What follows belongs to an exercise in optimizing a design on an open flow for small area, a short achievable clock period and few clock cycles; a production flow would make more cautious choices. The RTL was checked by simulation tests, not by an equivalence proof against the original design. Some runs may be left out. An edit can pass the tests and still lose a function that they never use. Power and IR drop assume default switching activity.

$ cat config.mk
export PLATFORM = sky130hd
export DESIGN_NAME = MainDatapath
export DESIGN_NICKNAME = MainDatapath
export VERILOG_FILES = /design/flow/design.v
export SDC_FILE = /design/flow/constraint.sdc
export NUM_CORES = 4
export LEC_CHECK = 0
export CAP_MARGIN = 20
export CORE_MARGIN = 2
export CORE_UTILIZATION = 40
export SLEW_MARGIN = 20
$ cat run.sh
#!/bin/bash
# synth_recipe.tcl (not shown) runs the flow's synth.tcl, then flattens the netlist and writes it again
# the make line also repeats each setting of config.mk as NAME=value (left out here)
make -C /OpenROAD-flow-scripts/flow DESIGN_CONFIG=/design/flow/config.mk WORK_HOME=/design/flow/orfs CLKGATE_MAP_FILE= SYNTH_SCRIPT=/design/flow/synth_recipe.tcl finish
$ cat constraint.sdc
create_clock -name core_clock -period 13.0 [get_ports {CLK}]
set_input_delay 2.6000 -clock core_clock [delete_from_list [all_inputs] [get_ports {CLK}]]
set_output_delay 2.6000 -clock core_clock [all_outputs]
set_load 0.01 [all_outputs]
$ cat design.v
`timescale 1ns / 1ps
package RISCV_PKG;
    parameter REG_COUNT = 32,
              REG_WIDTH = 32,
              ADDRESS_PORT_WIDTH = 5,
              INSTRUCTION_SIZE = 32, 
              IMMEDIATE_SIZE = 32,
              WORD_LENGTH = 32,
              OPCODE_SIZE = 7, 
              MEM_WIDTH=4, 
              MEM_SIZE = 268435456, 
              HALF_MEM = 32768,
              MEM_ROWS = 1 << 25;
endpackage
import RISCV_PKG::*;
module ALU(input logic [REG_WIDTH-1:0] dataA, dataB,
           input logic [3:0] ALUOperation,
           output logic [REG_WIDTH-1:0] ALUOutput);
    always_comb begin
        case(ALUOperation)
            4'b0000: ALUOutput = dataA | dataB;
            4'b0001: ALUOutput = dataA & dataB;
            4'b0010: ALUOutput = dataA + dataB;
            4'b0011: ALUOutput = dataA - dataB;
            4'b0101: ALUOutput = {31'b0, ($signed(dataA) < $signed(dataB))};
            4'b1000: ALUOutput = dataA << dataB[4:0];
            4'b1001: ALUOutput = dataA ^ dataB;
            4'b1010: ALUOutput = $unsigned(dataA) >> dataB[4:0];
            4'b1011: ALUOutput = $signed(dataA) >>> dataB[4:0];
            4'b1101: ALUOutput = {31'b0, (dataA < dataB)};
            default: ALUOutput = 32'b0;
        endcase
    end
endmodule
`timescale 1ns / 1ps
module ALUControl(input logic [2:0] ALUOp,
                  input logic [2:0] func3,
                  input logic [6:0] func7,
                  output logic [3:0] ALUOperation);
    always_comb begin
        casez({ALUOp,func3, func7[5]})
            7'b000110?, 7'b101110?: ALUOperation = 4'b0000;
            7'b000111?, 7'b101111?: ALUOperation = 4'b0001;
            7'b100????, 7'b1010000, 7'b000000?, 7'b110????, 7'b001????, 7'b111????, 7'b010????: ALUOperation = 4'b0010;
            7'b1010001: ALUOperation = 4'b0011;
            7'b101010?, 7'b000010?: ALUOperation = 4'b0101;
            7'b101001?, 7'b000001?: ALUOperation = 4'b1000;
            7'b101100?, 7'b000100?: ALUOperation = 4'b1001;
            7'b1011010, 7'b0001010: ALUOperation = 4'b1010;
            7'b1011011, 7'b0001011: ALUOperation = 4'b1011;
            7'b101011?, 7'b000011?: ALUOperation = 4'b1101;
            default: ALUOperation = 4'b1111;
        endcase
    end
endmodule
import RISCV_PKG::*;
module BranchDecisionUnit(input logic [OPCODE_SIZE-1:0] Opcode, 
                          input logic [WORD_LENGTH-1:0] dataA, dataB,
                          input logic [2:0] Func3,
                          output logic ONE);
    always_comb begin
        case({Opcode, Func3}) 
            10'b1100011_000: ONE = ($signed(dataA) == $signed(dataB));
            10'b1100011_001: ONE = ($signed(dataA) != $signed(dataB));
            10'b1100011_100: ONE = ($signed(dataA) < $signed(dataB));
            10'b1100011_101: ONE = ($signed(dataA) >= $signed(dataB));
            10'b1100011_110: ONE = (dataA < dataB);
            10'b1100011_111: ONE = (dataA >= dataB);
            default: ONE = 1'b0;
        endcase
    end
endmodule
import RISCV_PKG::*;
module ControlUnit(input logic [OPCODE_SIZE-1:0] Opcode, 
                   input logic ONE,
                   output logic [2:0] ALUOp,
                   output logic ID_Flush, JumpReg, Jump, Branch, RegSrc1, RegSrc2, UpperImm, RegWrite, MemWrite, MemToReg, RetAddr, imm, 
                   output logic rvfi_i_bool);
    always_comb begin
        case(Opcode)
            7'b0110011: begin 
                JumpReg = 0; 
                Branch = 0;
                Jump = 0;
                RegSrc1 = 1;
                RegSrc2 = 1;
                UpperImm = 0;
                RegWrite = 1;
                MemWrite = 0;
                MemToReg = 0;
                RetAddr = 0;
                ALUOp = 3'b101;
                imm = 0;
                ID_Flush = 0;
                rvfi_i_bool = 1;
            end 
            7'b0010011: begin 
                JumpReg = 0; 
                Branch = 0;
                Jump = 0;
                RegSrc1 = 1;
                RegSrc2 = 0;
                UpperImm = 0;
                RegWrite = 1;
                MemWrite = 0;
                MemToReg = 0;
                RetAddr = 0;
                ALUOp = 3'b000;
                imm = 1;
                ID_Flush = 0;
                rvfi_i_bool = 1;
            end 
            7'b0000011: begin 
                JumpReg = 0; 
                Branch = 0;
                Jump = 0;
                RegSrc1 = 1;
                RegSrc2 = 0;
                UpperImm = 0;
                RegWrite = 1;
                MemWrite = 0;
                MemToReg = 1;
                RetAddr = 0;
                ALUOp = 3'b110;
                imm = 1;
                ID_Flush = 0;
                rvfi_i_bool = 1;
            end 
            7'b0100011: begin 
                JumpReg = 0; 
                Branch = 0;
                Jump = 0;
                RegSrc1 = 1;
                RegSrc2 = 0;
                UpperImm = 0;
                RegWrite = 0;
                MemWrite = 1;
                MemToReg = 0;
                RetAddr = 0;
                ALUOp = 3'b001;  
                imm = 1;
                ID_Flush = 0;
                rvfi_i_bool = 1;
            end 
            7'b1100011: begin 
                Jump = 0;
                JumpReg = 0; 
                Branch = 1;
                RegSrc1 = 1;
                RegSrc2 = 1;
                UpperImm = 0;
                RegWrite = 0;
                MemWrite = 0;
                MemToReg = 0;
                RetAddr = 0;
                ALUOp = 3'b011;  
                imm = 0;
                ID_Flush = ONE;
                rvfi_i_bool = 1;
            end 
            7'b1100111: begin 
                Jump = 1;
                JumpReg = 1; 
                Branch = 1;
                RegSrc1 = 0;
                RegSrc2 = 0;
                UpperImm = 0;
                RegWrite = 1;
                MemWrite = 0;
                MemToReg = 0;
                RetAddr = 1;
                ALUOp = 3'b100;  
                imm = 0;
                ID_Flush = 1;
                rvfi_i_bool = 1;
            end 
            7'b1101111: begin 
                Jump = 1;
                JumpReg = 0; 
                Branch = 1;
                RegSrc1 = 0;
                RegSrc2 = 0;
                UpperImm = 0;
                RegWrite = 1;
                MemWrite = 0;
                MemToReg = 0;
                RetAddr = 1;
                ALUOp = 3'b100;
                imm = 0;  
                ID_Flush = 1;
                rvfi_i_bool = 1;
            end 
            7'b0110111: begin 
                Jump = 0;
                JumpReg = 0; 
                Branch = 0;
                RegSrc1 = 0;
                RegSrc2 = 0;
                UpperImm = 1;
                RegWrite = 1;
                MemWrite = 0;
                MemToReg = 0;
                RetAddr = 0;
                ALUOp = 3'b010;  
                imm = 1;
                ID_Flush = 0;
                rvfi_i_bool = 1;
            end   
            7'b0010111: begin 
                Jump = 0;
                JumpReg = 0; 
                Branch = 0;
                RegSrc1 = 0;
                RegSrc2 = 0;
                UpperImm = 0;
                RegWrite = 1;
                MemWrite = 0;
                MemToReg = 0;
                RetAddr = 0;
                ALUOp = 3'b010;  
                imm = 1;
                ID_Flush = 0;
                rvfi_i_bool = 1;
            end
            default: begin
                JumpReg   = 0;
                Jump      = 0;
                Branch    = 0;
                RegSrc1   = 0;
                RegSrc2   = 0;
                UpperImm  = 0;
                RegWrite  = 0;
                MemWrite  = 0;
                MemToReg  = 0;
                RetAddr   = 0;
                ALUOp     = 3'b000;
                imm = 0;
                ID_Flush = 0;
                rvfi_i_bool = 0;
            end
        endcase
    end
endmodule
`timescale 1ns / 1ps
import RISCV_PKG::*;
module ImmediateGenerator(input logic [INSTRUCTION_SIZE-1:0] Instruction,
                          output logic [IMMEDIATE_SIZE-1:0] ImmediateOutput);
    logic [OPCODE_SIZE-1:0] Opcode;
    always_comb begin
        Opcode = Instruction[6:0];
        case(Opcode) 
            7'b0010011, 7'b0000011, 7'b1100111: ImmediateOutput = {{20{Instruction[31]}},Instruction[31:20]};
            7'b0010111, 7'b0110111: ImmediateOutput = {Instruction[31:12], 12'b0};
            7'b0100011: ImmediateOutput = {{20{Instruction[31]}}, Instruction[31:25], Instruction[11:7]};
            7'b1100011: ImmediateOutput = {{19{Instruction[31]}}, Instruction[31], Instruction[7], Instruction[30:25], Instruction[11:8], 1'b0};
            7'b1101111: ImmediateOutput = {{11{Instruction[31]}}, Instruction[31], Instruction[19:12], Instruction[20], Instruction[30:21], 1'b0};
            default: ImmediateOutput = 32'b0;
        endcase
    end
endmodule
import RISCV_PKG::*;
module HazardDetectionUnit(input logic MemToReg, 
                           input logic [ADDRESS_PORT_WIDTH-1:0] ID_EX_RD, IF_ID_RS1, IF_ID_RS2,
                           input logic RegBranch, EX_MEM_MemToReg,
                           input logic [ADDRESS_PORT_WIDTH-1:0] EX_MEM_RD,
                           output logic HazardDetected);
    always_comb begin
        HazardDetected = 1'b0;
        if (MemToReg && (ID_EX_RD != 0) && (ID_EX_RD == IF_ID_RS1 || ID_EX_RD == IF_ID_RS2)) begin
            HazardDetected = 1'b1;
        end
        else if (RegBranch && EX_MEM_MemToReg && (EX_MEM_RD != 0) && (EX_MEM_RD == IF_ID_RS1 || EX_MEM_RD == IF_ID_RS2)) begin
            HazardDetected = 1'b1;
        end
        else begin
            HazardDetected = 1'b0;
        end
    end
endmodule
import RISCV_PKG::*;
module ForwardingUnit(input logic [ADDRESS_PORT_WIDTH-1:0] ID_EX_RD, EX_MEM_RD, MEM_WB_RD, ID_RS1, ID_RS2, ID_EX_RS1, ID_EX_RS2,
                      input logic ID_EX_RegWrite, EX_MEM_RegWrite, MEM_WB_RegWrite, MemToReg,
                      output logic ForwardALU_A, ForwardALU_B, ForwardMemToRegData_A, ForwardMemToRegData_B, ForwardMemToRegData_RS1, ForwardMemToRegData_RS2, Forward_EX_MEM_ALU_To_ID_A, Forward_EX_MEM_ALU_To_ID_B, Forward_ID_EX_ALU_To_ID_A, Forward_ID_EX_ALU_To_ID_B);
    always_comb begin
        ForwardALU_A = 1'b0;
        ForwardALU_B = 1'b0;
        ForwardMemToRegData_A = 1'b0;
        ForwardMemToRegData_B = 1'b0; 
        ForwardMemToRegData_RS1 = 1'b0;
        ForwardMemToRegData_RS2 = 1'b0;
        Forward_EX_MEM_ALU_To_ID_A = 1'b0;
        Forward_EX_MEM_ALU_To_ID_B = 1'b0;
        Forward_ID_EX_ALU_To_ID_A = 1'b0;
        Forward_ID_EX_ALU_To_ID_B = 1'b0;
        if (EX_MEM_RD == ID_EX_RS1 && EX_MEM_RegWrite && EX_MEM_RD != 0) begin
            ForwardALU_A = 1'b1;
        end
        if (EX_MEM_RD == ID_EX_RS2 && EX_MEM_RegWrite && EX_MEM_RD != 0) begin
            ForwardALU_B = 1'b1;
        end
        if (MEM_WB_RD == ID_EX_RS1 && MEM_WB_RegWrite && MEM_WB_RD != 0) begin
            ForwardMemToRegData_A = 1'b1;
        end
        if (MEM_WB_RD == ID_EX_RS2 && MEM_WB_RegWrite && MEM_WB_RD != 0) begin
            ForwardMemToRegData_B = 1'b1;
        end
        if (MEM_WB_RD == ID_RS1 && MEM_WB_RegWrite && MEM_WB_RD != 0) begin
            ForwardMemToRegData_RS1 = 1'b1;
        end
        if (MEM_WB_RD == ID_RS2 && MEM_WB_RegWrite && MEM_WB_RD != 0) begin
            ForwardMemToRegData_RS2 = 1'b1;
        end
        if (EX_MEM_RD == ID_RS1 && EX_MEM_RegWrite && EX_MEM_RD !=0) begin
            Forward_EX_MEM_ALU_To_ID_A = 1'b1;
        end
        if (EX_MEM_RD == ID_RS2 && EX_MEM_RegWrite && EX_MEM_RD !=0) begin
            Forward_EX_MEM_ALU_To_ID_B = 1'b1;
        end
        if (ID_EX_RD == ID_RS1 && ID_EX_RegWrite && ID_EX_RD !=0) begin
            Forward_ID_EX_ALU_To_ID_A = 1'b1;
        end
        if (ID_EX_RD == ID_RS2 && ID_EX_RegWrite && ID_EX_RD !=0) begin
            Forward_ID_EX_ALU_To_ID_B = 1'b1;
        end
    end 
endmodule
`timescale 1ns / 1ps
import RISCV_PKG::*;
module RegisterFile (input logic [ADDRESS_PORT_WIDTH-1:0] ReadReg1, ReadReg2, WriteAddress,
                    input logic CLK, Reset, RegWrite,
                    input logic [REG_WIDTH-1:0] WriteData,
                    output logic [REG_WIDTH-1:0] ReadData1, ReadData2);
    logic [REG_COUNT-1:0][REG_WIDTH-1:0] Registers;
    always_comb begin
        ReadData1 = Registers[ReadReg1];
        ReadData2 = Registers[ReadReg2];
    end
    always @(posedge CLK or posedge Reset) begin
        if (Reset) begin
             Registers <= '0;
        end
        else begin
             if (RegWrite && (WriteAddress != 5'b0)) begin
                 Registers[WriteAddress]<= WriteData;
             end
        end
    end
endmodule
import RISCV_PKG::*;
module ProgramCounter(input logic CLK, Reset, JumpReg, Jump, Branch, ONE, RetainPC,
                      input logic [31:0] ImmediateOutput, ReadData1, IF_ID_PC,
                      input logic [WORD_LENGTH-1:0] IF_ID_ReadData1,
                      output logic signed [31:0] PC);
    always_ff @(posedge CLK or posedge Reset) begin
        if (Reset) begin
            PC <= -4;
        end
        else begin
            PC <= ((JumpReg && !RetainPC)? IF_ID_ReadData1: ((Jump||(Branch && ONE))? IF_ID_PC: PC))  +  ((RetainPC) ? 32'b0 : ((Jump||(Branch && ONE))? ImmediateOutput: 32'd4)); 
        end
    end
endmodule
import RISCV_PKG::*;
module InstructionFetch(input logic IF_Flush, CLK, EN, ONE, Reset, JumpReg, Jump, Branch, RetainPC, RetainIF_ID,
                        input logic Forward_ID_EX_ALU_To_ID_A, Forward_EX_MEM_ALU_To_ID_A, ForwardMemToRegData_RS1,
                        input logic [WORD_LENGTH-1:0] ImmediateOutput, ReadData1, WriteData,EX_ALUResult,EX_MEM_ALUResult,
                        input logic [INSTRUCTION_SIZE-1:0] imem_rdata,
                        input logic [WORD_LENGTH-1:0] IF_ID_ReadData1,
                        output logic [INSTRUCTION_SIZE-1:0] Instruction, PC, PCcomputed
                        );
    logic [INSTRUCTION_SIZE-1:0] InstructionFetched;
    logic [WORD_LENGTH-1:0] ForwardedRS1;
    always_comb begin
        if (Forward_ID_EX_ALU_To_ID_A) begin
            ForwardedRS1 = EX_ALUResult;
        end
        else if (Forward_EX_MEM_ALU_To_ID_A) begin
            ForwardedRS1 = EX_MEM_ALUResult;
        end
        else if (ForwardMemToRegData_RS1) begin
            ForwardedRS1 = WriteData;
        end
        else begin
            ForwardedRS1 = IF_ID_ReadData1;
        end
    end
    ProgramCounter ProgCount(
            .CLK(CLK),
            .Reset(Reset),
            .JumpReg(JumpReg),
            .Jump(Jump),
            .Branch(Branch),
            .IF_ID_PC(PC),
            .ONE(ONE),
            .ImmediateOutput(ImmediateOutput),
            .IF_ID_ReadData1(ForwardedRS1),
            .ReadData1(ReadData1),
            .PC(PCcomputed),
            .RetainPC(RetainPC)
        );
    assign InstructionFetched = imem_rdata;
    always_ff @(posedge CLK or posedge Reset) begin
        if (Reset) begin
            Instruction <= 32'b0;
            PC <= 32'b0;
        end
        else if (IF_Flush) begin
            Instruction <= 32'b0;
            PC <= 32'b0;
        end
        else if (EN && !RetainIF_ID) begin
            Instruction <= InstructionFetched;
            PC <= PCcomputed;
        end
    end
endmodule
import RISCV_PKG::*;
module InstructionDecode(
    input logic CLK, Reset, EN, MEM_WB_RegWrite, ForwardMemToRegData_RS1, ForwardMemToRegData_RS2, Forward_ID_EX_ALU_To_ID_A, Forward_ID_EX_ALU_To_ID_B, Forward_EX_MEM_ALU_To_ID_A, Forward_EX_MEM_ALU_To_ID_B,
    input logic [ADDRESS_PORT_WIDTH-1:0] prevReadReg1, prevReadReg2, MEM_WB_WriteAddress,
    input logic EX_MEM_MemToReg,
    input logic [ADDRESS_PORT_WIDTH-1:0] EX_MEM_WriteAddress,
    input logic [OPCODE_SIZE-1:0] prevOpcode, 
    input logic [WORD_LENGTH-1:0] previousPC, ReadInstruction, WriteData, EX_ALUResult, EX_MEM_ALUResult,
    output logic [2:0] ALUOp, Func3,
    output logic [6:0] Func7,
    output logic [OPCODE_SIZE-1:0] Opcode,
    output logic [ADDRESS_PORT_WIDTH-1:0] WriteAddress, ReadReg1, ReadReg2,
    output logic [WORD_LENGTH-1:0] dataA, ReadData1, ReadData2, PC, ImmediateOutput, ImmediateOutputforPC,
    output logic ID_EX_HazardDetected, ID_Flush, ONE, imm, JumpReg, Jump, Branch, RegSrc1, MemToReg, RegSrc2, RegWrite, UpperImm, MemWrite, RetAddr, HazardDetected,
    output logic rvfi_i_bool);
    logic [2:0] iALUOp;
    logic [WORD_LENGTH-1:0] iReadData1, iReadData2, dataB;
    logic iRegSrc1, iRegSrc2, iMemToReg, iUpperImm, iRegWrite, iMemWrite, iRetAddr, iimm;
    ControlUnit CU(
        .Opcode(prevOpcode),
        .ONE(ONE),
        .ALUOp(iALUOp),
        .JumpReg(JumpReg),
        .Jump(Jump),
        .Branch(Branch),
        .RegSrc1(iRegSrc1),
        .RegSrc2(iRegSrc2),
        .UpperImm(iUpperImm),
        .RegWrite(iRegWrite),
        .MemWrite(iMemWrite),
        .MemToReg(iMemToReg),
        .RetAddr(iRetAddr),
        .imm(iimm),
        .ID_Flush(ID_Flush),
        .rvfi_i_bool(rvfi_i_bool)
        );
    always_comb begin
        if (HazardDetected) begin
            dataA = WriteData;
        end
        else if (Forward_ID_EX_ALU_To_ID_A) begin
            dataA = EX_ALUResult;
        end
        else if (Forward_EX_MEM_ALU_To_ID_A) begin
            dataA = EX_MEM_ALUResult;
        end
        else if (ForwardMemToRegData_RS1) begin
            dataA = WriteData;
        end
        else begin
            dataA = iReadData1;
        end
        if (HazardDetected) begin
            dataB = WriteData;
        end
        else if (Forward_ID_EX_ALU_To_ID_B) begin
            dataB = EX_ALUResult;
        end
        else if (Forward_EX_MEM_ALU_To_ID_B) begin
            dataB = EX_MEM_ALUResult;
        end
        else if (ForwardMemToRegData_RS2) begin
            dataB = WriteData;
        end      
        else begin
            dataB = iReadData2;
        end
    end
    BranchDecisionUnit BDU(
        .Opcode(prevOpcode),
        .Func3(ReadInstruction[14:12]),
        .dataA(dataA),
        .dataB(dataB),
        .ONE(ONE)
    );  
    RegisterFile RF(.CLK(CLK), 
                  .Reset(Reset), 
                  .RegWrite(MEM_WB_RegWrite), 
                  .ReadReg1(prevReadReg1), 
                  .ReadReg2(prevReadReg2),
                  .WriteAddress(MEM_WB_WriteAddress),
                  .WriteData(WriteData),
                  .ReadData1(iReadData1),
                  .ReadData2(iReadData2)
                  );
    ImmediateGenerator IG(.Instruction(ReadInstruction),
                        .ImmediateOutput(ImmediateOutputforPC));
    HazardDetectionUnit HDU(
        .MemToReg(MemToReg),
        .ID_EX_RD(WriteAddress),
        .IF_ID_RS1(prevReadReg1),
        .IF_ID_RS2(prevReadReg2),
        .RegBranch(Branch && (JumpReg || !Jump)),
        .EX_MEM_MemToReg(EX_MEM_MemToReg),
        .EX_MEM_RD(EX_MEM_WriteAddress),
        .HazardDetected(HazardDetected)
    );
    always_ff @(posedge CLK) begin
        if (Reset || HazardDetected) begin
            ID_EX_HazardDetected <= (Branch) ? 1 : 0; 
            RegSrc1 <= 0;
            RegSrc2 <= 0;
            UpperImm <= 0;
            MemWrite <= 0;
            RegWrite <= 0;
            MemToReg <= 0;
            RetAddr <= 0;
            ALUOp <= 3'b000;
            ReadData1 <= 32'b0;
            ReadData2 <= 32'b0;
            PC <= 32'b0;
            ImmediateOutput <= 32'b0;
            Func3 <= 3'b0;
            Func7 <= 7'b0;
            WriteAddress <= 5'b0;
            ReadReg1 <= 5'b0;
            ReadReg2 <= 5'b0;
            Opcode <= 0;
            imm <= 0;
        end
        else if (EN) begin
            ID_EX_HazardDetected <= 0;
            RegSrc1 <= iRegSrc1;
            RegSrc2 <= iRegSrc2;
            UpperImm <= iUpperImm;
            MemWrite <= iMemWrite;
            RegWrite <= iRegWrite;
            MemToReg <= iMemToReg;
            RetAddr <= iRetAddr;
            ALUOp <= iALUOp;
            ReadData1 <= (ForwardMemToRegData_RS1)? WriteData : iReadData1;
            ReadData2 <= (ForwardMemToRegData_RS2)? WriteData : iReadData2;
            PC <= previousPC;
            ImmediateOutput <= ImmediateOutputforPC;
            Func3 <= ReadInstruction[14:12];
            Func7 <= ReadInstruction[31:25];
            WriteAddress <= ReadInstruction[11:7];
            ReadReg1 <= prevReadReg1;
            ReadReg2 <= prevReadReg2;
            Opcode <= prevOpcode;
            imm <= iimm;
        end
    end
endmodule
import RISCV_PKG::*;
module Execute(input logic CLK, EN, Reset, ID_EX_HazardDetected, HazardDetected, imm, MEM_WB_MemToReg, MEM_WB_RegWrite, UpperImm, RetAddr, RegSrc1, RegSrc2, prevMemToReg, prevRegWrite, prevMemWrite,
               input logic [WORD_LENGTH-1:0] PC, ReadData1, previousReadData2, ImmediateOutput, WB_WriteData,
               input logic [ADDRESS_PORT_WIDTH-1:0] ID_RS1, ID_RS2, prevWriteAddress, MEM_WB_WriteAddress, prevReadReg1, prevReadReg2,
               input logic [2:0] prevFunc3, ALUOp, 
               input logic [OPCODE_SIZE-1:0] Opcode,
               input logic [6:0] Func7,
               output logic [2:0] Func3,
               output logic [WORD_LENGTH-1:0] ALUResult, ReadData2, exReadData1, exImmediateOutput, iALUResult,
               output logic [ADDRESS_PORT_WIDTH-1:0] WriteAddress,
               output logic MemToReg, RegWrite, MemWrite, ForwardMemToRegData_RS1, ForwardMemToRegData_RS2, Forward_ID_EX_ALU_To_ID_A, Forward_ID_EX_ALU_To_ID_B, Forward_EX_MEM_ALU_To_ID_A, Forward_EX_MEM_ALU_To_ID_B);
    logic [3:0] ALUOperation;
    logic [WORD_LENGTH-1:0] DataA, DataB, FinalReadData2;   
    logic ForwardALU_A, ForwardALU_B, ForwardMemToRegData_A, ForwardMemToRegData_B;
    always_comb begin
        if (UpperImm) begin
            DataA = 32'b0;
        end
        else if (RetAddr) begin 
            DataA = PC;
        end
        else if (ForwardALU_A && RegSrc1) begin
            DataA = ALUResult;
        end
        else if (ForwardMemToRegData_A && RegSrc1 && (Opcode != 7'b1100111)) begin
            DataA = WB_WriteData;
        end
        else if (RegSrc1) begin
            DataA = ReadData1;
        end
        else begin
            DataA = PC;
        end
    end
    always_comb begin
        FinalReadData2 = previousReadData2;
        DataB = 0;    
        if (ForwardALU_B) begin
            FinalReadData2 = ALUResult;
        end
        else if (ForwardMemToRegData_B) begin
            FinalReadData2 = WB_WriteData;
        end
        if(imm) begin
            DataB = ImmediateOutput;
        end    
        else if (RetAddr) begin
            DataB = 4;
        end 
        else if (RegSrc2) begin
            DataB = FinalReadData2;
        end
    end
    ALUControl ALUCU(.ALUOp(ALUOp),
                .func3(prevFunc3),
                .func7(Func7),
                .ALUOperation(ALUOperation));
    ALU ALU(
        .dataA(DataA),
        .dataB(DataB),
        .ALUOperation(ALUOperation),
        .ALUOutput(iALUResult)        
        );
    ForwardingUnit FU(
        .EX_MEM_RD(WriteAddress),
        .MEM_WB_RD(MEM_WB_WriteAddress),
        .ID_EX_RS1(prevReadReg1),
        .ID_EX_RS2(prevReadReg2),
        .ID_RS1(ID_RS1),
        .ID_RS2(ID_RS2),
        .ID_EX_RD(prevWriteAddress),
        .ID_EX_RegWrite(prevRegWrite),
        .EX_MEM_RegWrite(RegWrite),
        .MEM_WB_RegWrite(MEM_WB_RegWrite),
        .MemToReg(MEM_WB_MemToReg),
        .ForwardALU_A(ForwardALU_A),
        .ForwardALU_B(ForwardALU_B),
        .ForwardMemToRegData_A(ForwardMemToRegData_A),
        .ForwardMemToRegData_B(ForwardMemToRegData_B),
        .ForwardMemToRegData_RS1(ForwardMemToRegData_RS1),
        .ForwardMemToRegData_RS2(ForwardMemToRegData_RS2),
        .Forward_ID_EX_ALU_To_ID_A(Forward_ID_EX_ALU_To_ID_A),
        .Forward_ID_EX_ALU_To_ID_B(Forward_ID_EX_ALU_To_ID_B),
        .Forward_EX_MEM_ALU_To_ID_A(Forward_EX_MEM_ALU_To_ID_A),
        .Forward_EX_MEM_ALU_To_ID_B(Forward_EX_MEM_ALU_To_ID_B)
        );
    always_ff @(posedge CLK) begin
        if (Reset || ID_EX_HazardDetected) begin
            MemWrite <= 1'b0;
            RegWrite <= 1'b0;
            MemToReg <= 1'b0;
            ALUResult <= 32'b0;
            ReadData2 <= 32'b0;   
            Func3 <= 3'b0;
            exReadData1 <= 32'b0;
            exImmediateOutput <= 32'b0;
            WriteAddress <= 5'b0;
        end
        else if (EN) begin
            MemWrite <= prevMemWrite;
            RegWrite <= prevRegWrite;
            MemToReg <= prevMemToReg;
            ALUResult <= iALUResult;
            ReadData2 <= FinalReadData2;
            Func3 <= prevFunc3;
            exReadData1 <= ReadData1;
            exImmediateOutput <= ImmediateOutput;
            WriteAddress <= prevWriteAddress;
        end
    end
endmodule
import RISCV_PKG::*;
module Memory(input logic CLK, EN, Reset, MemWrite, prevRegWrite, prevMemToReg,
              input logic [ADDRESS_PORT_WIDTH-1:0] prevWriteAddress,
              input logic [2:0] Funct3,
              input logic [WORD_LENGTH-1:0] ReadData2, prevALUResult,
              input logic [WORD_LENGTH-1:0] dmem_rdata,
              output logic [WORD_LENGTH-1:0] dmem_addr, dmem_wdata,
              output logic [3:0] dmem_wstrb,
              output logic RegWrite, MemToReg,
              output logic [ADDRESS_PORT_WIDTH-1:0] WriteAddress,
              output logic [WORD_LENGTH-1:0] ReadData, ALUResult);  
    logic [WORD_LENGTH-1:0] iReadData;
    logic [WORD_LENGTH-1:0] DataAddress, Word;
    assign DataAddress = prevALUResult;
    assign Word = dmem_rdata;
    assign dmem_addr = DataAddress;
    always_comb begin
        dmem_wstrb = 4'b0000;
        dmem_wdata = ReadData2;
        if (EN && MemWrite) begin
            case (Funct3)
                3'b010: begin  
                    dmem_wstrb = 4'b1111;
                end
                3'b001: begin  
                    dmem_wdata = {ReadData2[15:0], ReadData2[15:0]};
                    dmem_wstrb = DataAddress[1] ? 4'b1100 : 4'b0011;
                end
                3'b000: begin  
                    dmem_wdata = {4{ReadData2[7:0]}};
                    dmem_wstrb = 4'b0001 << DataAddress[1:0];
                end
                default: ;
            endcase
        end
    end
    always_comb begin
        if (EN) begin
            case (Funct3)
                3'b010: begin  
                    iReadData = Word;
                end
                3'b001: begin  
                    case (DataAddress[1])
                        1'b0: iReadData = {{16{Word[15]}}, Word[15:0]};
                        1'b1: iReadData = {{16{Word[31]}}, Word[31:16]};
                    endcase
                end
                3'b000: begin  
                    case (DataAddress[1:0])
                        2'b00: iReadData = {{24{Word[7]}},  Word[7:0]};
                        2'b01: iReadData = {{24{Word[15]}}, Word[15:8]};
                        2'b10: iReadData = {{24{Word[23]}}, Word[23:16]};
                        2'b11: iReadData = {{24{Word[31]}}, Word[31:24]};
                    endcase
                end
                3'b101: begin  
                    case (DataAddress[1])
                        1'b0: iReadData = {16'b0, Word[15:0]};
                        1'b1: iReadData = {16'b0, Word[31:16]};
                    endcase
                end
                3'b100: begin  
                    case (DataAddress[1:0])
                        2'b00: iReadData = {24'b0, Word[7:0]};
                        2'b01: iReadData = {24'b0, Word[15:8]};
                        2'b10: iReadData = {24'b0, Word[23:16]};
                        2'b11: iReadData = {24'b0, Word[31:24]};
                    endcase
                end
                default: iReadData = 32'b0;
            endcase
        end else begin
            iReadData = 32'b0;
        end
    end
    always_ff @(posedge CLK or posedge Reset) begin
        if (Reset) begin
            ReadData <= 32'b0;
            ALUResult <= 32'b0;
            RegWrite <= 0;
            MemToReg <= 0;
            WriteAddress <= 5'b0;
        end
        else if (EN) begin
            ReadData <= iReadData;
            ALUResult <= prevALUResult;
            RegWrite <= prevRegWrite;
            MemToReg <= prevMemToReg;
            WriteAddress <= prevWriteAddress;
        end
    end
endmodule
import RISCV_PKG::*;
module WriteBack(input logic CLK, MemToReg,
                input logic [WORD_LENGTH-1:0] ReadData, ALUResult,
                output logic [WORD_LENGTH-1:0] WriteData);
    always_comb begin 
        WriteData = (MemToReg) ? ReadData : ALUResult;
    end
endmodule
import RISCV_PKG::*;
module MainDatapath(input logic CLK, Reset,
                    output logic [31:0] imem_addr,
                    input  logic [31:0] imem_rdata,
                    output logic [31:0] dmem_addr,
                    output logic [31:0] dmem_wdata,
                    output logic [3:0]  dmem_wstrb,
                    input  logic [31:0] dmem_rdata);
    logic EN;
    assign EN = 1'b1;
    assign imem_addr = prevPC;
    logic [WORD_LENGTH-1:0] IF_PC, IF_Instruction, prevPC;
    logic [WORD_LENGTH-1:0] ReadData1_TO_IF, ID_PC, ID_ImmediateOutput, ImmediateOutputforPC, ID_ReadData1, ID_ReadData2;
    logic [WORD_LENGTH-1:0] iALUResult, EX_ALUResult, EX_ReadData2, EX_ReadData1, EX_ImmediateOutput;
    logic [WORD_LENGTH-1:0] MEM_ReadData, MEM_ALUResult;
    logic [WORD_LENGTH-1:0] WB_WriteData;
    logic ID_EX_HazardDetected;
    logic ID_ValidInstruction, ID_Flush, ID_imm, ID_JumpReg, ID_Jump, ID_Branch, ID_RegSrc1, ID_RegSrc2, ID_UpperImm, ID_RegWrite, ID_MemWrite, ID_MemToReg, ID_RetAddr, HazardDetected, ID_ONE;
    logic EX_RegWrite, EX_MemWrite, EX_MemToReg;
    logic MEM_RegWrite, MEM_MemToReg;
    logic ForwardMemToRegData_RS1, ForwardMemToRegData_RS2, Forward_ID_EX_ALU_To_ID_A, Forward_ID_EX_ALU_To_ID_B, Forward_EX_MEM_ALU_To_ID_A, Forward_EX_MEM_ALU_To_ID_B;
    logic [2:0] ID_Func3, EX_Func3, ID_ALUOp;
    logic [6:0] ID_Func7;
    logic [OPCODE_SIZE-1:0] ID_Opcode;
    logic [ADDRESS_PORT_WIDTH-1:0] ID_WriteAddress, EX_WriteAddress, MEM_WriteAddress;
    logic [ADDRESS_PORT_WIDTH-1:0] ID_ReadReg1, ID_ReadReg2;
    InstructionFetch IF_STAGE (
        .CLK(CLK),
        .EN(EN),
        .ONE(ID_ONE),
        .Reset(Reset),
        .Forward_ID_EX_ALU_To_ID_A(Forward_ID_EX_ALU_To_ID_A),
        .Forward_EX_MEM_ALU_To_ID_A(Forward_EX_MEM_ALU_To_ID_A),
        .ForwardMemToRegData_RS1(ForwardMemToRegData_RS1),
        .WriteData(WB_WriteData),
        .EX_ALUResult(iALUResult),
        .EX_MEM_ALUResult(EX_ALUResult),
        .JumpReg(ID_JumpReg),
        .Jump(ID_Jump),
        .Branch(ID_Branch),
        .ImmediateOutput(ImmediateOutputforPC),
        .IF_ID_ReadData1(ReadData1_TO_IF),
        .ReadData1(EX_ReadData1),
        .Instruction(IF_Instruction),
        .PC(IF_PC),
        .PCcomputed(prevPC),
        .RetainPC(HazardDetected || ID_EX_HazardDetected),
        .RetainIF_ID(HazardDetected || ID_EX_HazardDetected),
        .IF_Flush(ID_Flush),
        .imem_rdata(imem_rdata)
    );
    InstructionDecode ID_STAGE (
        .CLK(CLK),
        .Reset(Reset),
        .EN(EN),
        .ID_Flush(ID_Flush),
        .MEM_WB_RegWrite(MEM_RegWrite),
        .ID_EX_HazardDetected(ID_EX_HazardDetected),
        .prevReadReg1(IF_Instruction[19:15]),
        .prevReadReg2(IF_Instruction[24:20]),
        .MEM_WB_WriteAddress(MEM_WriteAddress),
        .EX_MEM_MemToReg(EX_MemToReg),
        .EX_MEM_WriteAddress(EX_WriteAddress),
        .prevOpcode(IF_Instruction[6:0]),
        .ForwardMemToRegData_RS1(ForwardMemToRegData_RS1),
        .ForwardMemToRegData_RS2(ForwardMemToRegData_RS2),
        .Forward_ID_EX_ALU_To_ID_A(Forward_ID_EX_ALU_To_ID_A), 
        .Forward_ID_EX_ALU_To_ID_B(Forward_ID_EX_ALU_To_ID_B), 
        .Forward_EX_MEM_ALU_To_ID_A(Forward_EX_MEM_ALU_To_ID_A), 
        .Forward_EX_MEM_ALU_To_ID_B(Forward_EX_MEM_ALU_To_ID_B),
        .Opcode(ID_Opcode),
        .previousPC(IF_PC),
        .ReadInstruction(IF_Instruction),
        .WriteData(WB_WriteData),
        .EX_ALUResult(iALUResult),
        .EX_MEM_ALUResult(EX_ALUResult),
        .ALUOp(ID_ALUOp),
        .Func3(ID_Func3),
        .Func7(ID_Func7),
        .WriteAddress(ID_WriteAddress),
        .ReadReg1(ID_ReadReg1),
        .ReadReg2(ID_ReadReg2),
        .ReadData1(ID_ReadData1),
        .ReadData2(ID_ReadData2),
        .dataA(ReadData1_TO_IF),
        .PC(ID_PC),
        .ImmediateOutput(ID_ImmediateOutput),
        .ImmediateOutputforPC(ImmediateOutputforPC),
        .JumpReg(ID_JumpReg),
        .Jump(ID_Jump),
        .Branch(ID_Branch),
        .RegSrc1(ID_RegSrc1),
        .MemToReg(ID_MemToReg),
        .RegSrc2(ID_RegSrc2),
        .RegWrite(ID_RegWrite),
        .UpperImm(ID_UpperImm),
        .MemWrite(ID_MemWrite),
        .RetAddr(ID_RetAddr),
        .HazardDetected(HazardDetected),
        .imm(ID_imm),
        .ONE(ID_ONE),
        .rvfi_i_bool(ID_ValidInstruction)
    );
    Execute EX_STAGE (
        .CLK(CLK),
        .EN(EN),
        .Reset(Reset),
        .Opcode(ID_Opcode),
        .UpperImm(ID_UpperImm),
        .imm(ID_imm),
        .RetAddr(ID_RetAddr),
        .RegSrc1(ID_RegSrc1),
        .RegSrc2(ID_RegSrc2),
        .ID_EX_HazardDetected(ID_EX_HazardDetected),
        .MEM_WB_WriteAddress(MEM_WriteAddress),
        .MEM_WB_MemToReg(MEM_MemToReg),
        .MEM_WB_RegWrite(MEM_RegWrite),
        .ID_RS1(IF_Instruction[19:15]),
        .ID_RS2(IF_Instruction[24:20]),
        .prevMemToReg(ID_MemToReg),
        .prevRegWrite(ID_RegWrite),
        .prevMemWrite(ID_MemWrite),
        .prevWriteAddress(ID_WriteAddress),
        .prevReadReg1(ID_ReadReg1),
        .prevReadReg2(ID_ReadReg2),
        .PC(ID_PC),
        .ReadData1(ID_ReadData1),
        .previousReadData2(ID_ReadData2),
        .ImmediateOutput(ID_ImmediateOutput),
        .prevFunc3(ID_Func3),
        .WB_WriteData(WB_WriteData),
        .ALUOp(ID_ALUOp),
        .Func7(ID_Func7),
        .Func3(EX_Func3),
        .ALUResult(EX_ALUResult),
        .iALUResult(iALUResult),
        .ReadData2(EX_ReadData2),
        .MemToReg(EX_MemToReg),
        .RegWrite(EX_RegWrite),
        .MemWrite(EX_MemWrite),
        .exReadData1(EX_ReadData1),
        .exImmediateOutput(EX_ImmediateOutput),
        .WriteAddress(EX_WriteAddress),
        .ForwardMemToRegData_RS1(ForwardMemToRegData_RS1),
        .ForwardMemToRegData_RS2(ForwardMemToRegData_RS2),
        .Forward_ID_EX_ALU_To_ID_A(Forward_ID_EX_ALU_To_ID_A), 
        .Forward_ID_EX_ALU_To_ID_B(Forward_ID_EX_ALU_To_ID_B), 
        .Forward_EX_MEM_ALU_To_ID_A(Forward_EX_MEM_ALU_To_ID_A), 
        .Forward_EX_MEM_ALU_To_ID_B(Forward_EX_MEM_ALU_To_ID_B),
        .HazardDetected(HazardDetected)
    );
    Memory MEM_STAGE (
        .CLK(CLK),
        .prevWriteAddress(EX_WriteAddress),
        .EN(EN),
        .Reset(Reset),
        .dmem_rdata(dmem_rdata),
        .dmem_addr(dmem_addr),
        .dmem_wdata(dmem_wdata),
        .dmem_wstrb(dmem_wstrb),
        .MemWrite(EX_MemWrite),
        .prevRegWrite(EX_RegWrite),
        .prevMemToReg(EX_MemToReg),
        .Funct3(EX_Func3),
        .ReadData2(EX_ReadData2),
        .prevALUResult(EX_ALUResult),
        .RegWrite(MEM_RegWrite),
        .MemToReg(MEM_MemToReg),
        .ReadData(MEM_ReadData),
        .ALUResult(MEM_ALUResult),
        .WriteAddress(MEM_WriteAddress)
    );
    WriteBack WB_STAGE (
        .CLK(CLK),
        .MemToReg(MEM_MemToReg),
        .ReadData(MEM_ReadData),
        .ALUResult(MEM_ALUResult),
        .WriteData(WB_WriteData)
    );
endmodule
**Run 1: clock wires, drivers and flops**

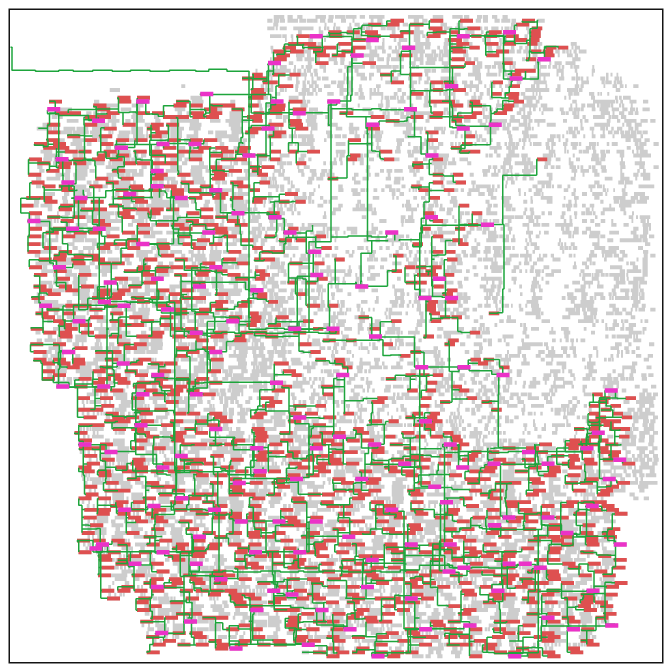
[clock wires] green | length: 20.3 mm
[flip-flops] red | count: 1,432
[clock-net drivers] magenta | count: 163
routed clock nets	164
flops lie	widely spread
Clk. pwr: 5.08 mW
Clock Skew: 61.7 ps
Worst-Skew Late Latency: 880 ps

**Run 1: cell classes on the final placement**

Bar = 100 um.
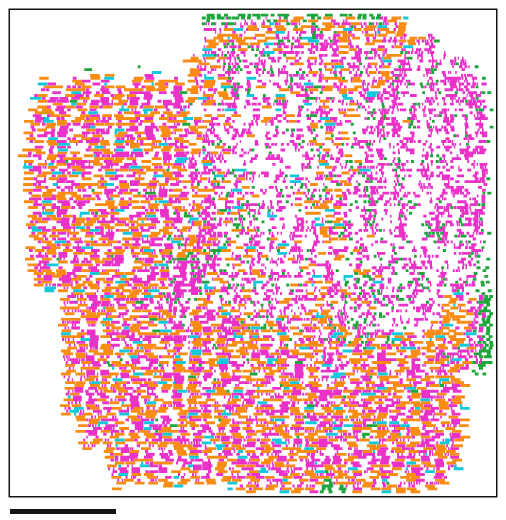
class	colour	cells	share of their area
remaining logic cells	magenta	5,628	50%
remaining buffers and delay cells	green	682	6.4%
registers	orange	1,432	37%
clock drivers and dummy loads	cyan	305	6.3%

==> run summary, run 1 <==
crit-path max FO=25; Met2 Wirelength=172,000 um; Setup crit end=IF_STAGE.ProgCount.PC[30]; CTS Hold Bufs=0; fin. max-slew vios=0; DRC=0; FF-to-FF setup slack=420 ps; P&R area growth vs syn=15.8%; share of cells above drive strength 1=0.225; drt first pass iters=6; Met3 Wirelength=about 46,000 um; layout net count=8,140; CTS tree=yes; worst min path class=reg2reg; placed instance area=between 0.09 and 0.1 mm2; fmax=~0.080 GHz; Gate Count Post-Synth=7,858; peak supply drop=155 uV; Setup Viol. Count Final=0; CP startpoint=MEM_STAGE.WriteAddress[0]; Reg-to-Reg Start=MEM_STAGE.WriteAddress[0]; slowest stage delay, CP=610 ps; Post-DRT Antenna Nets=0; IO buf count=165; kind of cell adding the most delay to the critical path=compound AO/OA/AOI/OAI gates; Tot GR Track Use=0.374; Final Power=12.7 mW; Slowest-stage cell, CP=or4b_4; Setup WS post-layout=between 400 and 500 ps; fin area=0.0965 mm2; hold path start=ID_STAGE.RF.Registers[30]; Async S/R FF share, synth=0.832; synth top area cells=dfrtp_1 (35%), mux4_2 (17%), dfxtp_1 (5.8%); Seq/Total Area, Yosys=0.416; fillers=19,008; top sig layer=met5; Critical Path Source Type=flop; CP Class=reg2reg; post-layout minimum cycle time=12,580 ps; met2 GRT Util=0.546; slew margin rel.=0.0899; row count=167; I/O pins=166; Starting DRT DRC Count=around 10,000; Top FF cell, synth=dfrtp_1; first-pass GRT wire length=559,000 um; status=timing/DRC/antenna clean; Initial Util=0.402; routability congestion estimate=1.10; WP data arrival=13,360 ps; Synth top area share=0.349; largest net degree at the start of global routing=192; hold_ws=393 ps; Total Die Area=0.212 mm2; worst slack at placement=-590 ps; Clock transition at path regs=60 ps; vias in the first global route=70,804; #FFs+latches synth=1,432; Final Hold Viols=0; period utilization=0.967; leakage dissipation=40.5 nW; Vias=73,123; drt total wl=401,000 um; initial antenna violation count=36; M1 WL=154,000 um; clock buffer depth=3; Yosys cell types=103; Die X=460 um; Layout Cells excl Fill=10,856; Power Dens Cells=132 mW/mm2; # H-tree levels=4; setup_tns=0 ps; critical path depth=53; cell repeated most along the worst path=a21oi_1; commonest non-fill, non-tap cells in the layout=dfrtp_1 (1,150), nand2_1 (978), o21ai_0 (733); CTS Buf Count=roughly 160; Worst Hold End=ID_STAGE.RF.Registers[30]; placed cells=10,523; vias per inst=between 6 and 7; Warnings, synthesis=14; die height=460 um; r2r endpoint=IF_STAGE.ProgCount.PC[30]; grt total ovfl=0; mapped cell area=0.0833 mm2; Max Cap Viol=0; Core ar.=0.207 mm2; clock root cell=clkbuf_16; Slew @ Worst Pin=1350 ps; Critical Path RT=13,780 ps; Mapped Avg Cell Area=10.6 um2; most common cell after layout, fill and taps aside=dfrtp_1; # clock sinks=1,432; Reg2Reg Depth=53; area leader, netlist=dfrtp_1; Worst Setup End Kind=flop; DPL Wire Length=271,000 um; Post-synth EDFFs=0; Hold Path Cell Cnt=0; CP Buf/Inv Count=5
Testbench counts for the RTL of run 1, summed over its fixed seeds: cycles 166,588.
**Run 1: track usage over the die**

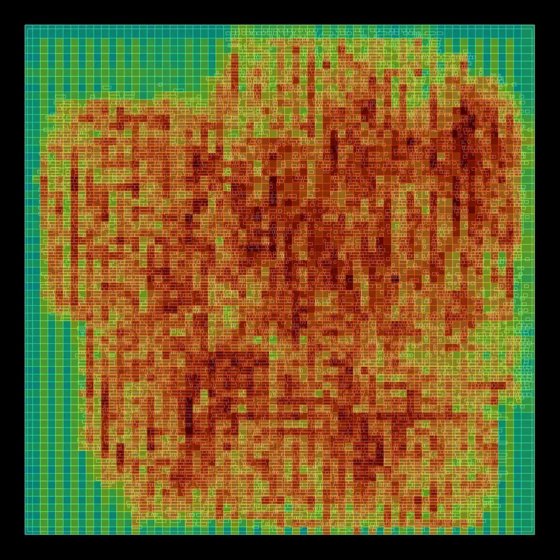
GR met3 Demand/Resource: 0.113
Final Util: 0.466
WL per Instance: 37.0 um
busiest layer in global routing: met2
met1 usage: 0.486

-- run 1: worst register-to-register path, delay by kind of cell, from the launching register on --
kind | cells | cell delay [ps]
compound gates | 23 | 5120
simple gates | 15 | 3910
fa+ha+maj | 6 | 1760
mux | 2 | 360
flops | 1 | 350
buf+inv | 5 | 670
xor+xnor | 2 | 310
-- run 1: cells in the mapped netlist, drive strengths merged, types with 93 or more instances --
library cell,number
ha,164
nor2,516
a22o,252
and3,131
a32o,180
a21oi,481
mux2i,316
clkbuf,609
o21ai,759
mux2,98
dfxtp,241
buf,189
dfrtp,1161
inv,115
mux4,647
nand2,987
nand3,93
-- run 1: cell families (layout without fill, tap and decap cells) --
kind of cell | Yosys count | count (layout) | share of synthesized area
and+or+nand+nor | 1983 | 1983 | 0.103
buffers and inverters | 915 | 1104 | 0.0432
other | 0 | 21 | 0
xor gates and xnor gates | 94 | 94 | 0.00988
adders and majority gates | 167 | 167 | 0.0253
AOI/OAI and AO/OA | 2206 | 2206 | 0.176
DFF | 1432 | 1432 | 0.416
muxes | 1061 | 1061 | 0.227
-- run 1: flip-flops by register name (all words and copies together), names as in the netlist, 7 cells and up --
signal / cells
EX_STAGE.ALUResult: 32
ID_STAGE.Opcode: 7
ID_STAGE.ReadData1: 32
IF_STAGE.ProgCount.PC: 32
ID_STAGE.ImmediateOutput: 32
ID_STAGE.ReadData2: 32
ID_STAGE.PC: 32
ID_STAGE.RF.Registers: 1024
MEM_STAGE.ReadData: 32
MEM_STAGE.ALUResult: 32
IF_STAGE.Instruction: 32
IF_STAGE.PC: 32
EX_STAGE.ReadData2: 32
-- run 1: power by group --
group	total, mW	leakage [nW]	internal, mW	switching (mW)
sequential	4.99	18.3	4.64	0.345
clock	5.08	2.87	2.96	2.12
combinational	2.66	19.4	0.976	1.68
total	12.7	40.5	8.58	4.14
-- run 1: final cells by class --
cell class / instances / area, um2 / share of cell area
Clock inverter: 80 / 1210 / 0.0126
Antenna cell: 21 / 52.6 / 0.000545
Multi-Input combinational cell: 5511 / 46000 / 0.477
Tap cell: 2788 / 3490 / 0.0362
Inverter: 117 / 447 / 0.00463
Timing Repair Buffer: 682 / 5900 / 0.0612
Sequential cell: 1432 / 34700 / 0.360
Clock buffer: 225 / 4660 / 0.0484
-- run 1: what timing repair did --
action,in CTS,in global routing
setup endpoints to repair,9,9
setup buffers,1,2
pin swaps,1,18
resized for setup,1,60
cloned,0,0
**Run 1: sizing map**

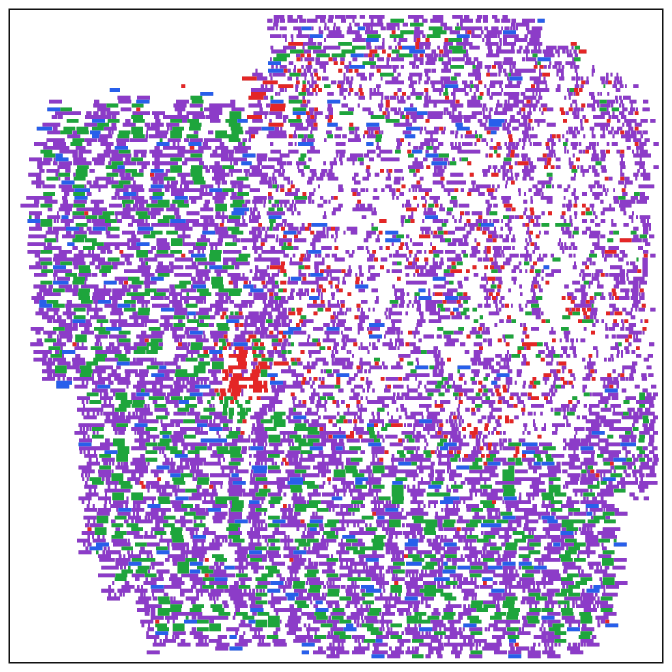

## Run 2: files that changed since run 1, shown whole
==> design.v <==
package RISCV_PKG;
    parameter REG_COUNT = 32,
              REG_WIDTH = 32,
              ADDRESS_PORT_WIDTH = 5,
              WORD_LENGTH = 32;
endpackage
module ALU(input  logic [31:0] dataA, dataB,
           input  logic [2:0]  f3,
           input  logic        alt,           
           output logic [31:0] ALUOutput);
    logic [31:0] sr;
    assign sr = $signed({alt & dataA[31], dataA}) >>> dataB[4:0];
    always_comb begin
        case (f3)
            3'd0: ALUOutput = alt ? dataA - dataB : dataA + dataB;
            3'd1: ALUOutput = dataA << dataB[4:0];
            3'd2: ALUOutput = {31'b0, $signed(dataA) < $signed(dataB)};
            3'd3: ALUOutput = {31'b0, dataA < dataB};
            3'd4: ALUOutput = dataA ^ dataB;
            3'd5: ALUOutput = sr;
            3'd6: ALUOutput = dataA | dataB;
            default: ALUOutput = dataA & dataB;
        endcase
    end
endmodule
module RegisterFile (input  logic        CLK, Reset, RegWrite,
                     input  logic [4:0]  ReadReg1, ReadReg2, WriteAddress,
                     input  logic [31:0] WriteData,
                     output logic [31:0] ReadData1, ReadData2);
    logic [31:0] Registers [1:31];
    logic [31:1] Valid;
    logic [31:0] v;
    assign v = {Valid, 1'b0};
    always_ff @(posedge CLK)
        if (RegWrite && WriteAddress != 5'd0) Registers[WriteAddress] <= WriteData;
    always_ff @(posedge CLK or posedge Reset)
        if (Reset) Valid <= '0;
        else if (RegWrite && WriteAddress != 5'd0) Valid[WriteAddress] <= 1'b1;
    assign ReadData1 = (ReadReg1 == 5'd0) ? 32'd0 : (Registers[ReadReg1] & {32{v[ReadReg1]}});
    assign ReadData2 = (ReadReg2 == 5'd0) ? 32'd0 : (Registers[ReadReg2] & {32{v[ReadReg2]}});
endmodule
module MainDatapath(input  logic CLK, Reset,
                    output logic [31:0] imem_addr,
                    input  logic [31:0] imem_rdata,
                    output logic [31:0] dmem_addr,
                    output logic [31:0] dmem_wdata,
                    output logic [3:0]  dmem_wstrb,
                    input  logic [31:0] dmem_rdata);
    logic [31:0] pc, pc_next;
    assign imem_addr = pc;
    logic [31:0] ins, dpc;
    logic        dv;
    logic [31:0] m_res, m_sdata;
    logic [3:0]  m_wstrb;
    logic [4:0]  m_rd;
    logic        m_we, m_ld;
    logic [2:0]  m_f3;
    logic [4:0] opc;
    logic [2:0] f3;
    logic [4:0] rs1, rs2, rd;
    assign opc = ins[6:2];
    assign f3  = ins[14:12];
    assign rs1 = ins[19:15];
    assign rs2 = ins[24:20];
    assign rd  = ins[11:7];
    logic is_lui, is_auipc, is_jal, is_jalr, is_br, is_ld, is_st, is_opi, is_op;
    assign is_lui   = opc == 5'b01101;
    assign is_auipc = opc == 5'b00101;
    assign is_jal   = opc == 5'b11011;
    assign is_jalr  = opc == 5'b11001;
    assign is_br    = opc == 5'b11000;
    assign is_ld    = opc == 5'b00000;
    assign is_st    = opc == 5'b01000;
    assign is_opi   = opc == 5'b00100;
    assign is_op    = opc == 5'b01100;
    logic use1, use2, wr;
    assign use1 = is_jalr | is_br | is_ld | is_st | is_opi | is_op;
    assign use2 = is_br | is_st | is_op;
    assign wr   = is_lui | is_auipc | is_jal | is_jalr | is_ld | is_opi | is_op;
    logic [31:0] imm;
    always_comb begin
        if (is_st)                imm = {{20{ins[31]}}, ins[31:25], ins[11:7]};
        else if (is_br)           imm = {{19{ins[31]}}, ins[31], ins[7], ins[30:25], ins[11:8], 1'b0};
        else if (is_jal)          imm = {{11{ins[31]}}, ins[31], ins[19:12], ins[20], ins[30:21], 1'b0};
        else if (is_lui | is_auipc) imm = {ins[31:12], 12'b0};
        else                      imm = {{20{ins[31]}}, ins[31:20]};
    end
    logic [31:0] rf1, rf2, wb_data;
    logic        wb_we;
    RegisterFile RF(.CLK(CLK), .Reset(Reset), .RegWrite(wb_we),
                    .ReadReg1(rs1), .ReadReg2(rs2), .WriteAddress(m_rd),
                    .WriteData(wb_data), .ReadData1(rf1), .ReadData2(rf2));
    logic fw1, fw2;
    assign fw1 = m_we && !m_ld && (m_rd == rs1) && (rs1 != 5'd0);
    assign fw2 = m_we && !m_ld && (m_rd == rs2) && (rs2 != 5'd0);
    logic [31:0] a, b;
    assign a = fw1 ? m_res : rf1;
    assign b = fw2 ? m_res : rf2;
    logic stall;
    assign stall = dv && m_we && m_ld && (m_rd != 5'd0) &&
                   ((use1 && m_rd == rs1) || (use2 && m_rd == rs2));
    logic [31:0] opA, opB, alu;
    logic        alt;
    assign opA = (is_op | is_opi | is_ld | is_st) ? a : (is_lui ? 32'd0 : dpc);
    assign opB = is_op ? b : ((is_jal | is_jalr) ? 32'd4 : imm);
    assign alt = ins[30] & (is_op | (is_opi & f3 == 3'd5));
    ALU ALU(.dataA(opA), .dataB(opB), .f3((is_op | is_opi) ? f3 : 3'd0), .alt(alt), .ALUOutput(alu));
    logic eq, lt, ltu, cond;
    assign eq  = a == b;
    assign lt  = $signed(a) < $signed(b);
    assign ltu = a < b;
    always_comb begin
        case (f3)
            3'd0: cond = eq;
            3'd1: cond = !eq;
            3'd4: cond = lt;
            3'd5: cond = !lt;
            3'd6: cond = ltu;
            3'd7: cond = !ltu;
            default: cond = 1'b0;
        endcase
    end
    logic [31:0] tgt;
    assign tgt = (is_jalr ? a : dpc) + imm;
    logic redirect;
    assign redirect = dv && !stall && (is_jal || is_jalr || (is_br && cond));
    always_comb begin
        if (stall)         pc_next = pc;
        else if (redirect) pc_next = {tgt[31:1], 1'b0};
        else               pc_next = pc + 32'd4;
    end
    always_ff @(posedge CLK or posedge Reset)
        if (Reset) pc <= 32'd0;
        else       pc <= pc_next;
    always_ff @(posedge CLK or posedge Reset)
        if (Reset)       dv <= 1'b0;
        else if (!stall) dv <= !redirect;
    always_ff @(posedge CLK)
        if (!stall) begin
            ins <= imem_rdata;
            dpc <= pc;
        end
    logic [31:0] sdata;
    logic [3:0]  wstrb;
    always_comb begin
        case (f3[1:0])
            2'd0: begin sdata = {4{b[7:0]}};  wstrb = 4'b0001 << alu[1:0]; end
            2'd1: begin sdata = {2{b[15:0]}}; wstrb = alu[1] ? 4'b1100 : 4'b0011; end
            default: begin sdata = b;         wstrb = 4'b1111; end
        endcase
    end
    logic go;
    assign go = dv && !stall;
    always_ff @(posedge CLK or posedge Reset)
        if (Reset) begin
            m_we    <= 1'b0;
            m_wstrb <= 4'd0;
        end else begin
            m_we    <= go && wr && (rd != 5'd0);
            m_wstrb <= (go && is_st) ? wstrb : 4'd0;
        end
    always_ff @(posedge CLK) begin
        m_res   <= alu;
        m_sdata <= sdata;
        m_rd    <= rd;
        m_ld    <= is_ld;
        m_f3    <= f3;
    end
    assign dmem_addr  = m_res;
    assign dmem_wdata = m_sdata;
    assign dmem_wstrb = m_wstrb;
    logic [31:0] ldata;
    logic [7:0]  byte_;
    logic [15:0] half;
    assign half  = m_res[1] ? dmem_rdata[31:16] : dmem_rdata[15:0];
    assign byte_ = m_res[0] ? half[15:8] : half[7:0];
    always_comb begin
        case (m_f3[1:0])
            2'd0: ldata = {{24{byte_[7] & !m_f3[2]}}, byte_};
            2'd1: ldata = {{16{half[15] & !m_f3[2]}}, half};
            default: ldata = dmem_rdata;
        endcase
    end
    assign wb_data = m_ld ? ldata : m_res;
    assign wb_we   = m_we;
endmodule
**Run 2: sizing map**

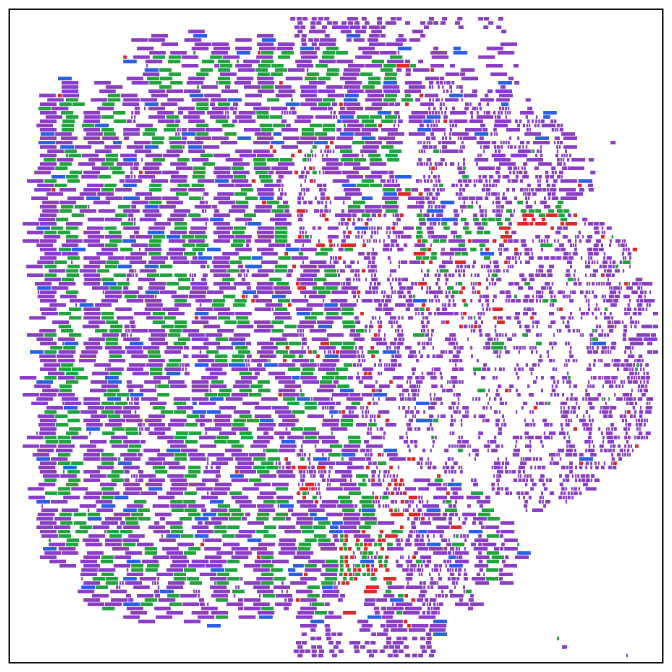
size	colour	cells	share	most used
x6 and larger	blue	176	3.5%	clkbuf_16
x3 and x4	red	210	4.1%	buf_4
x1 and smaller	purple	3,912	77%	edfxtp_1
x2	green	764	15%	mux4_2

**Run 2: cell classes on the final placement**

Bar = 100 um.
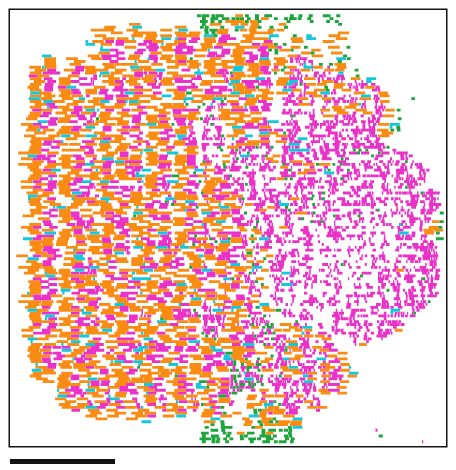
class	colour	cells	share of their area
remaining buffers and delay cells	green	335	4.0%
clock drivers and dummy loads	cyan	254	6.1%
registers	orange	1,204	48%
remaining logic cells	magenta	3,269	42%
Final Util: 0.457
fin area: 0.0765 mm2
sequential cell area share: 0.458

==> run 2 against run 1 <==
Compared with the run above: sequential power increased by 6.2%; design area decreased by 21%; critical path depth fell by 31; fmax up 47%; sequential cell count shrank 228; hold slack better by 82 ps; first-iteration DRC count decreased by 39%; cell count is 33% lower; clock skew decreased by 27 ps; largest cell class is now flip-flops and latches.
==> run summary, run 2 <==
status=timing/DRC/antenna clean (unchanged); Starting DRT DRC Count=6,250 (was 10,176); Layout Cells excl Fill=7,271 (was 10,856); Setup Viol. Count Final=0 (unchanged); Largest register FFs=992 (was 1,024); Power Dens Cells=174 mW/mm2 (was 132 mW/mm2); most common cell in the synthesized netlist=edfxtp_1 (was dfrtp_1); # clock sinks=1,204 (was 1,432); Die X=415 um (was 460 um); drt total wl=251,000 um (was 401,000 um); Gate Count Post-Synth=4,811 (was 7,858); Synth top area share=0.468 (was 0.349); CP Buf/Inv Count=3 (was 5); Reg with most FFs=RF.Registers (was ID_STAGE.RF.Registers); hold path start=RF.Valid[31] (was ID_STAGE.RF.Registers[30]); Post-synth EDFFs=1,053 (was 0); Reg2Reg Depth=22 (was 53); Clock transition at path regs=60 ps (about the same); Max Cap Viol=0 (unchanged); most common cell after layout, fill and taps aside=edfxtp_1 (was dfrtp_1); CTS tree=yes (unchanged); Vias=46,676 (was 73,123); Warnings, synthesis=3 (was 14); Worst Hold End=RF.Valid[31] (was ID_STAGE.RF.Registers[30]); first-pass GRT wire length=350,000 um (was 559,000 um); # H-tree levels=4 (unchanged); Tot GR Track Use=0.287 (was 0.374); Slew @ Worst Pin=1290 ps (was 1350 ps); Worst Setup End Kind=flop (unchanged); I/O pins=166 (unchanged); Yosys cell types=94 (was 103); clock root cell=clkbuf_16 (unchanged); peak supply drop=129 uV (was 155 uV); Async S/R FF share, synth=0.0565 (was 0.832); Final Hold Viols=0 (unchanged); kind of cell adding the most delay to the critical path=compound AO/OA/AOI/OAI gates (unchanged); row count=150 (was 167); mapped cell area=0.0675 mm2 (was 0.0833 mm2); initial antenna violation count=12 (was 36); period utilization=0.657 (was 0.967); drt first pass iters=5 (was 6); leakage dissipation=27.0 nW (was 40.5 nW); CP Cell Sequence=buf_4, mux4_2, mux4_2, mux2i_1, o32ai_1, buf_4, a22oi_2, inv_1, ha_1, nor2b_1, o21ai_0, a21oi_1, o311ai_0, o21ai_0, a21oi_1, o211ai_1, nand2_1, o21ai_0, a211oi_1, a311oi_1, xor2_1, o221ai_1; post-cts sizing count=0 (was 1); Total Die Area=0.172 mm2 (was 0.212 mm2); cell repeated most along the worst path=o21ai_0 (was a21oi_1); Regs by FF count=RF.Registers x992, m_res x32, m_sdata x32; IO buf count=162 (was 165); Post-DRT Antenna Nets=0 (unchanged); Initial Util=0.403 (was 0.402); fin. max-slew vios=0 (unchanged); FF-to-FF setup slack=4460 ps (was 420 ps); Top FF cell, synth=edfxtp_1 (was dfrtp_1); grt total ovfl=0 (unchanged); post-layout minimum cycle time=8540 ps (was 12,580 ps); WL per Instance=34.5 um (was 37.0 um); slowest stage delay, CP=760 ps (was 610 ps); vias in the first global route=46,229 (was 70,804); WP data arrival=9180 ps (was 13,360 ps); RSZ-0062 raised after global routing=no; fmax=0.117 GHz (was 0.0795 GHz); Hold Path Cell Cnt=1 (was 0); CTS Buf Count=137 (was 163); r2r endpoint=m_res[31] (was IF_STAGE.ProgCount.PC[30]); slew margin rel.=0.130 (was 0.0899); layout net count=5,190 (was 8,140); DPL Wire Length=164,000 um (was 271,000 um); worst min path class=reg2reg (unchanged); CP Class=reg2reg (unchanged); crit-path max FO=59 (was 25); Post-CTS Setup Repair Bufs=0 (was 1); setup_tns=0 ps (unchanged); top cells by count, synth=edfxtp_1 (1,053), mux4_2 (586), a21oi_1 (331) (was dfrtp_1 (1,161), nand2_1 (987), o21ai_0 (749)); Critical Path RT=13,650 ps (was 13,780 ps); #FFs+latches synth=1,204 (was 1,432); synth top area cells=edfxtp_1 (47%), mux4_2 (20%), mux2i_1 (4.0%) (was dfrtp_1 (35%), mux4_2 (17%), dfxtp_1 (5.8%)); CTS Hold Bufs=0 (unchanged); fillers=14,733 (was 19,008); P&R area growth vs syn=13.3% (was 15.8%); largest net degree at the start of global routing=147 (was 192); clock buffer depth=3 (unchanged); die height=415 um (was 460 um); DRC=0 (unchanged); Mapped Avg Cell Area=14.0 um2 (was 10.6 um2); Setup WS post-layout=4460 ps (was 424 ps); routability congestion estimate=1.03 (was 1.10); Core ar.=0.167 mm2 (was 0.207 mm2); worst slack at placement=4790 ps (was -590 ps); placed cells=7,012 (was 10,523); vias per inst=6.42 (was 6.74); share of cells above drive strength 1=0.227 (was 0.225); Critical Path Source Type=flop (unchanged); Slowest-stage cell, CP=buf_4 (was or4b_4); commonest non-fill, non-tap cells in the layout=edfxtp_1 (1,053), mux4_2 (586), a21oi_1 (310) (was dfrtp_1 (1,150), nand2_1 (978), o21ai_0 (733)); Seq/Total Area, Yosys=0.518 (was 0.416); area leader, netlist=edfxtp_1 (was dfrtp_1)
Testbench counts for the RTL of run 2, summed over its fixed seeds: cycles 166,588.
**Run 2: clock wires, drivers and flops**

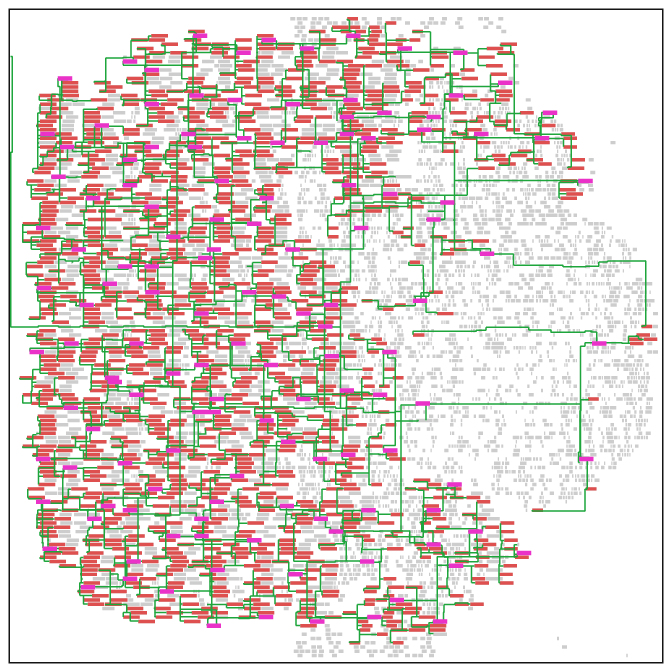
[clock wires] green | length: 16,000 um
[clock-net drivers] magenta | count: 137
[flip-flops] red | count: 1,204
routed clock nets	138
Clock Skew: 34.5 ps
clock network fraction of total power: 0.295
Worst-Skew Late Latency: 790 ps

run 2: logic make-up (layout without fill, tap and decap cells):
| family | count (synthesis) | in the layout | share of synthesized area |
|---|---|---|---|
| flip-flops | 1204 | 1204 | 0.518 |
| AO/OA/AOI/OAI | 1020 | 1020 | 0.100 |
| multiplexers | 906 | 906 | 0.244 |
| AND/OR/NAND/NOR | 892 | 892 | 0.0592 |
| buffers and inverters | 540 | 791 | 0.0363 |
| adder cells (fa/ha/maj) | 177 | 177 | 0.0331 |
| XOR/XNOR | 71 | 71 | 0.00921 |
| other | 1 | 6 | 0.0000555 |
run 2: how the worst max path moves through the flow:
stage          from        end  slack, ps  depth (start not counted)
4_1_cts        flop  m_res[31]       4750                         22
2_1_floorplan  flop     pc[15]       6880                         30
3_3_place_gp   flop  m_res[28]       4750                         22
6_report       flop  m_res[31]       4460                         22
3_5_place_dp   flop  m_res[31]       4790                         22
5_1_grt        flop  m_res[31]       4190                         22
run 2: per-layer routing:
metal  routed length [um]  share of wire  GRT usage
met1                88800           0.35      0.342
met2               120000           0.48      0.470
met3                21500          0.086     0.0584
met4                20100          0.080      0.194
met5                   20       0.000080          0
run 2: worst register-to-register path, delay by kind of cell (launching register included):
kind	cells	cell delay [ps]
AOI/OAI and AO/OA	12	4200
muxes	3	1490
buffers and inverters	3	1220
DFF	1	750
adders and majority gates	1	370
and+or+nand+nor	2	260
xor gates and xnor gates	1	150
run 2: through the flow:
stage | area [um2] | hold WS (ps) | power, mW
floorplan | 67500 | 346 | 7.53
global placement | 71900 | 449 | 9.31
detailed placement | 71900 | 463 | 9.34
CTS | 76400 | 476 | 13.2
global route | 76500 | 493 | 13.7
finish | 76500 | 475 | 13.3
run 2: where the power goes:
| part | total [mW] | internal (mW) | switching, mW |
|---|---|---|---|
| clock | 3.91 | 2.26 | 1.65 |
| combinational | 4.07 | 1.46 | 2.61 |
| sequential | 5.30 | 4.88 | 0.420 |
run 2: layout make-up:
type | instances | area, um2 | area share
flip-flops and latches | 1204 | 35000 | 0.458
multi-input cells | 3067 | 30400 | 0.398
clock buffers | 186 | 3830 | 0.0501
repair buffers | 335 | 2980 | 0.0389
well taps | 2204 | 2760 | 0.0361
inverters | 202 | 764 | 0.0100
clock inverters | 68 | 693 | 0.00906
diodes | 5 | 12.5 | 0.000164
**Run 2: track usage over the die**

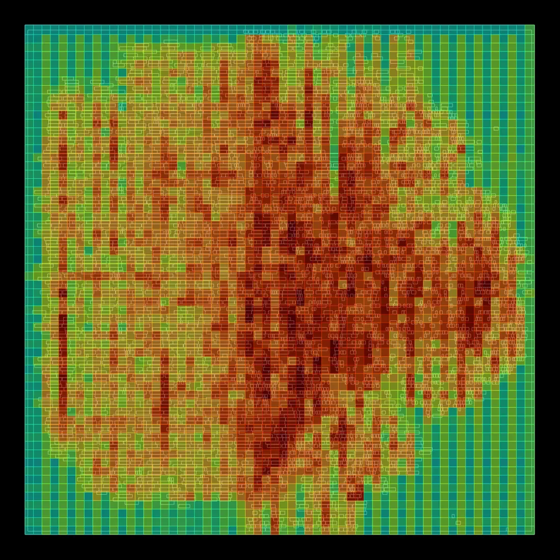

==> run 3: a larger rewrite; changed files in full <==
removed: run.sh
==> design.v <==
package RISCV_PKG;
    parameter REG_COUNT = 32,
              REG_WIDTH = 32,
              ADDRESS_PORT_WIDTH = 5,
              WORD_LENGTH = 32;
endpackage
module ALU(input  logic [31:0] dataA, dataB,
           input  logic [2:0]  f3,
           input  logic        sub, alt,
           output logic [31:0] Sum,
           output logic [31:0] ALUOutput);
    logic [31:0] bx, sr, sl;
    assign bx = dataB ^ {32{sub}};
    logic [31:0] g [0:5];
    logic [31:0] p [0:5];
    assign g[0] = (dataA & bx) | {31'd0, (dataA[0] | bx[0]) & sub};
    assign p[0] = dataA ^ bx;
    for (genvar l = 0; l < 5; l++) begin : ks
        for (genvar j = 0; j < 32; j++) begin : bitj
            if (j >= (1 << l)) begin : mrg
                assign g[l+1][j] = g[l][j] | (p[l][j] & g[l][j - (1 << l)]);
                assign p[l+1][j] = p[l][j] & p[l][j - (1 << l)];
            end else begin : pass
                assign g[l+1][j] = g[l][j];
                assign p[l+1][j] = p[l][j];
            end
        end
    end
    assign Sum  = p[0] ^ {g[5][30:0], sub};
    logic        left;
    logic [31:0] sin, srev;
    assign left = f3 == 3'd1;
    always_comb
        for (int i = 0; i < 32; i++) begin
            sin[i]  = left ? dataA[31 - i] : dataA[i];
            srev[i] = sr[31 - i];
        end
    assign sr = 32'($signed({alt & !left & dataA[31], sin}) >>> dataB[4:0]);
    assign sl = srev;
    always_comb begin
        case (f3)
            3'd1: ALUOutput = sl;
            3'd4: ALUOutput = dataA ^ dataB;
            3'd5: ALUOutput = sr;
            3'd6: ALUOutput = dataA | dataB;
            default: ALUOutput = dataA & dataB;
        endcase
    end
endmodule
module RegisterFile (input  logic        CLK, RegWrite,
                     input  logic [31:1] Sel1, Sel2,        
                     input  logic [4:0]  WriteAddress,
                     input  logic [31:0] WriteData,
                     output logic [31:0] ReadData1, ReadData2);
    logic [31:0] Registers [1:31];
    always_ff @(posedge CLK)
        if (RegWrite && WriteAddress != 5'd0) Registers[WriteAddress] <= WriteData;
    always_comb begin
        ReadData1 = 32'd0;
        ReadData2 = 32'd0;
        for (int i = 1; i < 32; i++) begin
            ReadData1 = ReadData1 | (Registers[i] & {32{Sel1[i]}});
            ReadData2 = ReadData2 | (Registers[i] & {32{Sel2[i]}});
        end
    end
endmodule
module MainDatapath(input  logic CLK, Reset,
                    output logic [31:0] imem_addr,
                    input  logic [31:0] imem_rdata,
                    output logic [31:0] dmem_addr,
                    output logic [31:0] dmem_wdata,
                    output logic [3:0]  dmem_wstrb,
                    input  logic [31:0] dmem_rdata);
    localparam logic [4:0] OP_LUI = 5'b01101, OP_AUIPC = 5'b00101, OP_JAL = 5'b11011,
                           OP_JALR = 5'b11001, OP_BR = 5'b11000, OP_LD = 5'b00000,
                           OP_ST = 5'b01000, OP_OPI = 5'b00100, OP_OP = 5'b01100;
    logic [31:2] pc;                   
    logic [31:0] ins;                  
    logic [31:0] opa, opb;             
    logic        dv, fw1a, fw1r, fw2a, fw2r, fww1, fww2, ldh;
    logic [31:0] m_res, m_addr, m_sdata;    
    logic [3:0]  m_wstrb;
    logic [4:0]  m_rd;
    logic        m_we, m_ld, m_add;
    logic [2:0]  m_f3;
    logic [31:0] w_val;                
    logic [4:0]  w_rd;
    logic        w_we;
    assign imem_addr = {pc, 2'b00};
    logic [4:0] opc, rd, rs1, rs2;
    logic [2:0] f3;
    assign opc = ins[6:2];
    assign f3  = ins[14:12];
    assign rd  = ins[11:7];
    assign rs1 = ins[19:15];
    assign rs2 = ins[24:20];
    logic is_lui, is_auipc, is_jal, is_jalr, is_br, is_ld, is_st, is_opi, is_op, is_add, wr;
    logic f_add, f_sub, is_sub;
    logic f_lui, f_auipc, f_jal, f_jalr, f_br, f_ld, f_st, f_opi, f_op, f_wr;
    assign f_lui   = imem_rdata[6:2] == OP_LUI;
    assign f_auipc = imem_rdata[6:2] == OP_AUIPC;
    assign f_jal   = imem_rdata[6:2] == OP_JAL;
    assign f_jalr  = imem_rdata[6:2] == OP_JALR;
    assign f_br    = imem_rdata[6:2] == OP_BR;
    assign f_ld    = imem_rdata[6:2] == OP_LD;
    assign f_st    = imem_rdata[6:2] == OP_ST;
    assign f_opi   = imem_rdata[6:2] == OP_OPI;
    assign f_op    = imem_rdata[6:2] == OP_OP;
    assign f_add   = (f_op | f_opi) && imem_rdata[14:12] == 3'd0;    
    assign f_sub   = f_op && imem_rdata[30] && imem_rdata[14:12] == 3'd0;
    assign f_wr    = (f_lui | f_auipc | f_jal | f_jalr | f_ld | f_opi | f_op) && imem_rdata[11:7] != 5'd0;
    logic [31:0] simm, bimm, f_imm;
    assign simm = {{20{ins[31]}}, ins[31:25], ins[11:7]};
    assign bimm = {{19{ins[31]}}, ins[31], ins[7], ins[30:25], ins[11:8], 1'b0};
    always_comb begin
        if (f_lui | f_auipc) f_imm = {imem_rdata[31:12], 12'b0};
        else if (f_jal)      f_imm = {{11{imem_rdata[31]}}, imem_rdata[31], imem_rdata[19:12],
                                      imem_rdata[20], imem_rdata[30:21], 1'b0};
        else                 f_imm = {{20{imem_rdata[31]}}, imem_rdata[31:20]};
    end
    logic stall, redirect, go;
    assign stall = dv && ldh;
    assign go    = dv && !stall;
    logic [4:0]  f_opc, f_rs1, f_rs2;
    logic        f_use1, f_use2, dx_wr, dx_alu_wr, dx_ld_wr;
    logic        fw1_n, fw2_n, fww1_n, fww2_n, ldh_n;
    logic [31:0] f_dec1, f_dec2;
    assign f_opc  = imem_rdata[6:2];
    assign f_rs1  = imem_rdata[19:15];
    assign f_rs2  = imem_rdata[24:20];
    assign f_use1 = f_jalr | f_br | f_ld | f_st | f_opi | f_op;
    assign f_use2 = f_br | f_st | f_op;
    assign dx_wr     = dv && wr;
    assign dx_alu_wr = dx_wr && !is_ld;
    assign dx_ld_wr  = dx_wr && is_ld;
    assign fw1_n  = dx_alu_wr && f_rs1 == rd;
    assign fw2_n  = dx_alu_wr && f_use2 && f_rs2 == rd;
    assign fww1_n = m_we && f_rs1 == m_rd && !(dx_wr && f_rs1 == rd);
    assign fww2_n = m_we && f_use2 && f_rs2 == m_rd && !(dx_wr && f_rs2 == rd);
    assign ldh_n  = dx_ld_wr && ((f_use1 && f_rs1 == rd) || (f_use2 && f_rs2 == rd));
    assign f_dec1 = 32'd1 << f_rs1;
    assign f_dec2 = 32'd1 << f_rs2;
    logic [31:0] rf1, rf2, wb_data, opa_n, opb_n;
    logic [4:0] clr;
    logic       clearing;
    assign clearing = clr != 5'd0;
    always_ff @(posedge CLK or posedge Reset)
        if (Reset)         clr <= 5'd31;
        else if (clearing) clr <= clr - 5'd1;
    RegisterFile RF(.CLK(CLK), .RegWrite(w_we | clearing),
                    .Sel1(f_dec1[31:1]), .Sel2(f_dec2[31:1]),
                    .WriteAddress(clearing ? clr : w_rd),
                    .WriteData(wb_data & {32{!clearing}}), .ReadData1(rf1), .ReadData2(rf2));
    assign opa_n = (w_we && w_rd == f_rs1) ? wb_data : rf1;
    assign opb_n = !f_use2 ? f_imm : (w_we && w_rd == f_rs2) ? wb_data : rf2;
    logic [31:0] a, b;
    assign a = (opa & {32{!fw1a & !fw1r & !fww1}}) | (m_addr & {32{fw1a}}) | (m_res & {32{fw1r}}) |
               (wb_data & {32{fww1}});
    assign b = (opb & {32{!fw2a & !fw2r & !fww2}}) | (m_addr & {32{fw2a}}) | (m_res & {32{fw2r}}) |
               (wb_data & {32{fww2}});
    logic [31:0] opB, sum, alu, res;
    logic        lt, ltu;
    logic        sub;
    assign opB = is_st ? simm : b;
    assign sub = is_sub;
    ALU ALU(.dataA(a), .dataB(opB), .f3((is_op | is_opi) ? f3 : 3'd0), .sub(sub),
            .alt(ins[30]), .Sum(sum), .ALUOutput(alu));
    logic [31:0] tgt, pc4;
    assign pc4 = {pc, 2'b00};
    assign tgt = pc4 + ((is_br ? bimm : opb) - 32'd4);    
    always_comb begin
        if (is_lui)                 res = opb;
        else if (is_auipc)          res = tgt;
        else if (is_jal || is_jalr) res = pc4;
        else if (f3 == 3'd2)        res = {31'd0, lt};
        else if (f3 == 3'd3)        res = {31'd0, ltu};
        else                        res = alu;
    end
    logic [30:0] cl [0:5];
    logic [30:0] ce [0:5];
    assign cl[0] = ~a[30:0] & b[30:0];
    assign ce[0] = ~(a[30:0] ^ b[30:0]);
    for (genvar l = 0; l < 5; l++) begin : cmpt
        for (genvar j = 0; j < 31; j++) begin : bitj
            if (j >= (1 << l)) begin : mrg
                assign cl[l+1][j] = cl[l][j] | (ce[l][j] & cl[l][j - (1 << l)]);
                assign ce[l+1][j] = ce[l][j] & ce[l][j - (1 << l)];
            end else begin : pass
                assign cl[l+1][j] = cl[l][j];
                assign ce[l+1][j] = ce[l][j];
            end
        end
    end
    logic eq, cond, e31;
    assign e31 = !(a[31] ^ b[31]);
    assign eq  = e31 & ce[5][30];
    assign ltu = (!a[31] & b[31]) | (e31 & cl[5][30]);
    assign lt  = (a[31] & !b[31]) | (e31 & cl[5][30]);
    always_comb begin
        case (f3)
            3'd0: cond = eq;
            3'd1: cond = !eq;
            3'd4: cond = lt;
            3'd5: cond = !lt;
            3'd6: cond = ltu;
            3'd7: cond = !ltu;
            default: cond = 1'b0;
        endcase
    end
    assign redirect = go && (is_jal || is_jalr || (is_br && cond));
    always_ff @(posedge CLK or posedge Reset)
        if (Reset)         pc <= 30'd0;
        else if (stall || clearing) pc <= pc;
        else if (redirect) pc <= is_jalr ? sum[31:2] : tgt[31:2];
        else               pc <= pc + 30'd1;
    always_ff @(posedge CLK or posedge Reset)
        if (Reset)       dv <= 1'b0;
        else if (!stall) dv <= !redirect && !clearing;
    always_ff @(posedge CLK)
        if (!stall) begin
            ins  <= imem_rdata;
            is_lui   <= f_lui;
            is_auipc <= f_auipc;
            is_jal   <= f_jal;
            is_jalr  <= f_jalr;
            is_br    <= f_br;
            is_ld    <= f_ld;
            is_st    <= f_st;
            is_opi   <= f_opi;
            is_op    <= f_op;
            wr       <= f_wr;
            is_add   <= f_add;
            is_sub   <= f_sub;
            opa  <= opa_n;
            opb  <= opb_n;
            fw1a <= fw1_n && is_add;
            fw1r <= fw1_n && !is_add;
            fw2a <= fw2_n && is_add;
            fw2r <= fw2_n && !is_add;
            fww1 <= fww1_n;
            fww2 <= fww2_n;
            ldh  <= ldh_n;
        end else begin
            opa  <= a;
            opb  <= b;
            fw1a <= 1'b0;
            fw1r <= 1'b0;
            fw2a <= 1'b0;
            fw2r <= 1'b0;
            fww1 <= m_we && m_rd == rs1;
            fww2 <= m_we && m_rd == rs2 && (is_br || is_st || is_op);
            ldh  <= 1'b0;
        end
    logic [31:0] sdata;
    logic [3:0]  wstrb;
    always_comb begin
        case (f3[1:0])
            2'd0: begin sdata = {4{b[7:0]}};  wstrb = 4'b0001 << sum[1:0]; end
            2'd1: begin sdata = {2{b[15:0]}}; wstrb = sum[1] ? 4'b1100 : 4'b0011; end
            default: begin sdata = b;         wstrb = 4'b1111; end
        endcase
    end
    always_ff @(posedge CLK or posedge Reset)
        if (Reset) begin
            m_we    <= 1'b0;
            m_wstrb <= 4'd0;
        end else begin
            m_we    <= go && wr;
            m_wstrb <= (go && is_st) ? wstrb : 4'd0;
        end
    always_ff @(posedge CLK) begin
        m_res   <= res;
        m_addr  <= sum;
        m_sdata <= sdata;
        m_rd    <= rd;
        m_ld    <= is_ld;
        m_add   <= is_add;
        m_f3    <= f3;
    end
    assign dmem_addr  = m_addr;
    assign dmem_wdata = m_sdata;
    assign dmem_wstrb = m_wstrb;
    logic [31:0] ldata;
    logic [15:0] half;
    logic [7:0]  byte_;
    assign half  = m_addr[1] ? dmem_rdata[31:16] : dmem_rdata[15:0];
    assign byte_ = m_addr[0] ? half[15:8] : half[7:0];
    always_comb begin
        case (m_f3[1:0])
            2'd0: ldata = {{24{byte_[7] & !m_f3[2]}}, byte_};
            2'd1: ldata = {{16{half[15] & !m_f3[2]}}, half};
            default: ldata = dmem_rdata;
        endcase
    end
    always_ff @(posedge CLK or posedge Reset)
        if (Reset) w_we <= 1'b0;
        else       w_we <= m_we;
    always_ff @(posedge CLK) begin
        w_val <= m_ld ? ldata : m_add ? m_addr : m_res;
        w_rd  <= m_rd;
    end
    assign wb_data = w_val;
endmodule
==> flow/run.sh <==
#!/bin/bash
set -o pipefail
export SETUP_SLACK_MARGIN=8.5
export BUFFER_PORTS_ARGS="-buffer_cell sky130_fd_sc_hd__buf_2"
bash standard.sh > standard.log 2>&1
==> standard.sh <==
#!/bin/bash
# synth_recipe.tcl (not shown) runs the flow's synth.tcl, then flattens the netlist and writes it again
# the make line also repeats each setting of config.mk as NAME=value (left out here)
make -C /OpenROAD-flow-scripts/flow DESIGN_CONFIG=/design/flow/config.mk WORK_HOME=/design/flow/orfs CLKGATE_MAP_FILE= SYNTH_SCRIPT=/design/flow/synth_recipe.tcl "${@:-finish}"
==> config.mk <==
export PLATFORM = sky130hd
export DESIGN_NAME = MainDatapath
export DESIGN_NICKNAME = MainDatapath
export VERILOG_FILES = /design/flow/design.v
export SDC_FILE = /design/flow/constraint.sdc
export NUM_CORES = 4
export LEC_CHECK = 0
export CAP_MARGIN = 20
export CORE_MARGIN = 2
export CORE_UTILIZATION = 40
export CTS_CLUSTER_DIAMETER = 60
export CTS_CLUSTER_SIZE = 20
export SLEW_MARGIN = 20
**Run 3: track usage over the die**

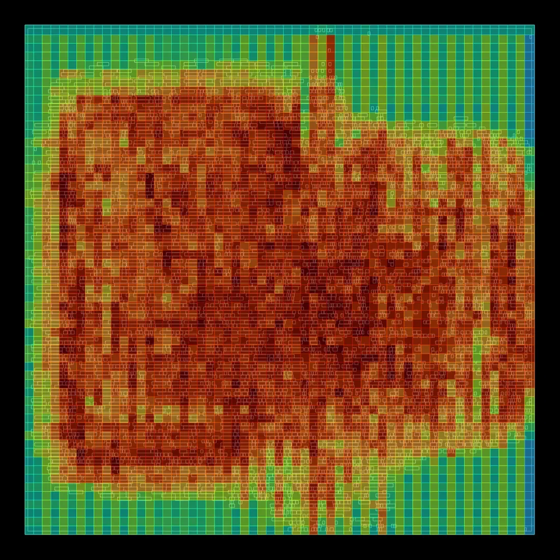
WL per Instance: 42.8 um
GR met3 Demand/Resource: 0.183
Tot GR Track Use: 0.402
met1 usage: 0.478

**Run 3: clock wires, drivers and flops**

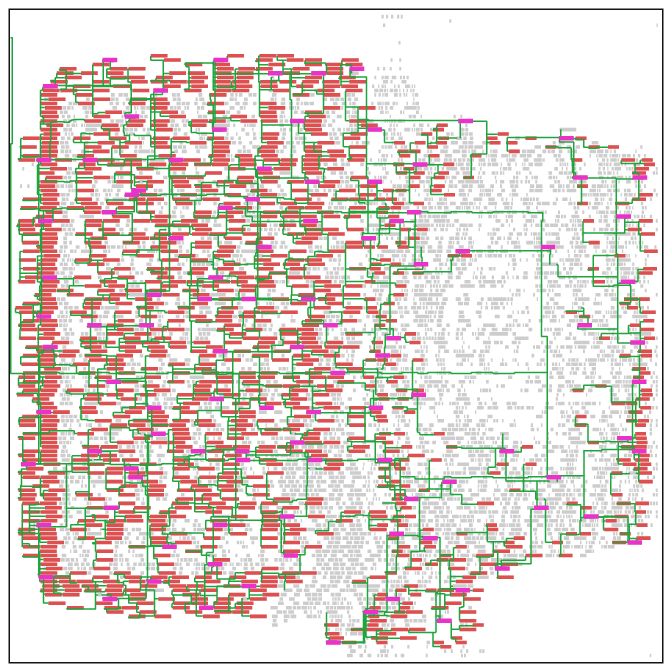
clock network fraction of total power: 0.297
Clk. pwr: 3.59 mW
Clock Skew: 82.5 ps

==> run 3 against run 2 <==
Compared with the run above: non-clock buffer count rose by 215; sequential power decreased by 2%; highest routed layer unchanged; cell count increased by 14%.
==> run summary, run 3 <==
CP Cell Sequence=clkbuf_16, or4b_1, a2111oi_1, nor3_1, a21oi_1, mux2i_1, mux2_2, o21ai_0, o21ai_0, o21ai_0, a22o_1 (was buf_4, mux4_2, mux4_2, mux2i_1, o32ai_1, buf_4, a22oi_2, inv_1, ha_1, nor2b_1, o21ai_0, a21oi_1, o311ai_0, o21ai_0, a21oi_1, o211ai_1, nand2_1, o21ai_0, a211oi_1, a311oi_1, xor2_1, o221ai_1); period utilization=0.366 (was 0.657); Core ar.=0.162 mm2 (was 0.167 mm2); CTS Buf Count=106 (was 137); area leader, netlist=edfxtp_1 (unchanged); Critical Path Source Type=flop (unchanged); Worst-Skew Late Latency=820 ps (was 790 ps); routability congestion estimate=1.05 (was 1.03); Critical Path RT=13,730 ps (was 13,650 ps); share of cells above drive strength 1=0.195 (was 0.227); Total Die Area=0.167 mm2 (was 0.172 mm2); CP Class=reg2reg (unchanged); Reg with most FFs=RF.Registers (unchanged); Vias=61,897 (was 46,676); crit-path max FO=28 (was 59); leakage dissipation=27.1 nW (was 27.0 nW); hold_ws=444 ps (was 475 ps); # clock sinks=1,285 (was 1,204); clock root cell=clkbuf_16 (unchanged); Setup WS post-layout=8240 ps (was 4460 ps); synth top area cells=edfxtp_1 (47%), a22oi_1 (7.9%), dfxtp_1 (6.6%) (was edfxtp_1 (47%), mux4_2 (20%), mux2i_1 (4.0%)); kind of cell adding the most delay to the critical path=compound AO/OA/AOI/OAI gates (unchanged); Async S/R FF share, synth=0.0327 (was 0.0565); Die X=408 um (was 415 um); row count=148 (was 150); first-pass GRT wire length=467,000 um (was 350,000 um); slew margin rel.=0.144 (was 0.130); worst slack at placement=6410 ps (was 4790 ps); CTS tree=yes (unchanged); CP Buf/Inv Count=1 (was 3); Final Hold Viols=0 (unchanged); Starting DRT DRC Count=12,911 (was 6,250); most common cell in the synthesized netlist=edfxtp_1 (unchanged); Mapped Avg Cell Area=11.3 um2 (was 14.0 um2); IO buf count=161 (was 162); worst min path class=reg2reg (unchanged); cell repeated most along the worst path=o21ai_0 (unchanged); Largest register FFs=992 (unchanged); Gate Count Post-Synth=5,788 (was 4,811); clock buffer depth=3 (unchanged); DPL Wire Length=210,000 um (was 164,000 um); layout net count=6,268 (was 5,190); initial antenna violation count=35 (was 12); slowest stage delay, CP=1110 ps (was 760 ps); status=timing/DRC/antenna clean (unchanged); largest net degree at the start of global routing=66 (was 147); Slew @ Worst Pin=1280 ps (was 1290 ps); Initial Util=0.402 (was 0.403); Setup Viol. Count Final=0 (unchanged); CTS Hold Bufs=0 (unchanged); fin. max-slew vios=0 (unchanged); peak supply drop=148 uV (was 129 uV); fillers=14,546 (was 14,733); Slowest-stage cell, CP=a2111oi_1 (was buf_4); Warnings, synthesis=7 (was 3); Post-DRT Antenna Nets=0 (unchanged); vias per inst=7.46 (was 6.42); Final Power=12.1 mW (was 13.3 mW); grt total ovfl=0 (unchanged); I/O pins=166 (unchanged); post-layout minimum cycle time=4760 ps (was 8540 ps); Worst Setup End Kind=flop (unchanged); drt total wl=355,000 um (was 251,000 um); RSZ-0062 raised after global routing=yes (was no); Max Cap Viol=0 (unchanged); FF-to-FF setup slack=8240 ps (was 4460 ps); WP data arrival=5490 ps (was 9180 ps)
Testbench counts for the RTL of run 3, summed over its fixed seeds: cycles 166,588.
**Run 3: sizing map**

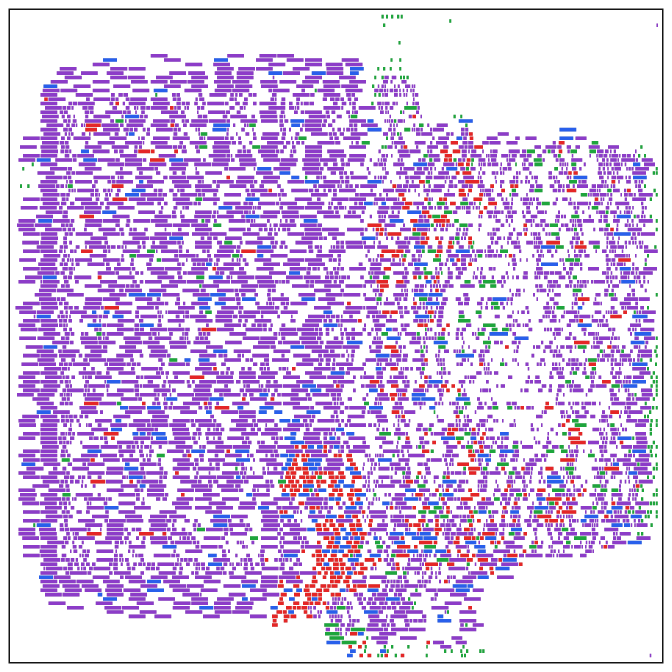
fin area: 0.0776 mm2
P&R area growth vs syn: 18.8%

-- run 3: cell count changes after synthesis, moves of 104 or more --
cell	before	now
dfxtp_1	83	214
mux4_2	586	4
mux2i_1	270	101
a22o_1	8	112
nand3_1	68	173
nand4_1	25	133
a222oi_1	2	128
a221oi_1	19	128
a22oi_1	19	688
clkbuf_1	181	346
-- run 3: timing repair --
item,4_1_cts,5_1_grt
resized for setup,305,247
cloned,6,14
setup endpoints to repair,471,219
pin swaps,65,114
setup buffers,102,83
endpoints found under the hold margin,0,0
-- run 3: final timing paths --
check	startpoint	end	depth (start not counted)
setup / recovery	fw1r	m_res[28]	11
hold / removal	is_add	m_add	0
setup reg to reg	fw1r	m_res[28]	11
hold reg to reg	is_add	m_add	0
max in group asynchronous	Reset	pc[18]	3
min in group asynchronous	Reset	m_we	3
-- run 3: logic make-up (layout without fill, tap and decap cells) --
| kind of cell | count (synthesis) | after routing | synth area share |
|---|---|---|---|
| mux | 124 | 124 | 0.0204 |
| buf+inv | 644 | 950 | 0.0389 |
| compound gates | 2008 | 2008 | 0.226 |
| simple gates | 1405 | 1407 | 0.105 |
| other cells | 1 | 27 | 0.0000574 |
| fa+ha+maj | 188 | 188 | 0.0362 |
| flops | 1285 | 1285 | 0.555 |
| xor+xnor | 133 | 133 | 0.0178 |
-- run 3: per-layer routing --
layer,up-vias,share of wire,GRT usage
met1,29713,0.32,0.478
li1,23580,-,-
met2,6581,0.40,0.567
met4,32,0.11,0.303
met3,1991,0.17,0.183
met5,-,0.00083,0.00632
-- run 3: layout make-up --
type | count | area [um2] | share of cell area
Timing Repair Buffer | 550 | 4920 | 0.0635
Tap cell | 2175 | 2720 | 0.0351
Clock inverter | 70 | 972 | 0.0125
Timing Repair inverter | 1 | 5.00 | 0.0000645
Clock buffer | 121 | 2810 | 0.0363
Inverter | 208 | 820 | 0.0106
Sequential cell | 1285 | 36300 | 0.467
Antenna cell | 25 | 62.6 | 0.000806
Multi-Input combinational cell | 3862 | 29000 | 0.374
-- run 3: metrics by stage --
step,utilization,instances,area [um2]
5_1_grt,0.477,8276,77500
2_1_floorplan,-,5789,65400
3_5_place_dp,0.427,7876,69300
3_3_place_gp,0.427,7876,69300
4_1_cts,0.465,8175,75500
6_report,0.478,8297,77600
-- run 3: power breakdown --
group          internal (mW)  total [mW]  switching, mW
combinational           1.09        3.27           2.18
clock                   1.78        3.59           1.80
sequential              4.76        5.20          0.441
**Run 3: port wiring**

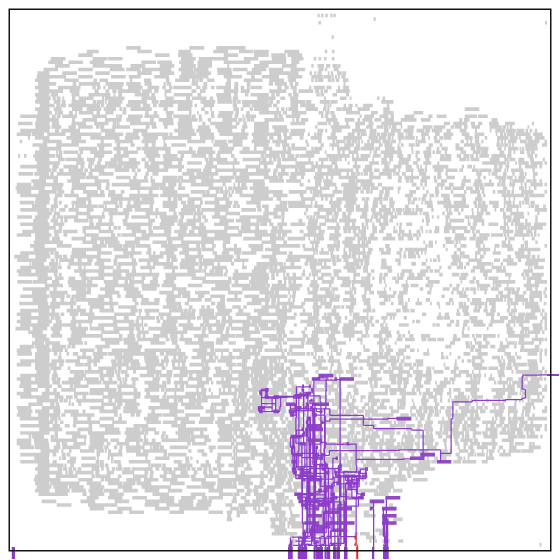

==> inputs of run 4 (changes only) <==
==> flow/run.sh (replaced) <==
#!/bin/bash
set -o pipefail
export SETUP_SLACK_MARGIN=8.25
export BUFFER_PORTS_ARGS="-buffer_cell sky130_fd_sc_hd__buf_2"
bash standard.sh > standard.log 2>&1
**Run 4: port wiring**

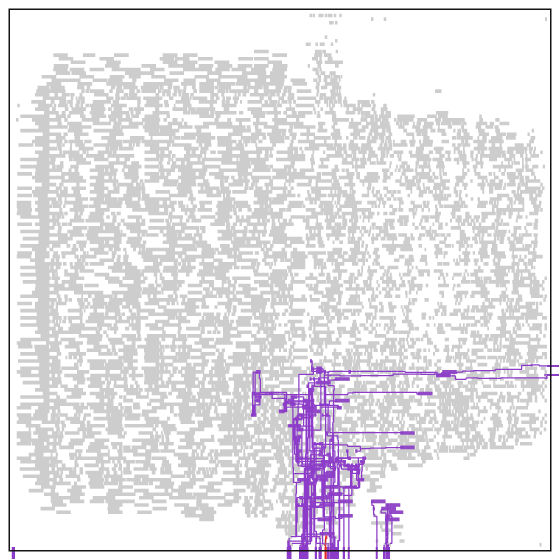
port	colour	direction	end cells	buffers	wire
`imem_rdata`	purple	input	141	30	4,600 um
`Reset`	red	input	1	1	8.90 um
IO buf count: 161
I/O pins: 166

**Run 4: track usage over the die**

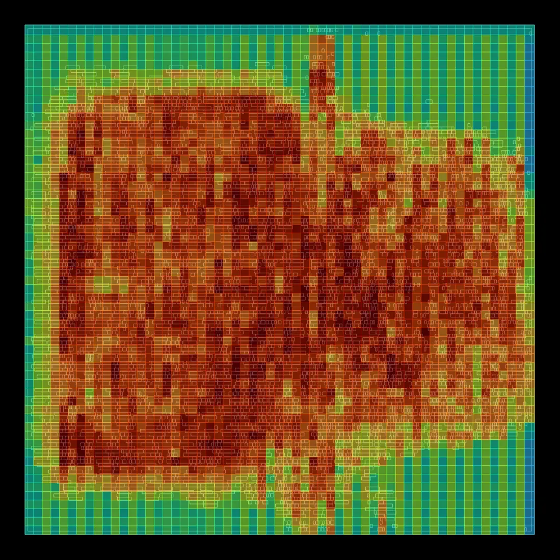
GR met3 Demand/Resource: 0.169
met1 usage: 0.467
met2 GRT Util: 0.564
WL per Instance: 42.1 um

==> run 4 against run 3 <==
Compared with the run above: still clean; cell count fell by 1.2%; non-clock buffer count fell by 81; design area fell by 2.7%.
==> run summary, run 4 <==
Power Dens Cells=156 mW/mm2 (was 155 mW/mm2); commonest non-fill, non-tap cells in the layout=edfxtp_1 (1,029), a22oi_1 (686), nand2_1 (348) (was edfxtp_1 (1,029), a22oi_1 (686), nand2_1 (327)); DPL Wire Length=205,000 um (was 210,000 um); most common cell after layout, fill and taps aside=edfxtp_1 (unchanged); synth top area cells=edfxtp_1 (47%), a22oi_1 (7.9%), dfxtp_1 (6.6%) (unchanged); worst slack at placement=6440 ps (was 6410 ps); row count=148 (unchanged); main combinational cell family by area after synthesis=compound AO/OA/AOI/OAI gates (unchanged); Compound-Gate Fraction of Synth Area=0.226 (unchanged); clock buffer depth=3 (unchanged); leakage dissipation=26.4 nW (was 27.1 nW); area leader, netlist=edfxtp_1 (unchanged); top cells by count, synth=edfxtp_1 (1,029), a22oi_1 (688), nand2_1 (374) (unchanged); first-pass GRT wire length=459,000 um (was 467,000 um); Largest register FFs=992 (unchanged); largest net degree at the start of global routing=65 (was 66); Setup Viol. Count Final=0 (unchanged); vias per inst=7.49 (was 7.46); post-layout minimum cycle time=4870 ps (was 4760 ps); Warnings, synthesis=7 (unchanged); Starting DRT DRC Count=12,902 (was 12,911); Total Die Area=0.167 mm2 (unchanged); CP Cell Sequence=clkbuf_4, nand3b_1, nor2_4, buf_4, a22o_1, a221oi_1, nand3_1, nor2_1, nand4_1, o221ai_4, o21ai_0 (was clkbuf_16, or4b_1, a2111oi_1, nor3_1, a21oi_1, mux2i_1, mux2_2, o21ai_0, o21ai_0, o21ai_0, a22o_1); Clock transition at path regs=80 ps (about the same); Slowest-stage cell, CP=buf_4 (was a2111oi_1); share of cells above drive strength 1=0.166 (was 0.195); # clock sinks=1,285 (unchanged); die height=408 um (unchanged); post-synthesis simple-gate area fraction=0.105 (unchanged); Gate Count Post-Synth=5,788 (unchanged); Async S/R FF share, synth=0.0327 (unchanged); Tot GR Track Use=0.394 (was 0.402); post-synthesis adder-cell area fraction=0.0362 (unchanged); Vias=61,375 (was 61,897); Initial Util=0.402 (unchanged); CTS tree=yes (unchanged); Final Util=0.465 (was 0.478); Die X=408 um (unchanged); fmax=0.205 GHz (was 0.210 GHz); period utilization=0.375 (was 0.366); Comb pwr share=0.267 (was 0.271); worst min path class=reg2reg (unchanged); crit-path max FO=24 (was 28); drt first pass iters=14 (unchanged); P&R area growth vs syn=15.5% (was 18.8%); Slew @ Worst Pin=1240 ps (was 1280 ps); Critical Path RT=13,670 ps (was 13,730 ps); Worst-Skew Late Latency=810 ps (was 820 ps); RSZ-0062 raised after global routing=yes (unchanged); Synth top area share=0.473 (unchanged); Core ar.=0.162 mm2 (unchanged); fillers=14,834 (was 14,546); Worst Setup End Kind=flop (unchanged); setup_tns=0 ps (unchanged); slowest stage delay, CP=740 ps (was 1110 ps); clock network fraction of total power=0.291 (was 0.297); routability congestion estimate=1.05 (about the same); mapped cell area=0.0653 mm2 (unchanged); CTS Buf Count=103 (was 106); Yosys cell types=92 (unchanged); Reg with most FFs=RF.Registers (unchanged); peak supply drop=127 uV (was 148 uV); layout net count=6,184 (was 6,268); Max Cap Viol=0 (unchanged); Post-Synth XOR/XNOR Area=0.0178 (unchanged); Clock Skew=100 ps (was 82.5 ps); Power Internal=7.46 mW (was 7.64 mW); Post-DRT Antenna Nets=0 (unchanged); # H-tree levels=3 (unchanged); WP data arrival=5540 ps (was 5490 ps); initial antenna violation count=28 (was 35); Setup WS post-layout=8130 ps (was 8240 ps); grt total ovfl=0 (unchanged); sequential power share=0.442 (was 0.431); mux contribution to synthesized area=0.0204 (unchanged); Seq/Total Area, Yosys=0.555 (unchanged); slew margin rel.=0.168 (was 0.144); CP Class=in2reg (was reg2reg); clock root cell=clkbuf_16 (unchanged); DRC=0 (unchanged); #FFs+latches synth=1,285 (unchanged); fin. max-slew vios=0 (unchanged); Post-synth EDFFs=1,029 (unchanged); Mapped Avg Cell Area=11.3 um2 (unchanged); drt total wl=345,000 um (was 355,000 um); most common cell in the synthesized netlist=edfxtp_1 (unchanged); Net Switching=4.28 mW (was 4.42 mW); Final Hold Viols=0 (unchanged); switching share of total power=0.365 (was 0.367); vias in the first global route=55,922 (was 56,823); Critical Path Source Type=input port (was flop); Top FF cell, synth=edfxtp_1 (unchanged); status=timing/DRC/antenna clean (unchanged)
**Run 4: cell classes on the final placement**

Bar = 100 um.
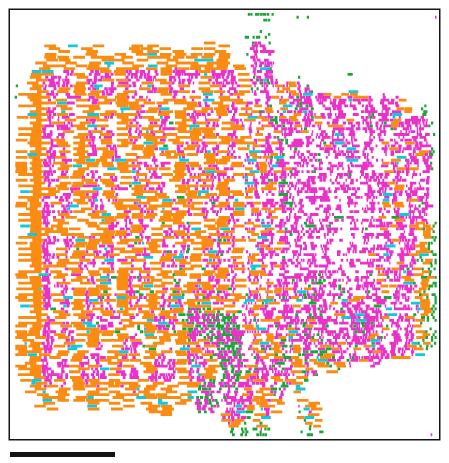
class	colour	cells	share of their area
remaining buffers and delay cells	green	469	5.0%
clock drivers and dummy loads	cyan	184	4.9%
registers	orange	1,285	50%
remaining logic cells	magenta	4,071	40%

## run 4: area by class of cell
type / count / area, um2 / share of cell area
Antenna cell: 15 / 37.5 / 0.000497
Timing Repair Buffer: 469 / 3630 / 0.0482
Clock inverter: 74 / 943 / 0.0125
Clock buffer: 110 / 2630 / 0.0348
Timing Repair inverter: 1 / 5.00 / 0.0000663
Multi-Input combinational cell: 3862 / 28400 / 0.377
Sequential cell: 1285 / 36300 / 0.481
Inverter: 208 / 802 / 0.0106
Tap cell: 2175 / 2720 / 0.0361
## run 4: final timing paths
path                                start      end  slack [ps]  cells past startpoint
hold reg to reg                      m_we     w_we         460                      0
min in group asynchronous           Reset     w_we        1940                      3
hold / removal                       m_we     w_we         460                      0
setup reg to reg                     fw2a   pc[29]        8170                     18
max in group asynchronous           Reset   pc[22]       10460                      3
setup / recovery           imem_rdata[18]  opa[14]        8130                     11
## run 4: per-stage QoR
| stage | hold WS [ps] | cell area, um2 | power, mW | instances |
|---|---|---|---|---|
| floorplan | 343 | 65300 | 6.75 | 5789 |
| global placement | 430 | 69200 | 8.05 | 7863 |
| CTS | 454 | 74100 | 11.5 | 8108 |
| finish | 460 | 75500 | 11.7 | 8199 |
| detailed placement | 434 | 69200 | 8.07 | 7863 |
| global route | 476 | 75400 | 12.0 | 8188 |
## run 4: per-layer routing
layer,share of wire,global-route usage
met5,0.00079,0.00316
met4,0.10,0.297
met3,0.17,0.169
met2,0.40,0.564
met1,0.32,0.467
## run 4: worst max-delay path: cells and delay by family
| kind | cells | cell delay, ps |
|---|---|---|
| compound gates | 4 | 710 |
| simple gates | 5 | 1220 |
| buf+inv | 2 | 960 |
## run 4: what timing repair did
action	in CTS	in global routing
cloned	3	5
setup endpoints to repair	130	394
setup buffers	58	70
gates resized for setup	183	136
pin swaps	57	58
hold buffers	0	0
## run 4: cell families (layout without fill, tap and decap cells)
family                     after synthesis  count (layout)
muxes                                  124             124
buffers and inverters                  644             862
AOI/OAI and AO/OA                     2008            2008
and+or+nand+nor                       1405            1407
DFF                                   1285            1285
adders and majority gates              188             188
xor gates and xnor gates               133             133
other                                    1              17
## run 4: power groups by stage
stage | combinational [mW] | sequential (mW) | clock (mW)
floorplan | 1.71 | 5.04 | 0
global placement | 2.82 | 5.23 | 0
detailed placement | 2.84 | 5.23 | 0
CTS | 2.93 | 5.14 | 3.40
global route | 3.31 | 5.18 | 3.54
finish | 3.14 | 5.19 | 3.42
**Run 4: sizing map**

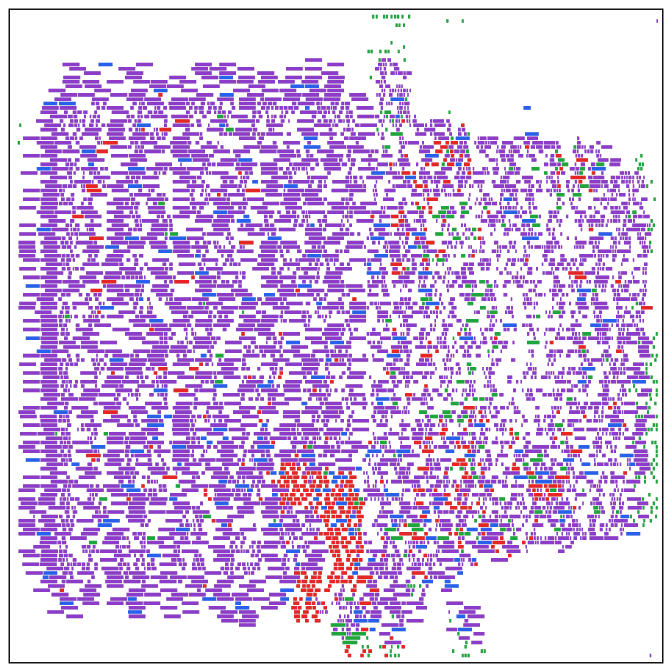

==> inputs of run 5 (changes only) <==
==> flow/run.sh (replaced) <==
#!/bin/bash
set -o pipefail
export SETUP_SLACK_MARGIN=8.5
export BUFFER_PORTS_ARGS="-buffer_cell sky130_fd_sc_hd__buf_2"
bash standard.sh > standard.log 2>&1
--- a/config.mk
+++ b/config.mk
@@ -10,4 +10,4 @@
 export CORE_UTILIZATION = 40
 export CTS_CLUSTER_DIAMETER = 60
-export CTS_CLUSTER_SIZE = 20
+export CTS_CLUSTER_SIZE = 25
 export SLEW_MARGIN = 20
**Run 5: sizing map**

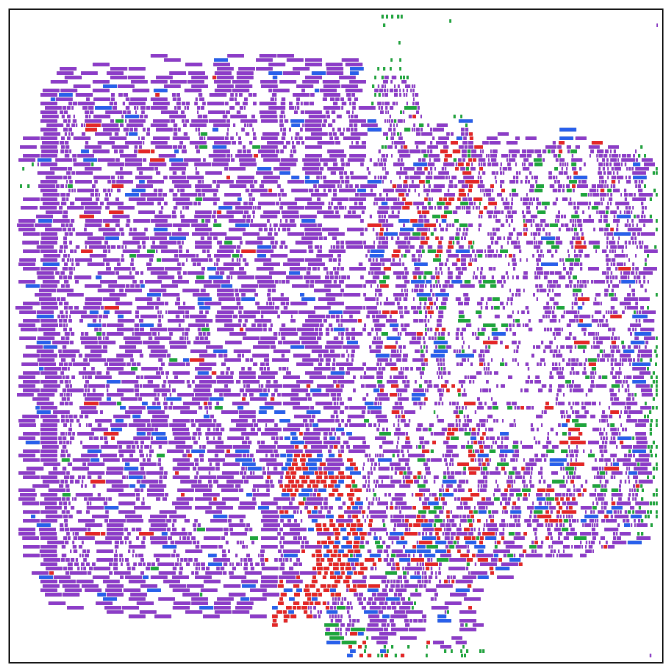
size	colour	cells	share	most used
x3 and x4	red	494	8.1%	buf_4
x2	green	372	6.1%	buf_2
x6 and larger	blue	299	4.9%	clkbuf_16
x1 and smaller	purple	4,915	81%	edfxtp_1
count of non-CTS buffers in the layout: 522
Setup WS post-layout: 8290 ps

**Run 5: clock wires, drivers and flops**

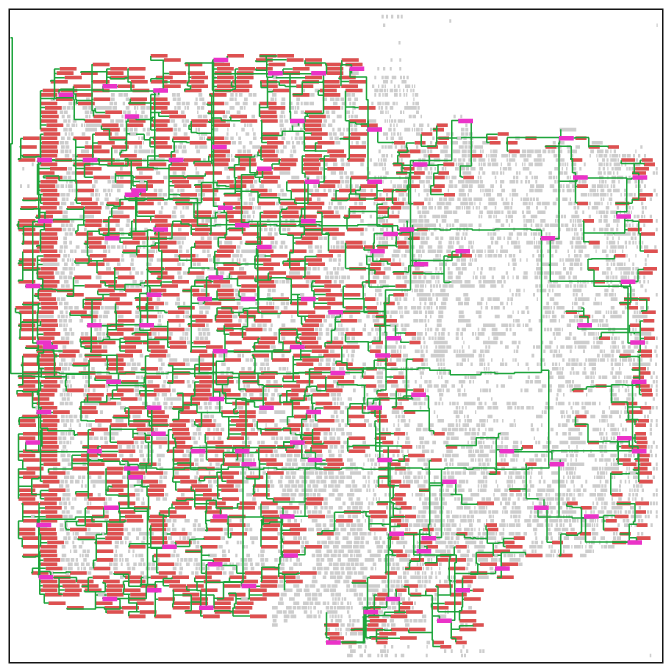
[clock-net drivers] magenta | count: 106
[flip-flops] red | count: 1,285
[clock wires] green | length: 15,700 um
routed clock nets	107
flops lie	widely spread
Clock Skew: 92.1 ps
Clk. pwr: 3.72 mW
clock network fraction of total power: 0.306

==> run 5 against run 4 <==
Compared with the run above: first-iteration DRC count shrank 2.4%; total power is 3.6% higher; fmax is 3.4% higher; clock-buffer cell count increased by 1; area after synthesis unchanged; combinational power up 4%; via count rose by 0.21%; clock skew decreased by 8.4 ps; register-to-register slack gained 120 ps; core utilization increased by 1.1 points; critical path type is now reg2reg; largest power group unchanged.
==> run summary, run 5 <==
Net Switching=4.50 mW (was 4.28 mW); switching share of total power=0.370 (was 0.365); IO buf count=161 (unchanged); Seq/Total Area, Yosys=0.555 (unchanged); top cells by count, synth=edfxtp_1 (1,029), a22oi_1 (688), nand2_1 (374) (unchanged); Async S/R FF share, synth=0.0327 (unchanged); Die X=408 um (unchanged); Power Dens Cells=158 mW/mm2 (was 156 mW/mm2); largest net degree at the start of global routing=66 (was 65); CP Cell Sequence=buf_12, a222oi_1, buf_4, nand2_2, o21bai_2, buf_12, clkinvlp_4, xor2_2, ha_4, inv_1, a2111oi_2, mux2_4, o31ai_4, buf_4, a31oi_4, nand3_2, o31ai_4, a21oi_1, xnor2_1, a221o_1 (was clkbuf_4, nand3b_1, nor2_4, buf_4, a22o_1, a221oi_1, nand3_1, nor2_1, nand4_1, o221ai_4, o21ai_0); Clock transition at path regs=80 ps (about the same); drt total wl=353,000 um (was 345,000 um); slew margin rel.=0.209 (was 0.168); period utilization=0.362 (was 0.375); area leader, netlist=edfxtp_1 (unchanged); placed cells=7,876 (was 7,863); fin area=0.0772 mm2 (was 0.0755 mm2); clock buffer depth=3 (unchanged); Slowest-stage cell, CP=a222oi_1 (was buf_4); leakage dissipation=27.0 nW (was 26.4 nW); row count=148 (unchanged); fin. max-slew vios=0 (unchanged); share of cells above drive strength 1=0.192 (was 0.166); DRC=0 (unchanged); #FFs+latches synth=1,285 (unchanged); Reg with most FFs=RF.Registers (unchanged); # H-tree levels=3 (unchanged); WP data arrival=5350 ps (was 5540 ps); layout net count=6,240 (was 6,184); Final Hold Viols=0 (unchanged); Starting DRT DRC Count=12,591 (was 12,902); Reg-to-Reg Start=fw2a (unchanged); Worst-Skew Late Latency=830 ps (was 810 ps); clock root cell=clkbuf_16 (unchanged); hold_ws=470 ps (was 460 ps); Layout Cells excl Fill=8,272 (was 8,199); most common cell after layout, fill and taps aside=edfxtp_1 (unchanged); Gate Count Post-Synth=5,788 (unchanged); worst min path class=reg2reg (unchanged); Power Internal=7.67 mW (was 7.46 mW); WL per Instance=42.7 um (was 42.1 um); Slew @ Worst Pin=1190 ps (was 1240 ps); DPL Wire Length=210,000 um (was 205,000 um); drt first pass iters=13 (was 14); Post-DRT Antenna Nets=0 (unchanged); Largest register FFs=992 (unchanged); CP startpoint=fw2a (was imem_rdata[18]); Yosys cell types=92 (unchanged); # clock sinks=1,285 (unchanged); grt total ovfl=0 (unchanged); CP Class=reg2reg (was in2reg); Reg2Reg Depth=20 (was 18); Initial Util=0.402 (unchanged); peak supply drop=173 uV (was 127 uV); most common cell in the synthesized netlist=edfxtp_1 (unchanged); Vias=61,505 (was 61,375); mapped cell area=0.0653 mm2 (unchanged); Total Die Area=0.167 mm2 (unchanged); Max Cap Viol=0 (unchanged); I/O pins=166 (unchanged); status=timing/DRC/antenna clean (unchanged); placed instance area=0.0693 mm2 (was 0.0692 mm2); Worst Setup End Kind=flop (unchanged); sequential power share=0.427 (was 0.442); hold path start=m_we (unchanged); Comb pwr share=0.267 (about the same); post-layout minimum cycle time=4710 ps (was 4870 ps); Core ar.=0.162 mm2 (unchanged); commonest non-fill, non-tap cells in the layout=edfxtp_1 (1,029), a22oi_1 (686), nand2_1 (328) (was edfxtp_1 (1,029), a22oi_1 (686), nand2_1 (348)); die height=408 um (unchanged); first-pass GRT wire length=465,000 um (was 459,000 um); CTS Buf Count=106 (was 103); worst slack at placement=6410 ps (was 6440 ps); P&R area growth vs syn=18.3% (was 15.5%); Synth top area share=0.473 (unchanged); Setup Viol. Count Final=0 (unchanged); initial antenna violation count=25 (was 28); RSZ-0062 raised after global routing=yes (unchanged); setup_tns=0 ps (unchanged); Hold Path Cell Cnt=0 (unchanged); fmax=0.212 GHz (was 0.205 GHz); slowest stage delay, CP=400 ps (was 740 ps); vias in the first global route=56,643 (was 55,922); Top FF cell, synth=edfxtp_1 (unchanged); CTS tree=yes (unchanged); synth top area cells=edfxtp_1 (47%), a22oi_1 (7.9%), dfxtp_1 (6.6%) (unchanged); Critical Path RT=13,640 ps (was 13,670 ps); Final Util=0.476 (was 0.465); Post-synth EDFFs=1,029 (unchanged); Warnings, synthesis=7 (unchanged); Final Power=12.2 mW (was 11.7 mW); vias per inst=7.44 (was 7.49); Tot GR Track Use=0.401 (was 0.394); crit-path max FO=29 (was 24); Mapped Avg Cell Area=11.3 um2 (unchanged); routability congestion estimate=1.05 (about the same); Critical Path Source Type=flop (was input port)
**Run 5: port wiring**

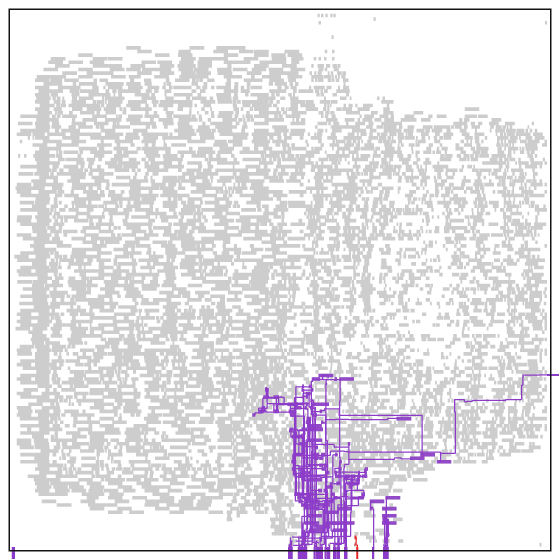
port	colour	direction	end cells	buffers	wire
`imem_rdata`	purple	input	141	30	4,400 um
`Reset`	red	input	1	1	11.7 um

[run 5: cell counts after synthesis]
Identical to the previous run, type by type.
[run 5: power by group through the flow]
stage               combinational (mW)  clock [mW]  sequential [mW]
floorplan                         1.71           0             5.04
global placement                  2.79           0             5.23
detailed placement                2.82           0             5.24
CTS                               2.98        3.70             5.15
global route                      3.42        3.85             5.19
finish                            3.25        3.72             5.20
[run 5: worst max-delay path, delay by kind of cell (launching register included)]
family / cells / cell delay [ps]
fa+ha+maj: 1 / 330
compound gates: 8 / 1980
mux: 1 / 260
flops: 1 / 360
buf+inv: 6 / 1010
xor+xnor: 2 / 350
simple gates: 2 / 210
[run 5: layer usage]
metal	up-vias	part of all wire	track usage
met1	29545	0.33	0.477
met5	-	0.0012	0.00891
met3	1957	0.17	0.181
li1	23562	-	-
met4	28	0.10	0.305
met2	6413	0.40	0.565
[run 5: path summary, 6_finish.rpt]
check / end / slack, ps
setup / recovery: pc[29] / 8290
hold / removal: w_we / 470
setup reg to reg: pc[29] / 8290
hold reg to reg: w_we / 470
max in group asynchronous: pc[18] / 10460
min in group asynchronous: w_we / 1940
[run 5: area by class of cell]
class | instances | area, um2
Clock buffer | 111 | 2730
Multi-Input combinational cell | 3862 | 28900
Fill cell | 14591 | 85200
Timing Repair Buffer | 522 | 4500
Sequential cell | 1285 | 36300
Inverter | 208 | 821
Tap cell | 2175 | 2720
Clock inverter | 91 | 1280
Antenna cell | 17 | 42.5
Timing Repair inverter | 1 | 5.00
[run 5: repair_timing]
item,CTS,global route
hold buffers,0,0
resized for setup,290,227
pin swaps,64,83
gates cloned,5,8
setup buffers,92,72
setup endpoints to repair,468,231
[run 5: cells by family (layout without fill, tap and decap cells)]
logic type / count (synthesis) / after routing / synth area share
xor+xnor: 133 / 133 / 0.0178
simple gates: 1405 / 1407 / 0.105
mux: 124 / 124 / 0.0204
fa+ha+maj: 188 / 188 / 0.0362
compound gates: 2008 / 2008 / 0.226
other cells: 1 / 19 / 0.0000574
flops: 1285 / 1285 / 0.555
buf+inv: 644 / 933 / 0.0389
**Run 5: track usage over the die**

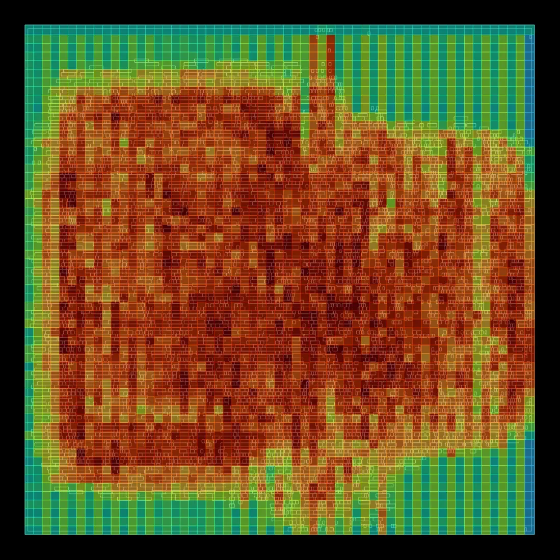

==> inputs of run 6 (changes only) <==
--- a/config.mk
+++ b/config.mk
@@ -12,2 +12,3 @@
 export CTS_CLUSTER_SIZE = 25
 export SLEW_MARGIN = 20
+export TNS_END_PERCENT = 20
**Run 6: track usage over the die**

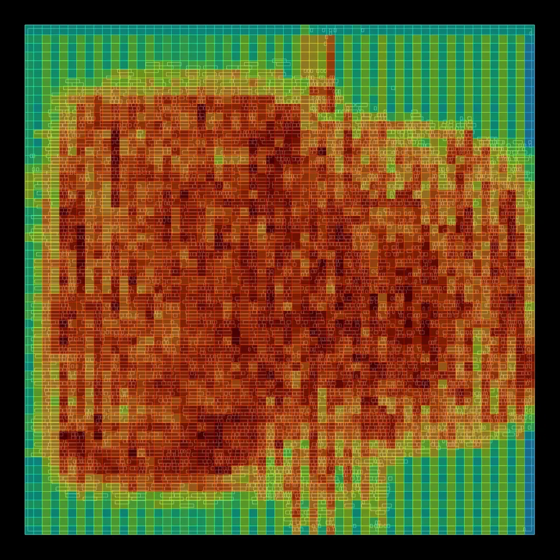
met2 GRT Util: 0.566
GR met3 Demand/Resource: 0.185
met1 usage: 0.482

**Run 6: clock wires, drivers and flops**

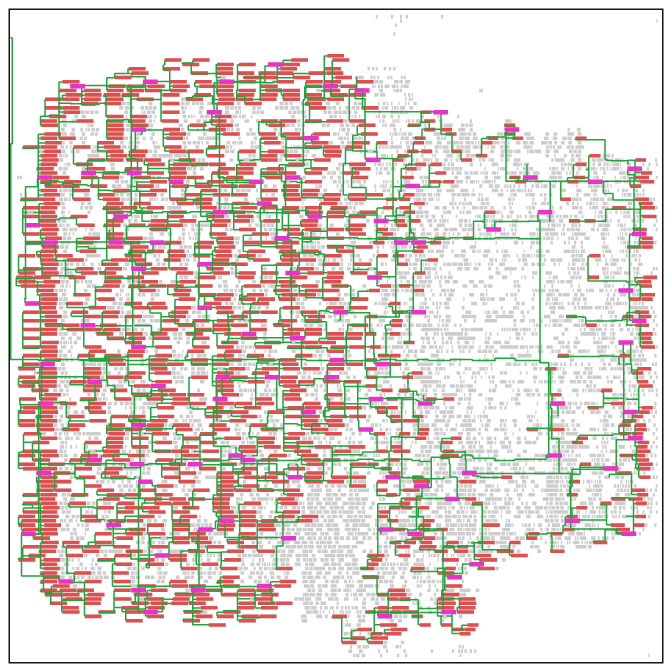
[clock wires] green | length: 15,200 um
[clock-net drivers] magenta | count: 103
[flip-flops] red | count: 1,285
routed clock nets	104
flops lie	widely spread
Clk. pwr: 3.47 mW
Worst-Skew Late Latency: 830 ps
clock network fraction of total power: 0.293

**Run 6: cell classes on the final placement**

Bar = 100 um.
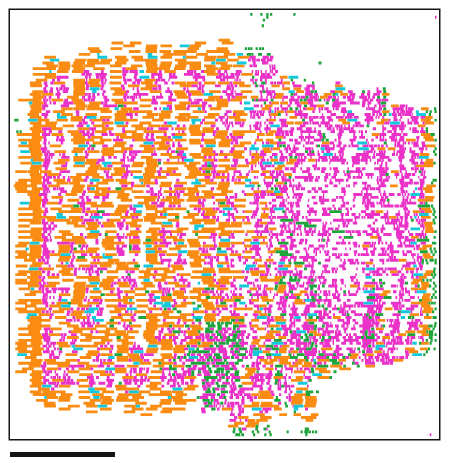
class	colour	cells	share of their area
remaining logic cells	magenta	4,070	40%
remaining buffers and delay cells	green	536	6.2%
registers	orange	1,285	49%
clock drivers and dummy loads	cyan	195	5.0%
Final Util: 0.472
sequential cell area share: 0.473
Core ar.: 0.162 mm2
fin area: 0.0767 mm2
row count: 148

==> run 6 against run 5 <==
Compared with the run above: core utilization down 0.36 points; global-route usage up 0.32 points; routed wire length down 0.81%; sequential power about the same; setup slack worse by 46 ps; hold slack worse by 16 ps; clock skew down 24 ps; synthesized cell count unchanged; largest power group unchanged; highest routed layer unchanged.
==> run summary, run 6 <==
status=timing/DRC/antenna clean (unchanged); Warnings, synthesis=7 (unchanged); hold_ws=454 ps (was 470 ps); Top FF cell, synth=edfxtp_1 (unchanged); busiest layer in global routing=met2 (unchanged); clock buffer depth=3 (unchanged); CTS tree=yes (unchanged); grt total ovfl=0 (unchanged); slew margin rel.=0.179 (was 0.209); DRC=0 (unchanged); # clock sinks=1,285 (unchanged); Worst Hold End=m_add (was w_we); drt total wl=350,000 um (was 353,000 um); CTS Buf Count=103 (was 106); P&R area growth vs syn=17.4% (was 18.3%); Starting DRT DRC Count=13,098 (was 12,591); crit-path max FO=40 (was 29); FF-to-FF setup slack=8240 ps (was 8290 ps); worst min path class=reg2reg (unchanged); Slew @ Worst Pin=1230 ps (was 1190 ps); share of cells above drive strength 1=0.183 (was 0.192); Power Dens Cells=155 mW/mm2 (was 158 mW/mm2); Post-DRT Antenna Nets=0 (unchanged); switching share of total power=0.372 (was 0.370); CP Class=reg2reg (unchanged); Reg area=0.0363 mm2 (about the same); Final Power=11.9 mW (was 12.2 mW); hold path start=is_add (was m_we); Critical Path Source Type=flop (unchanged); DPL Wire Length=206,000 um (was 210,000 um); Setup WS post-layout=8240 ps (was 8290 ps); Clock Skew=67.8 ps (was 92.1 ps); fin. max-slew vios=0 (unchanged); largest net degree at the start of global routing=65 (was 66); Seq/Total Area, Yosys=0.555 (unchanged); area leader, netlist=edfxtp_1 (unchanged); clock root cell=clkbuf_16 (unchanged); drt first pass iters=13 (unchanged); Die X=408 um (unchanged); Total Die Area=0.167 mm2 (unchanged); Mapped Avg Cell Area=11.3 um2 (unchanged); routability congestion estimate=1.04 (was 1.05); post-layout minimum cycle time=4760 ps (was 4710 ps); Hold Path Cell Cnt=0 (unchanged); initial antenna violation count=21 (was 25); Final Hold Viols=0 (unchanged); Gate Count Post-Synth=5,788 (unchanged); Post-synth EDFFs=1,029 (unchanged); synth top area cells=edfxtp_1 (47%), a22oi_1 (7.9%), dfxtp_1 (6.6%) (unchanged); Setup Viol. Count Final=0 (unchanged); top cells by count, synth=edfxtp_1 (1,029), a22oi_1 (688), nand2_1 (374) (unchanged); Net Switching=4.41 mW (was 4.50 mW); WP data arrival=5350 ps (about the same); placed instance area=0.0693 mm2 (about the same); placed cells=7,872 (was 7,876); mapped cell area=0.0653 mm2 (unchanged); Layout Cells excl Fill=8,271 (was 8,272); setup_tns=0 ps (unchanged); Power Internal=7.45 mW (was 7.67 mW); Comb pwr share=0.270 (was 0.267); # H-tree levels=3 (unchanged); fmax=0.210 GHz (was 0.212 GHz); fillers=14,698 (was 14,591); commonest non-fill, non-tap cells in the layout=edfxtp_1 (1,029), a22oi_1 (687), nand2_1 (326) (was edfxtp_1 (1,029), a22oi_1 (686), nand2_1 (328)); Reg2Reg Depth=13 (was 20); Tot GR Track Use=0.404 (was 0.401); Largest register FFs=992 (unchanged); vias per inst=7.43 (was 7.44); Clock transition at path regs=80 ps (about the same); layout net count=6,250 (was 6,240); Yosys cell types=92 (unchanged); IO buf count=161 (unchanged); RSZ-0062 raised after global routing=yes (unchanged); r2r endpoint=m_res[11] (was pc[29]); Synth top area share=0.473 (unchanged); worst slack at placement=6450 ps (was 6410 ps); WL per Instance=42.3 um (was 42.7 um); most common cell in the synthesized netlist=edfxtp_1 (unchanged); I/O pins=166 (unchanged); leakage dissipation=26.9 nW (was 27.0 nW); vias in the first global route=56,719 (was 56,643); Vias=61,485 (was 61,505); Worst Setup End Kind=flop (unchanged); Critical Path RT=13,600 ps (was 13,640 ps); most common cell after layout, fill and taps aside=edfxtp_1 (unchanged); Initial Util=0.402 (unchanged); peak supply drop=136 uV (was 173 uV); Max Cap Viol=0 (unchanged); sequential power share=0.437 (was 0.427); period utilization=0.366 (was 0.362); die height=408 um (unchanged); first-pass GRT wire length=469,000 um (was 465,000 um); Reg with most FFs=RF.Registers (unchanged); Reg-to-Reg Start=fww2 (was fw2a); Async S/R FF share, synth=0.0327 (unchanged); multi-input logic area=0.0285 mm2 (was 0.0289 mm2); #FFs+latches synth=1,285 (unchanged)
==> run 6: cell counts after synthesis <==
No cell type changed its count.
==> run 6: layout make-up <==
class | instances | share of cell area
Clock inverter | 88 | 0.0146
Timing Repair Buffer | 536 | 0.0600
Timing Repair inverter | 1 | 0.0000653
Multi-Input combinational cell | 3861 | 0.372
Tap cell | 2175 | 0.0355
Sequential cell | 1285 | 0.473
Antenna cell | 10 | 0.000326
Clock buffer | 107 | 0.0341
Inverter | 208 | 0.0106
==> run 6: worst max-delay path by stage <==
| stage | slack [ps] | to | cells after the start | start |
|---|---|---|---|---|
| 2_1_floorplan | 8470 | pc[24] | 19 | fw2a |
| 3_3_place_gp | 6500 | pc[30] | 18 | fw2a |
| 3_5_place_dp | 6450 | pc[30] | 18 | fw2a |
| 4_1_cts | 8280 | RF.Registers[7][19] | 9 | clr[0] |
| 5_1_grt | 8230 | pc[30] | 20 | fw2r |
| 6_report | 8240 | m_res[11] | 13 | fww2 |
==> run 6: power groups by stage <==
stage                     Clock (mW)  Combinational, mW  Sequential, mW
after global placement             0               2.81            5.21
final                           3.47               3.21            5.18
after global routing            3.61               3.36            5.17
after floorplan                    0               1.71            5.04
after detailed placement           0               2.83            5.22
after CTS                       3.46               3.02            5.13
==> run 6: per-layer routing <==
layer,routed length [um],up-vias
li1,-,23570
met1,114000,29655
met2,139000,6369
met3,59900,1879
met4,36900,12
met5,100,-
==> run 6: kinds of logic (layout without fill, tap and decap cells) <==
kind of cell,after synthesis,in the layout,share of synthesized area
DFF,1285,1285,0.555
buffers and inverters,644,940,0.0389
adders and majority gates,188,188,0.0362
xor gates and xnor gates,133,133,0.0178
AOI/OAI and AO/OA,2008,2008,0.226
and+or+nand+nor,1405,1406,0.105
other,1,12,0.0000574
muxes,124,124,0.0204
==> run 6: worst max-delay path, cell delays in order, from the launching register on <==
cell and delay, ps:
dfxtp_2 370, buf_12 170, buf_12 150, a222oi_1 260, buf_4 200, a31o_2 160, buf_6 310, inv_2 340
nor2_2 330, o21ai_0 220, mux2i_1 620, mux4_2 420, a221oi_1 80, a2111oi_0 840
==> run 6: what timing repair did <==
| action | 4_1_cts | 5_1_grt |
|---|---|---|
| hold buffers | 0 | 0 |
| pin swaps | 95 | 42 |
| endpoints found under the setup margin | 533 | 705 |
| gates cloned | 13 | 1 |
| buffers inserted | 145 | 33 |
| gates resized for setup | 339 | 52 |

-- port drivers added, routing unchanged --
In the flow no input, the clock included, has a driving cell. The finished layouts below were timed again as built, in two steps. Step 1 assumes that a clkbuf_16 drives the clock port and a buf_2 every other input. Step 2, shift: input delay + t, output delay - t, t = (earliest + latest rising clock arrival at the registers) / 2. This alone moves slack from input paths to output paths. a / b / c = ideal / step 1 / step 2; a / b = the first two.
run | t, ns | setup WS [ns] | worst slew at a driven data input, ns
run 1 | 0.940 | 0.424 / 0.424 / 0.424 | 0.07
run 2 | 0.850 | 4.464 / 4.464 / 4.464 | 0.05
run 3 | 0.883 | 8.240 / 8.240 / 7.490 | 0.13
run 4 | 0.844 | 8.128 / 8.166 / 7.346 | 0.13
run 5 | 0.879 | 8.288 / 8.288 / 7.574 | 0.14
run 6 | 0.877 | 8.242 / 8.242 / 7.428 | 0.12
After both steps every run listed still meets setup and hold. For run 6, which loses most, drivers alone change the setup slack by 0.000 ns; drivers and shift together by -0.814 ns.
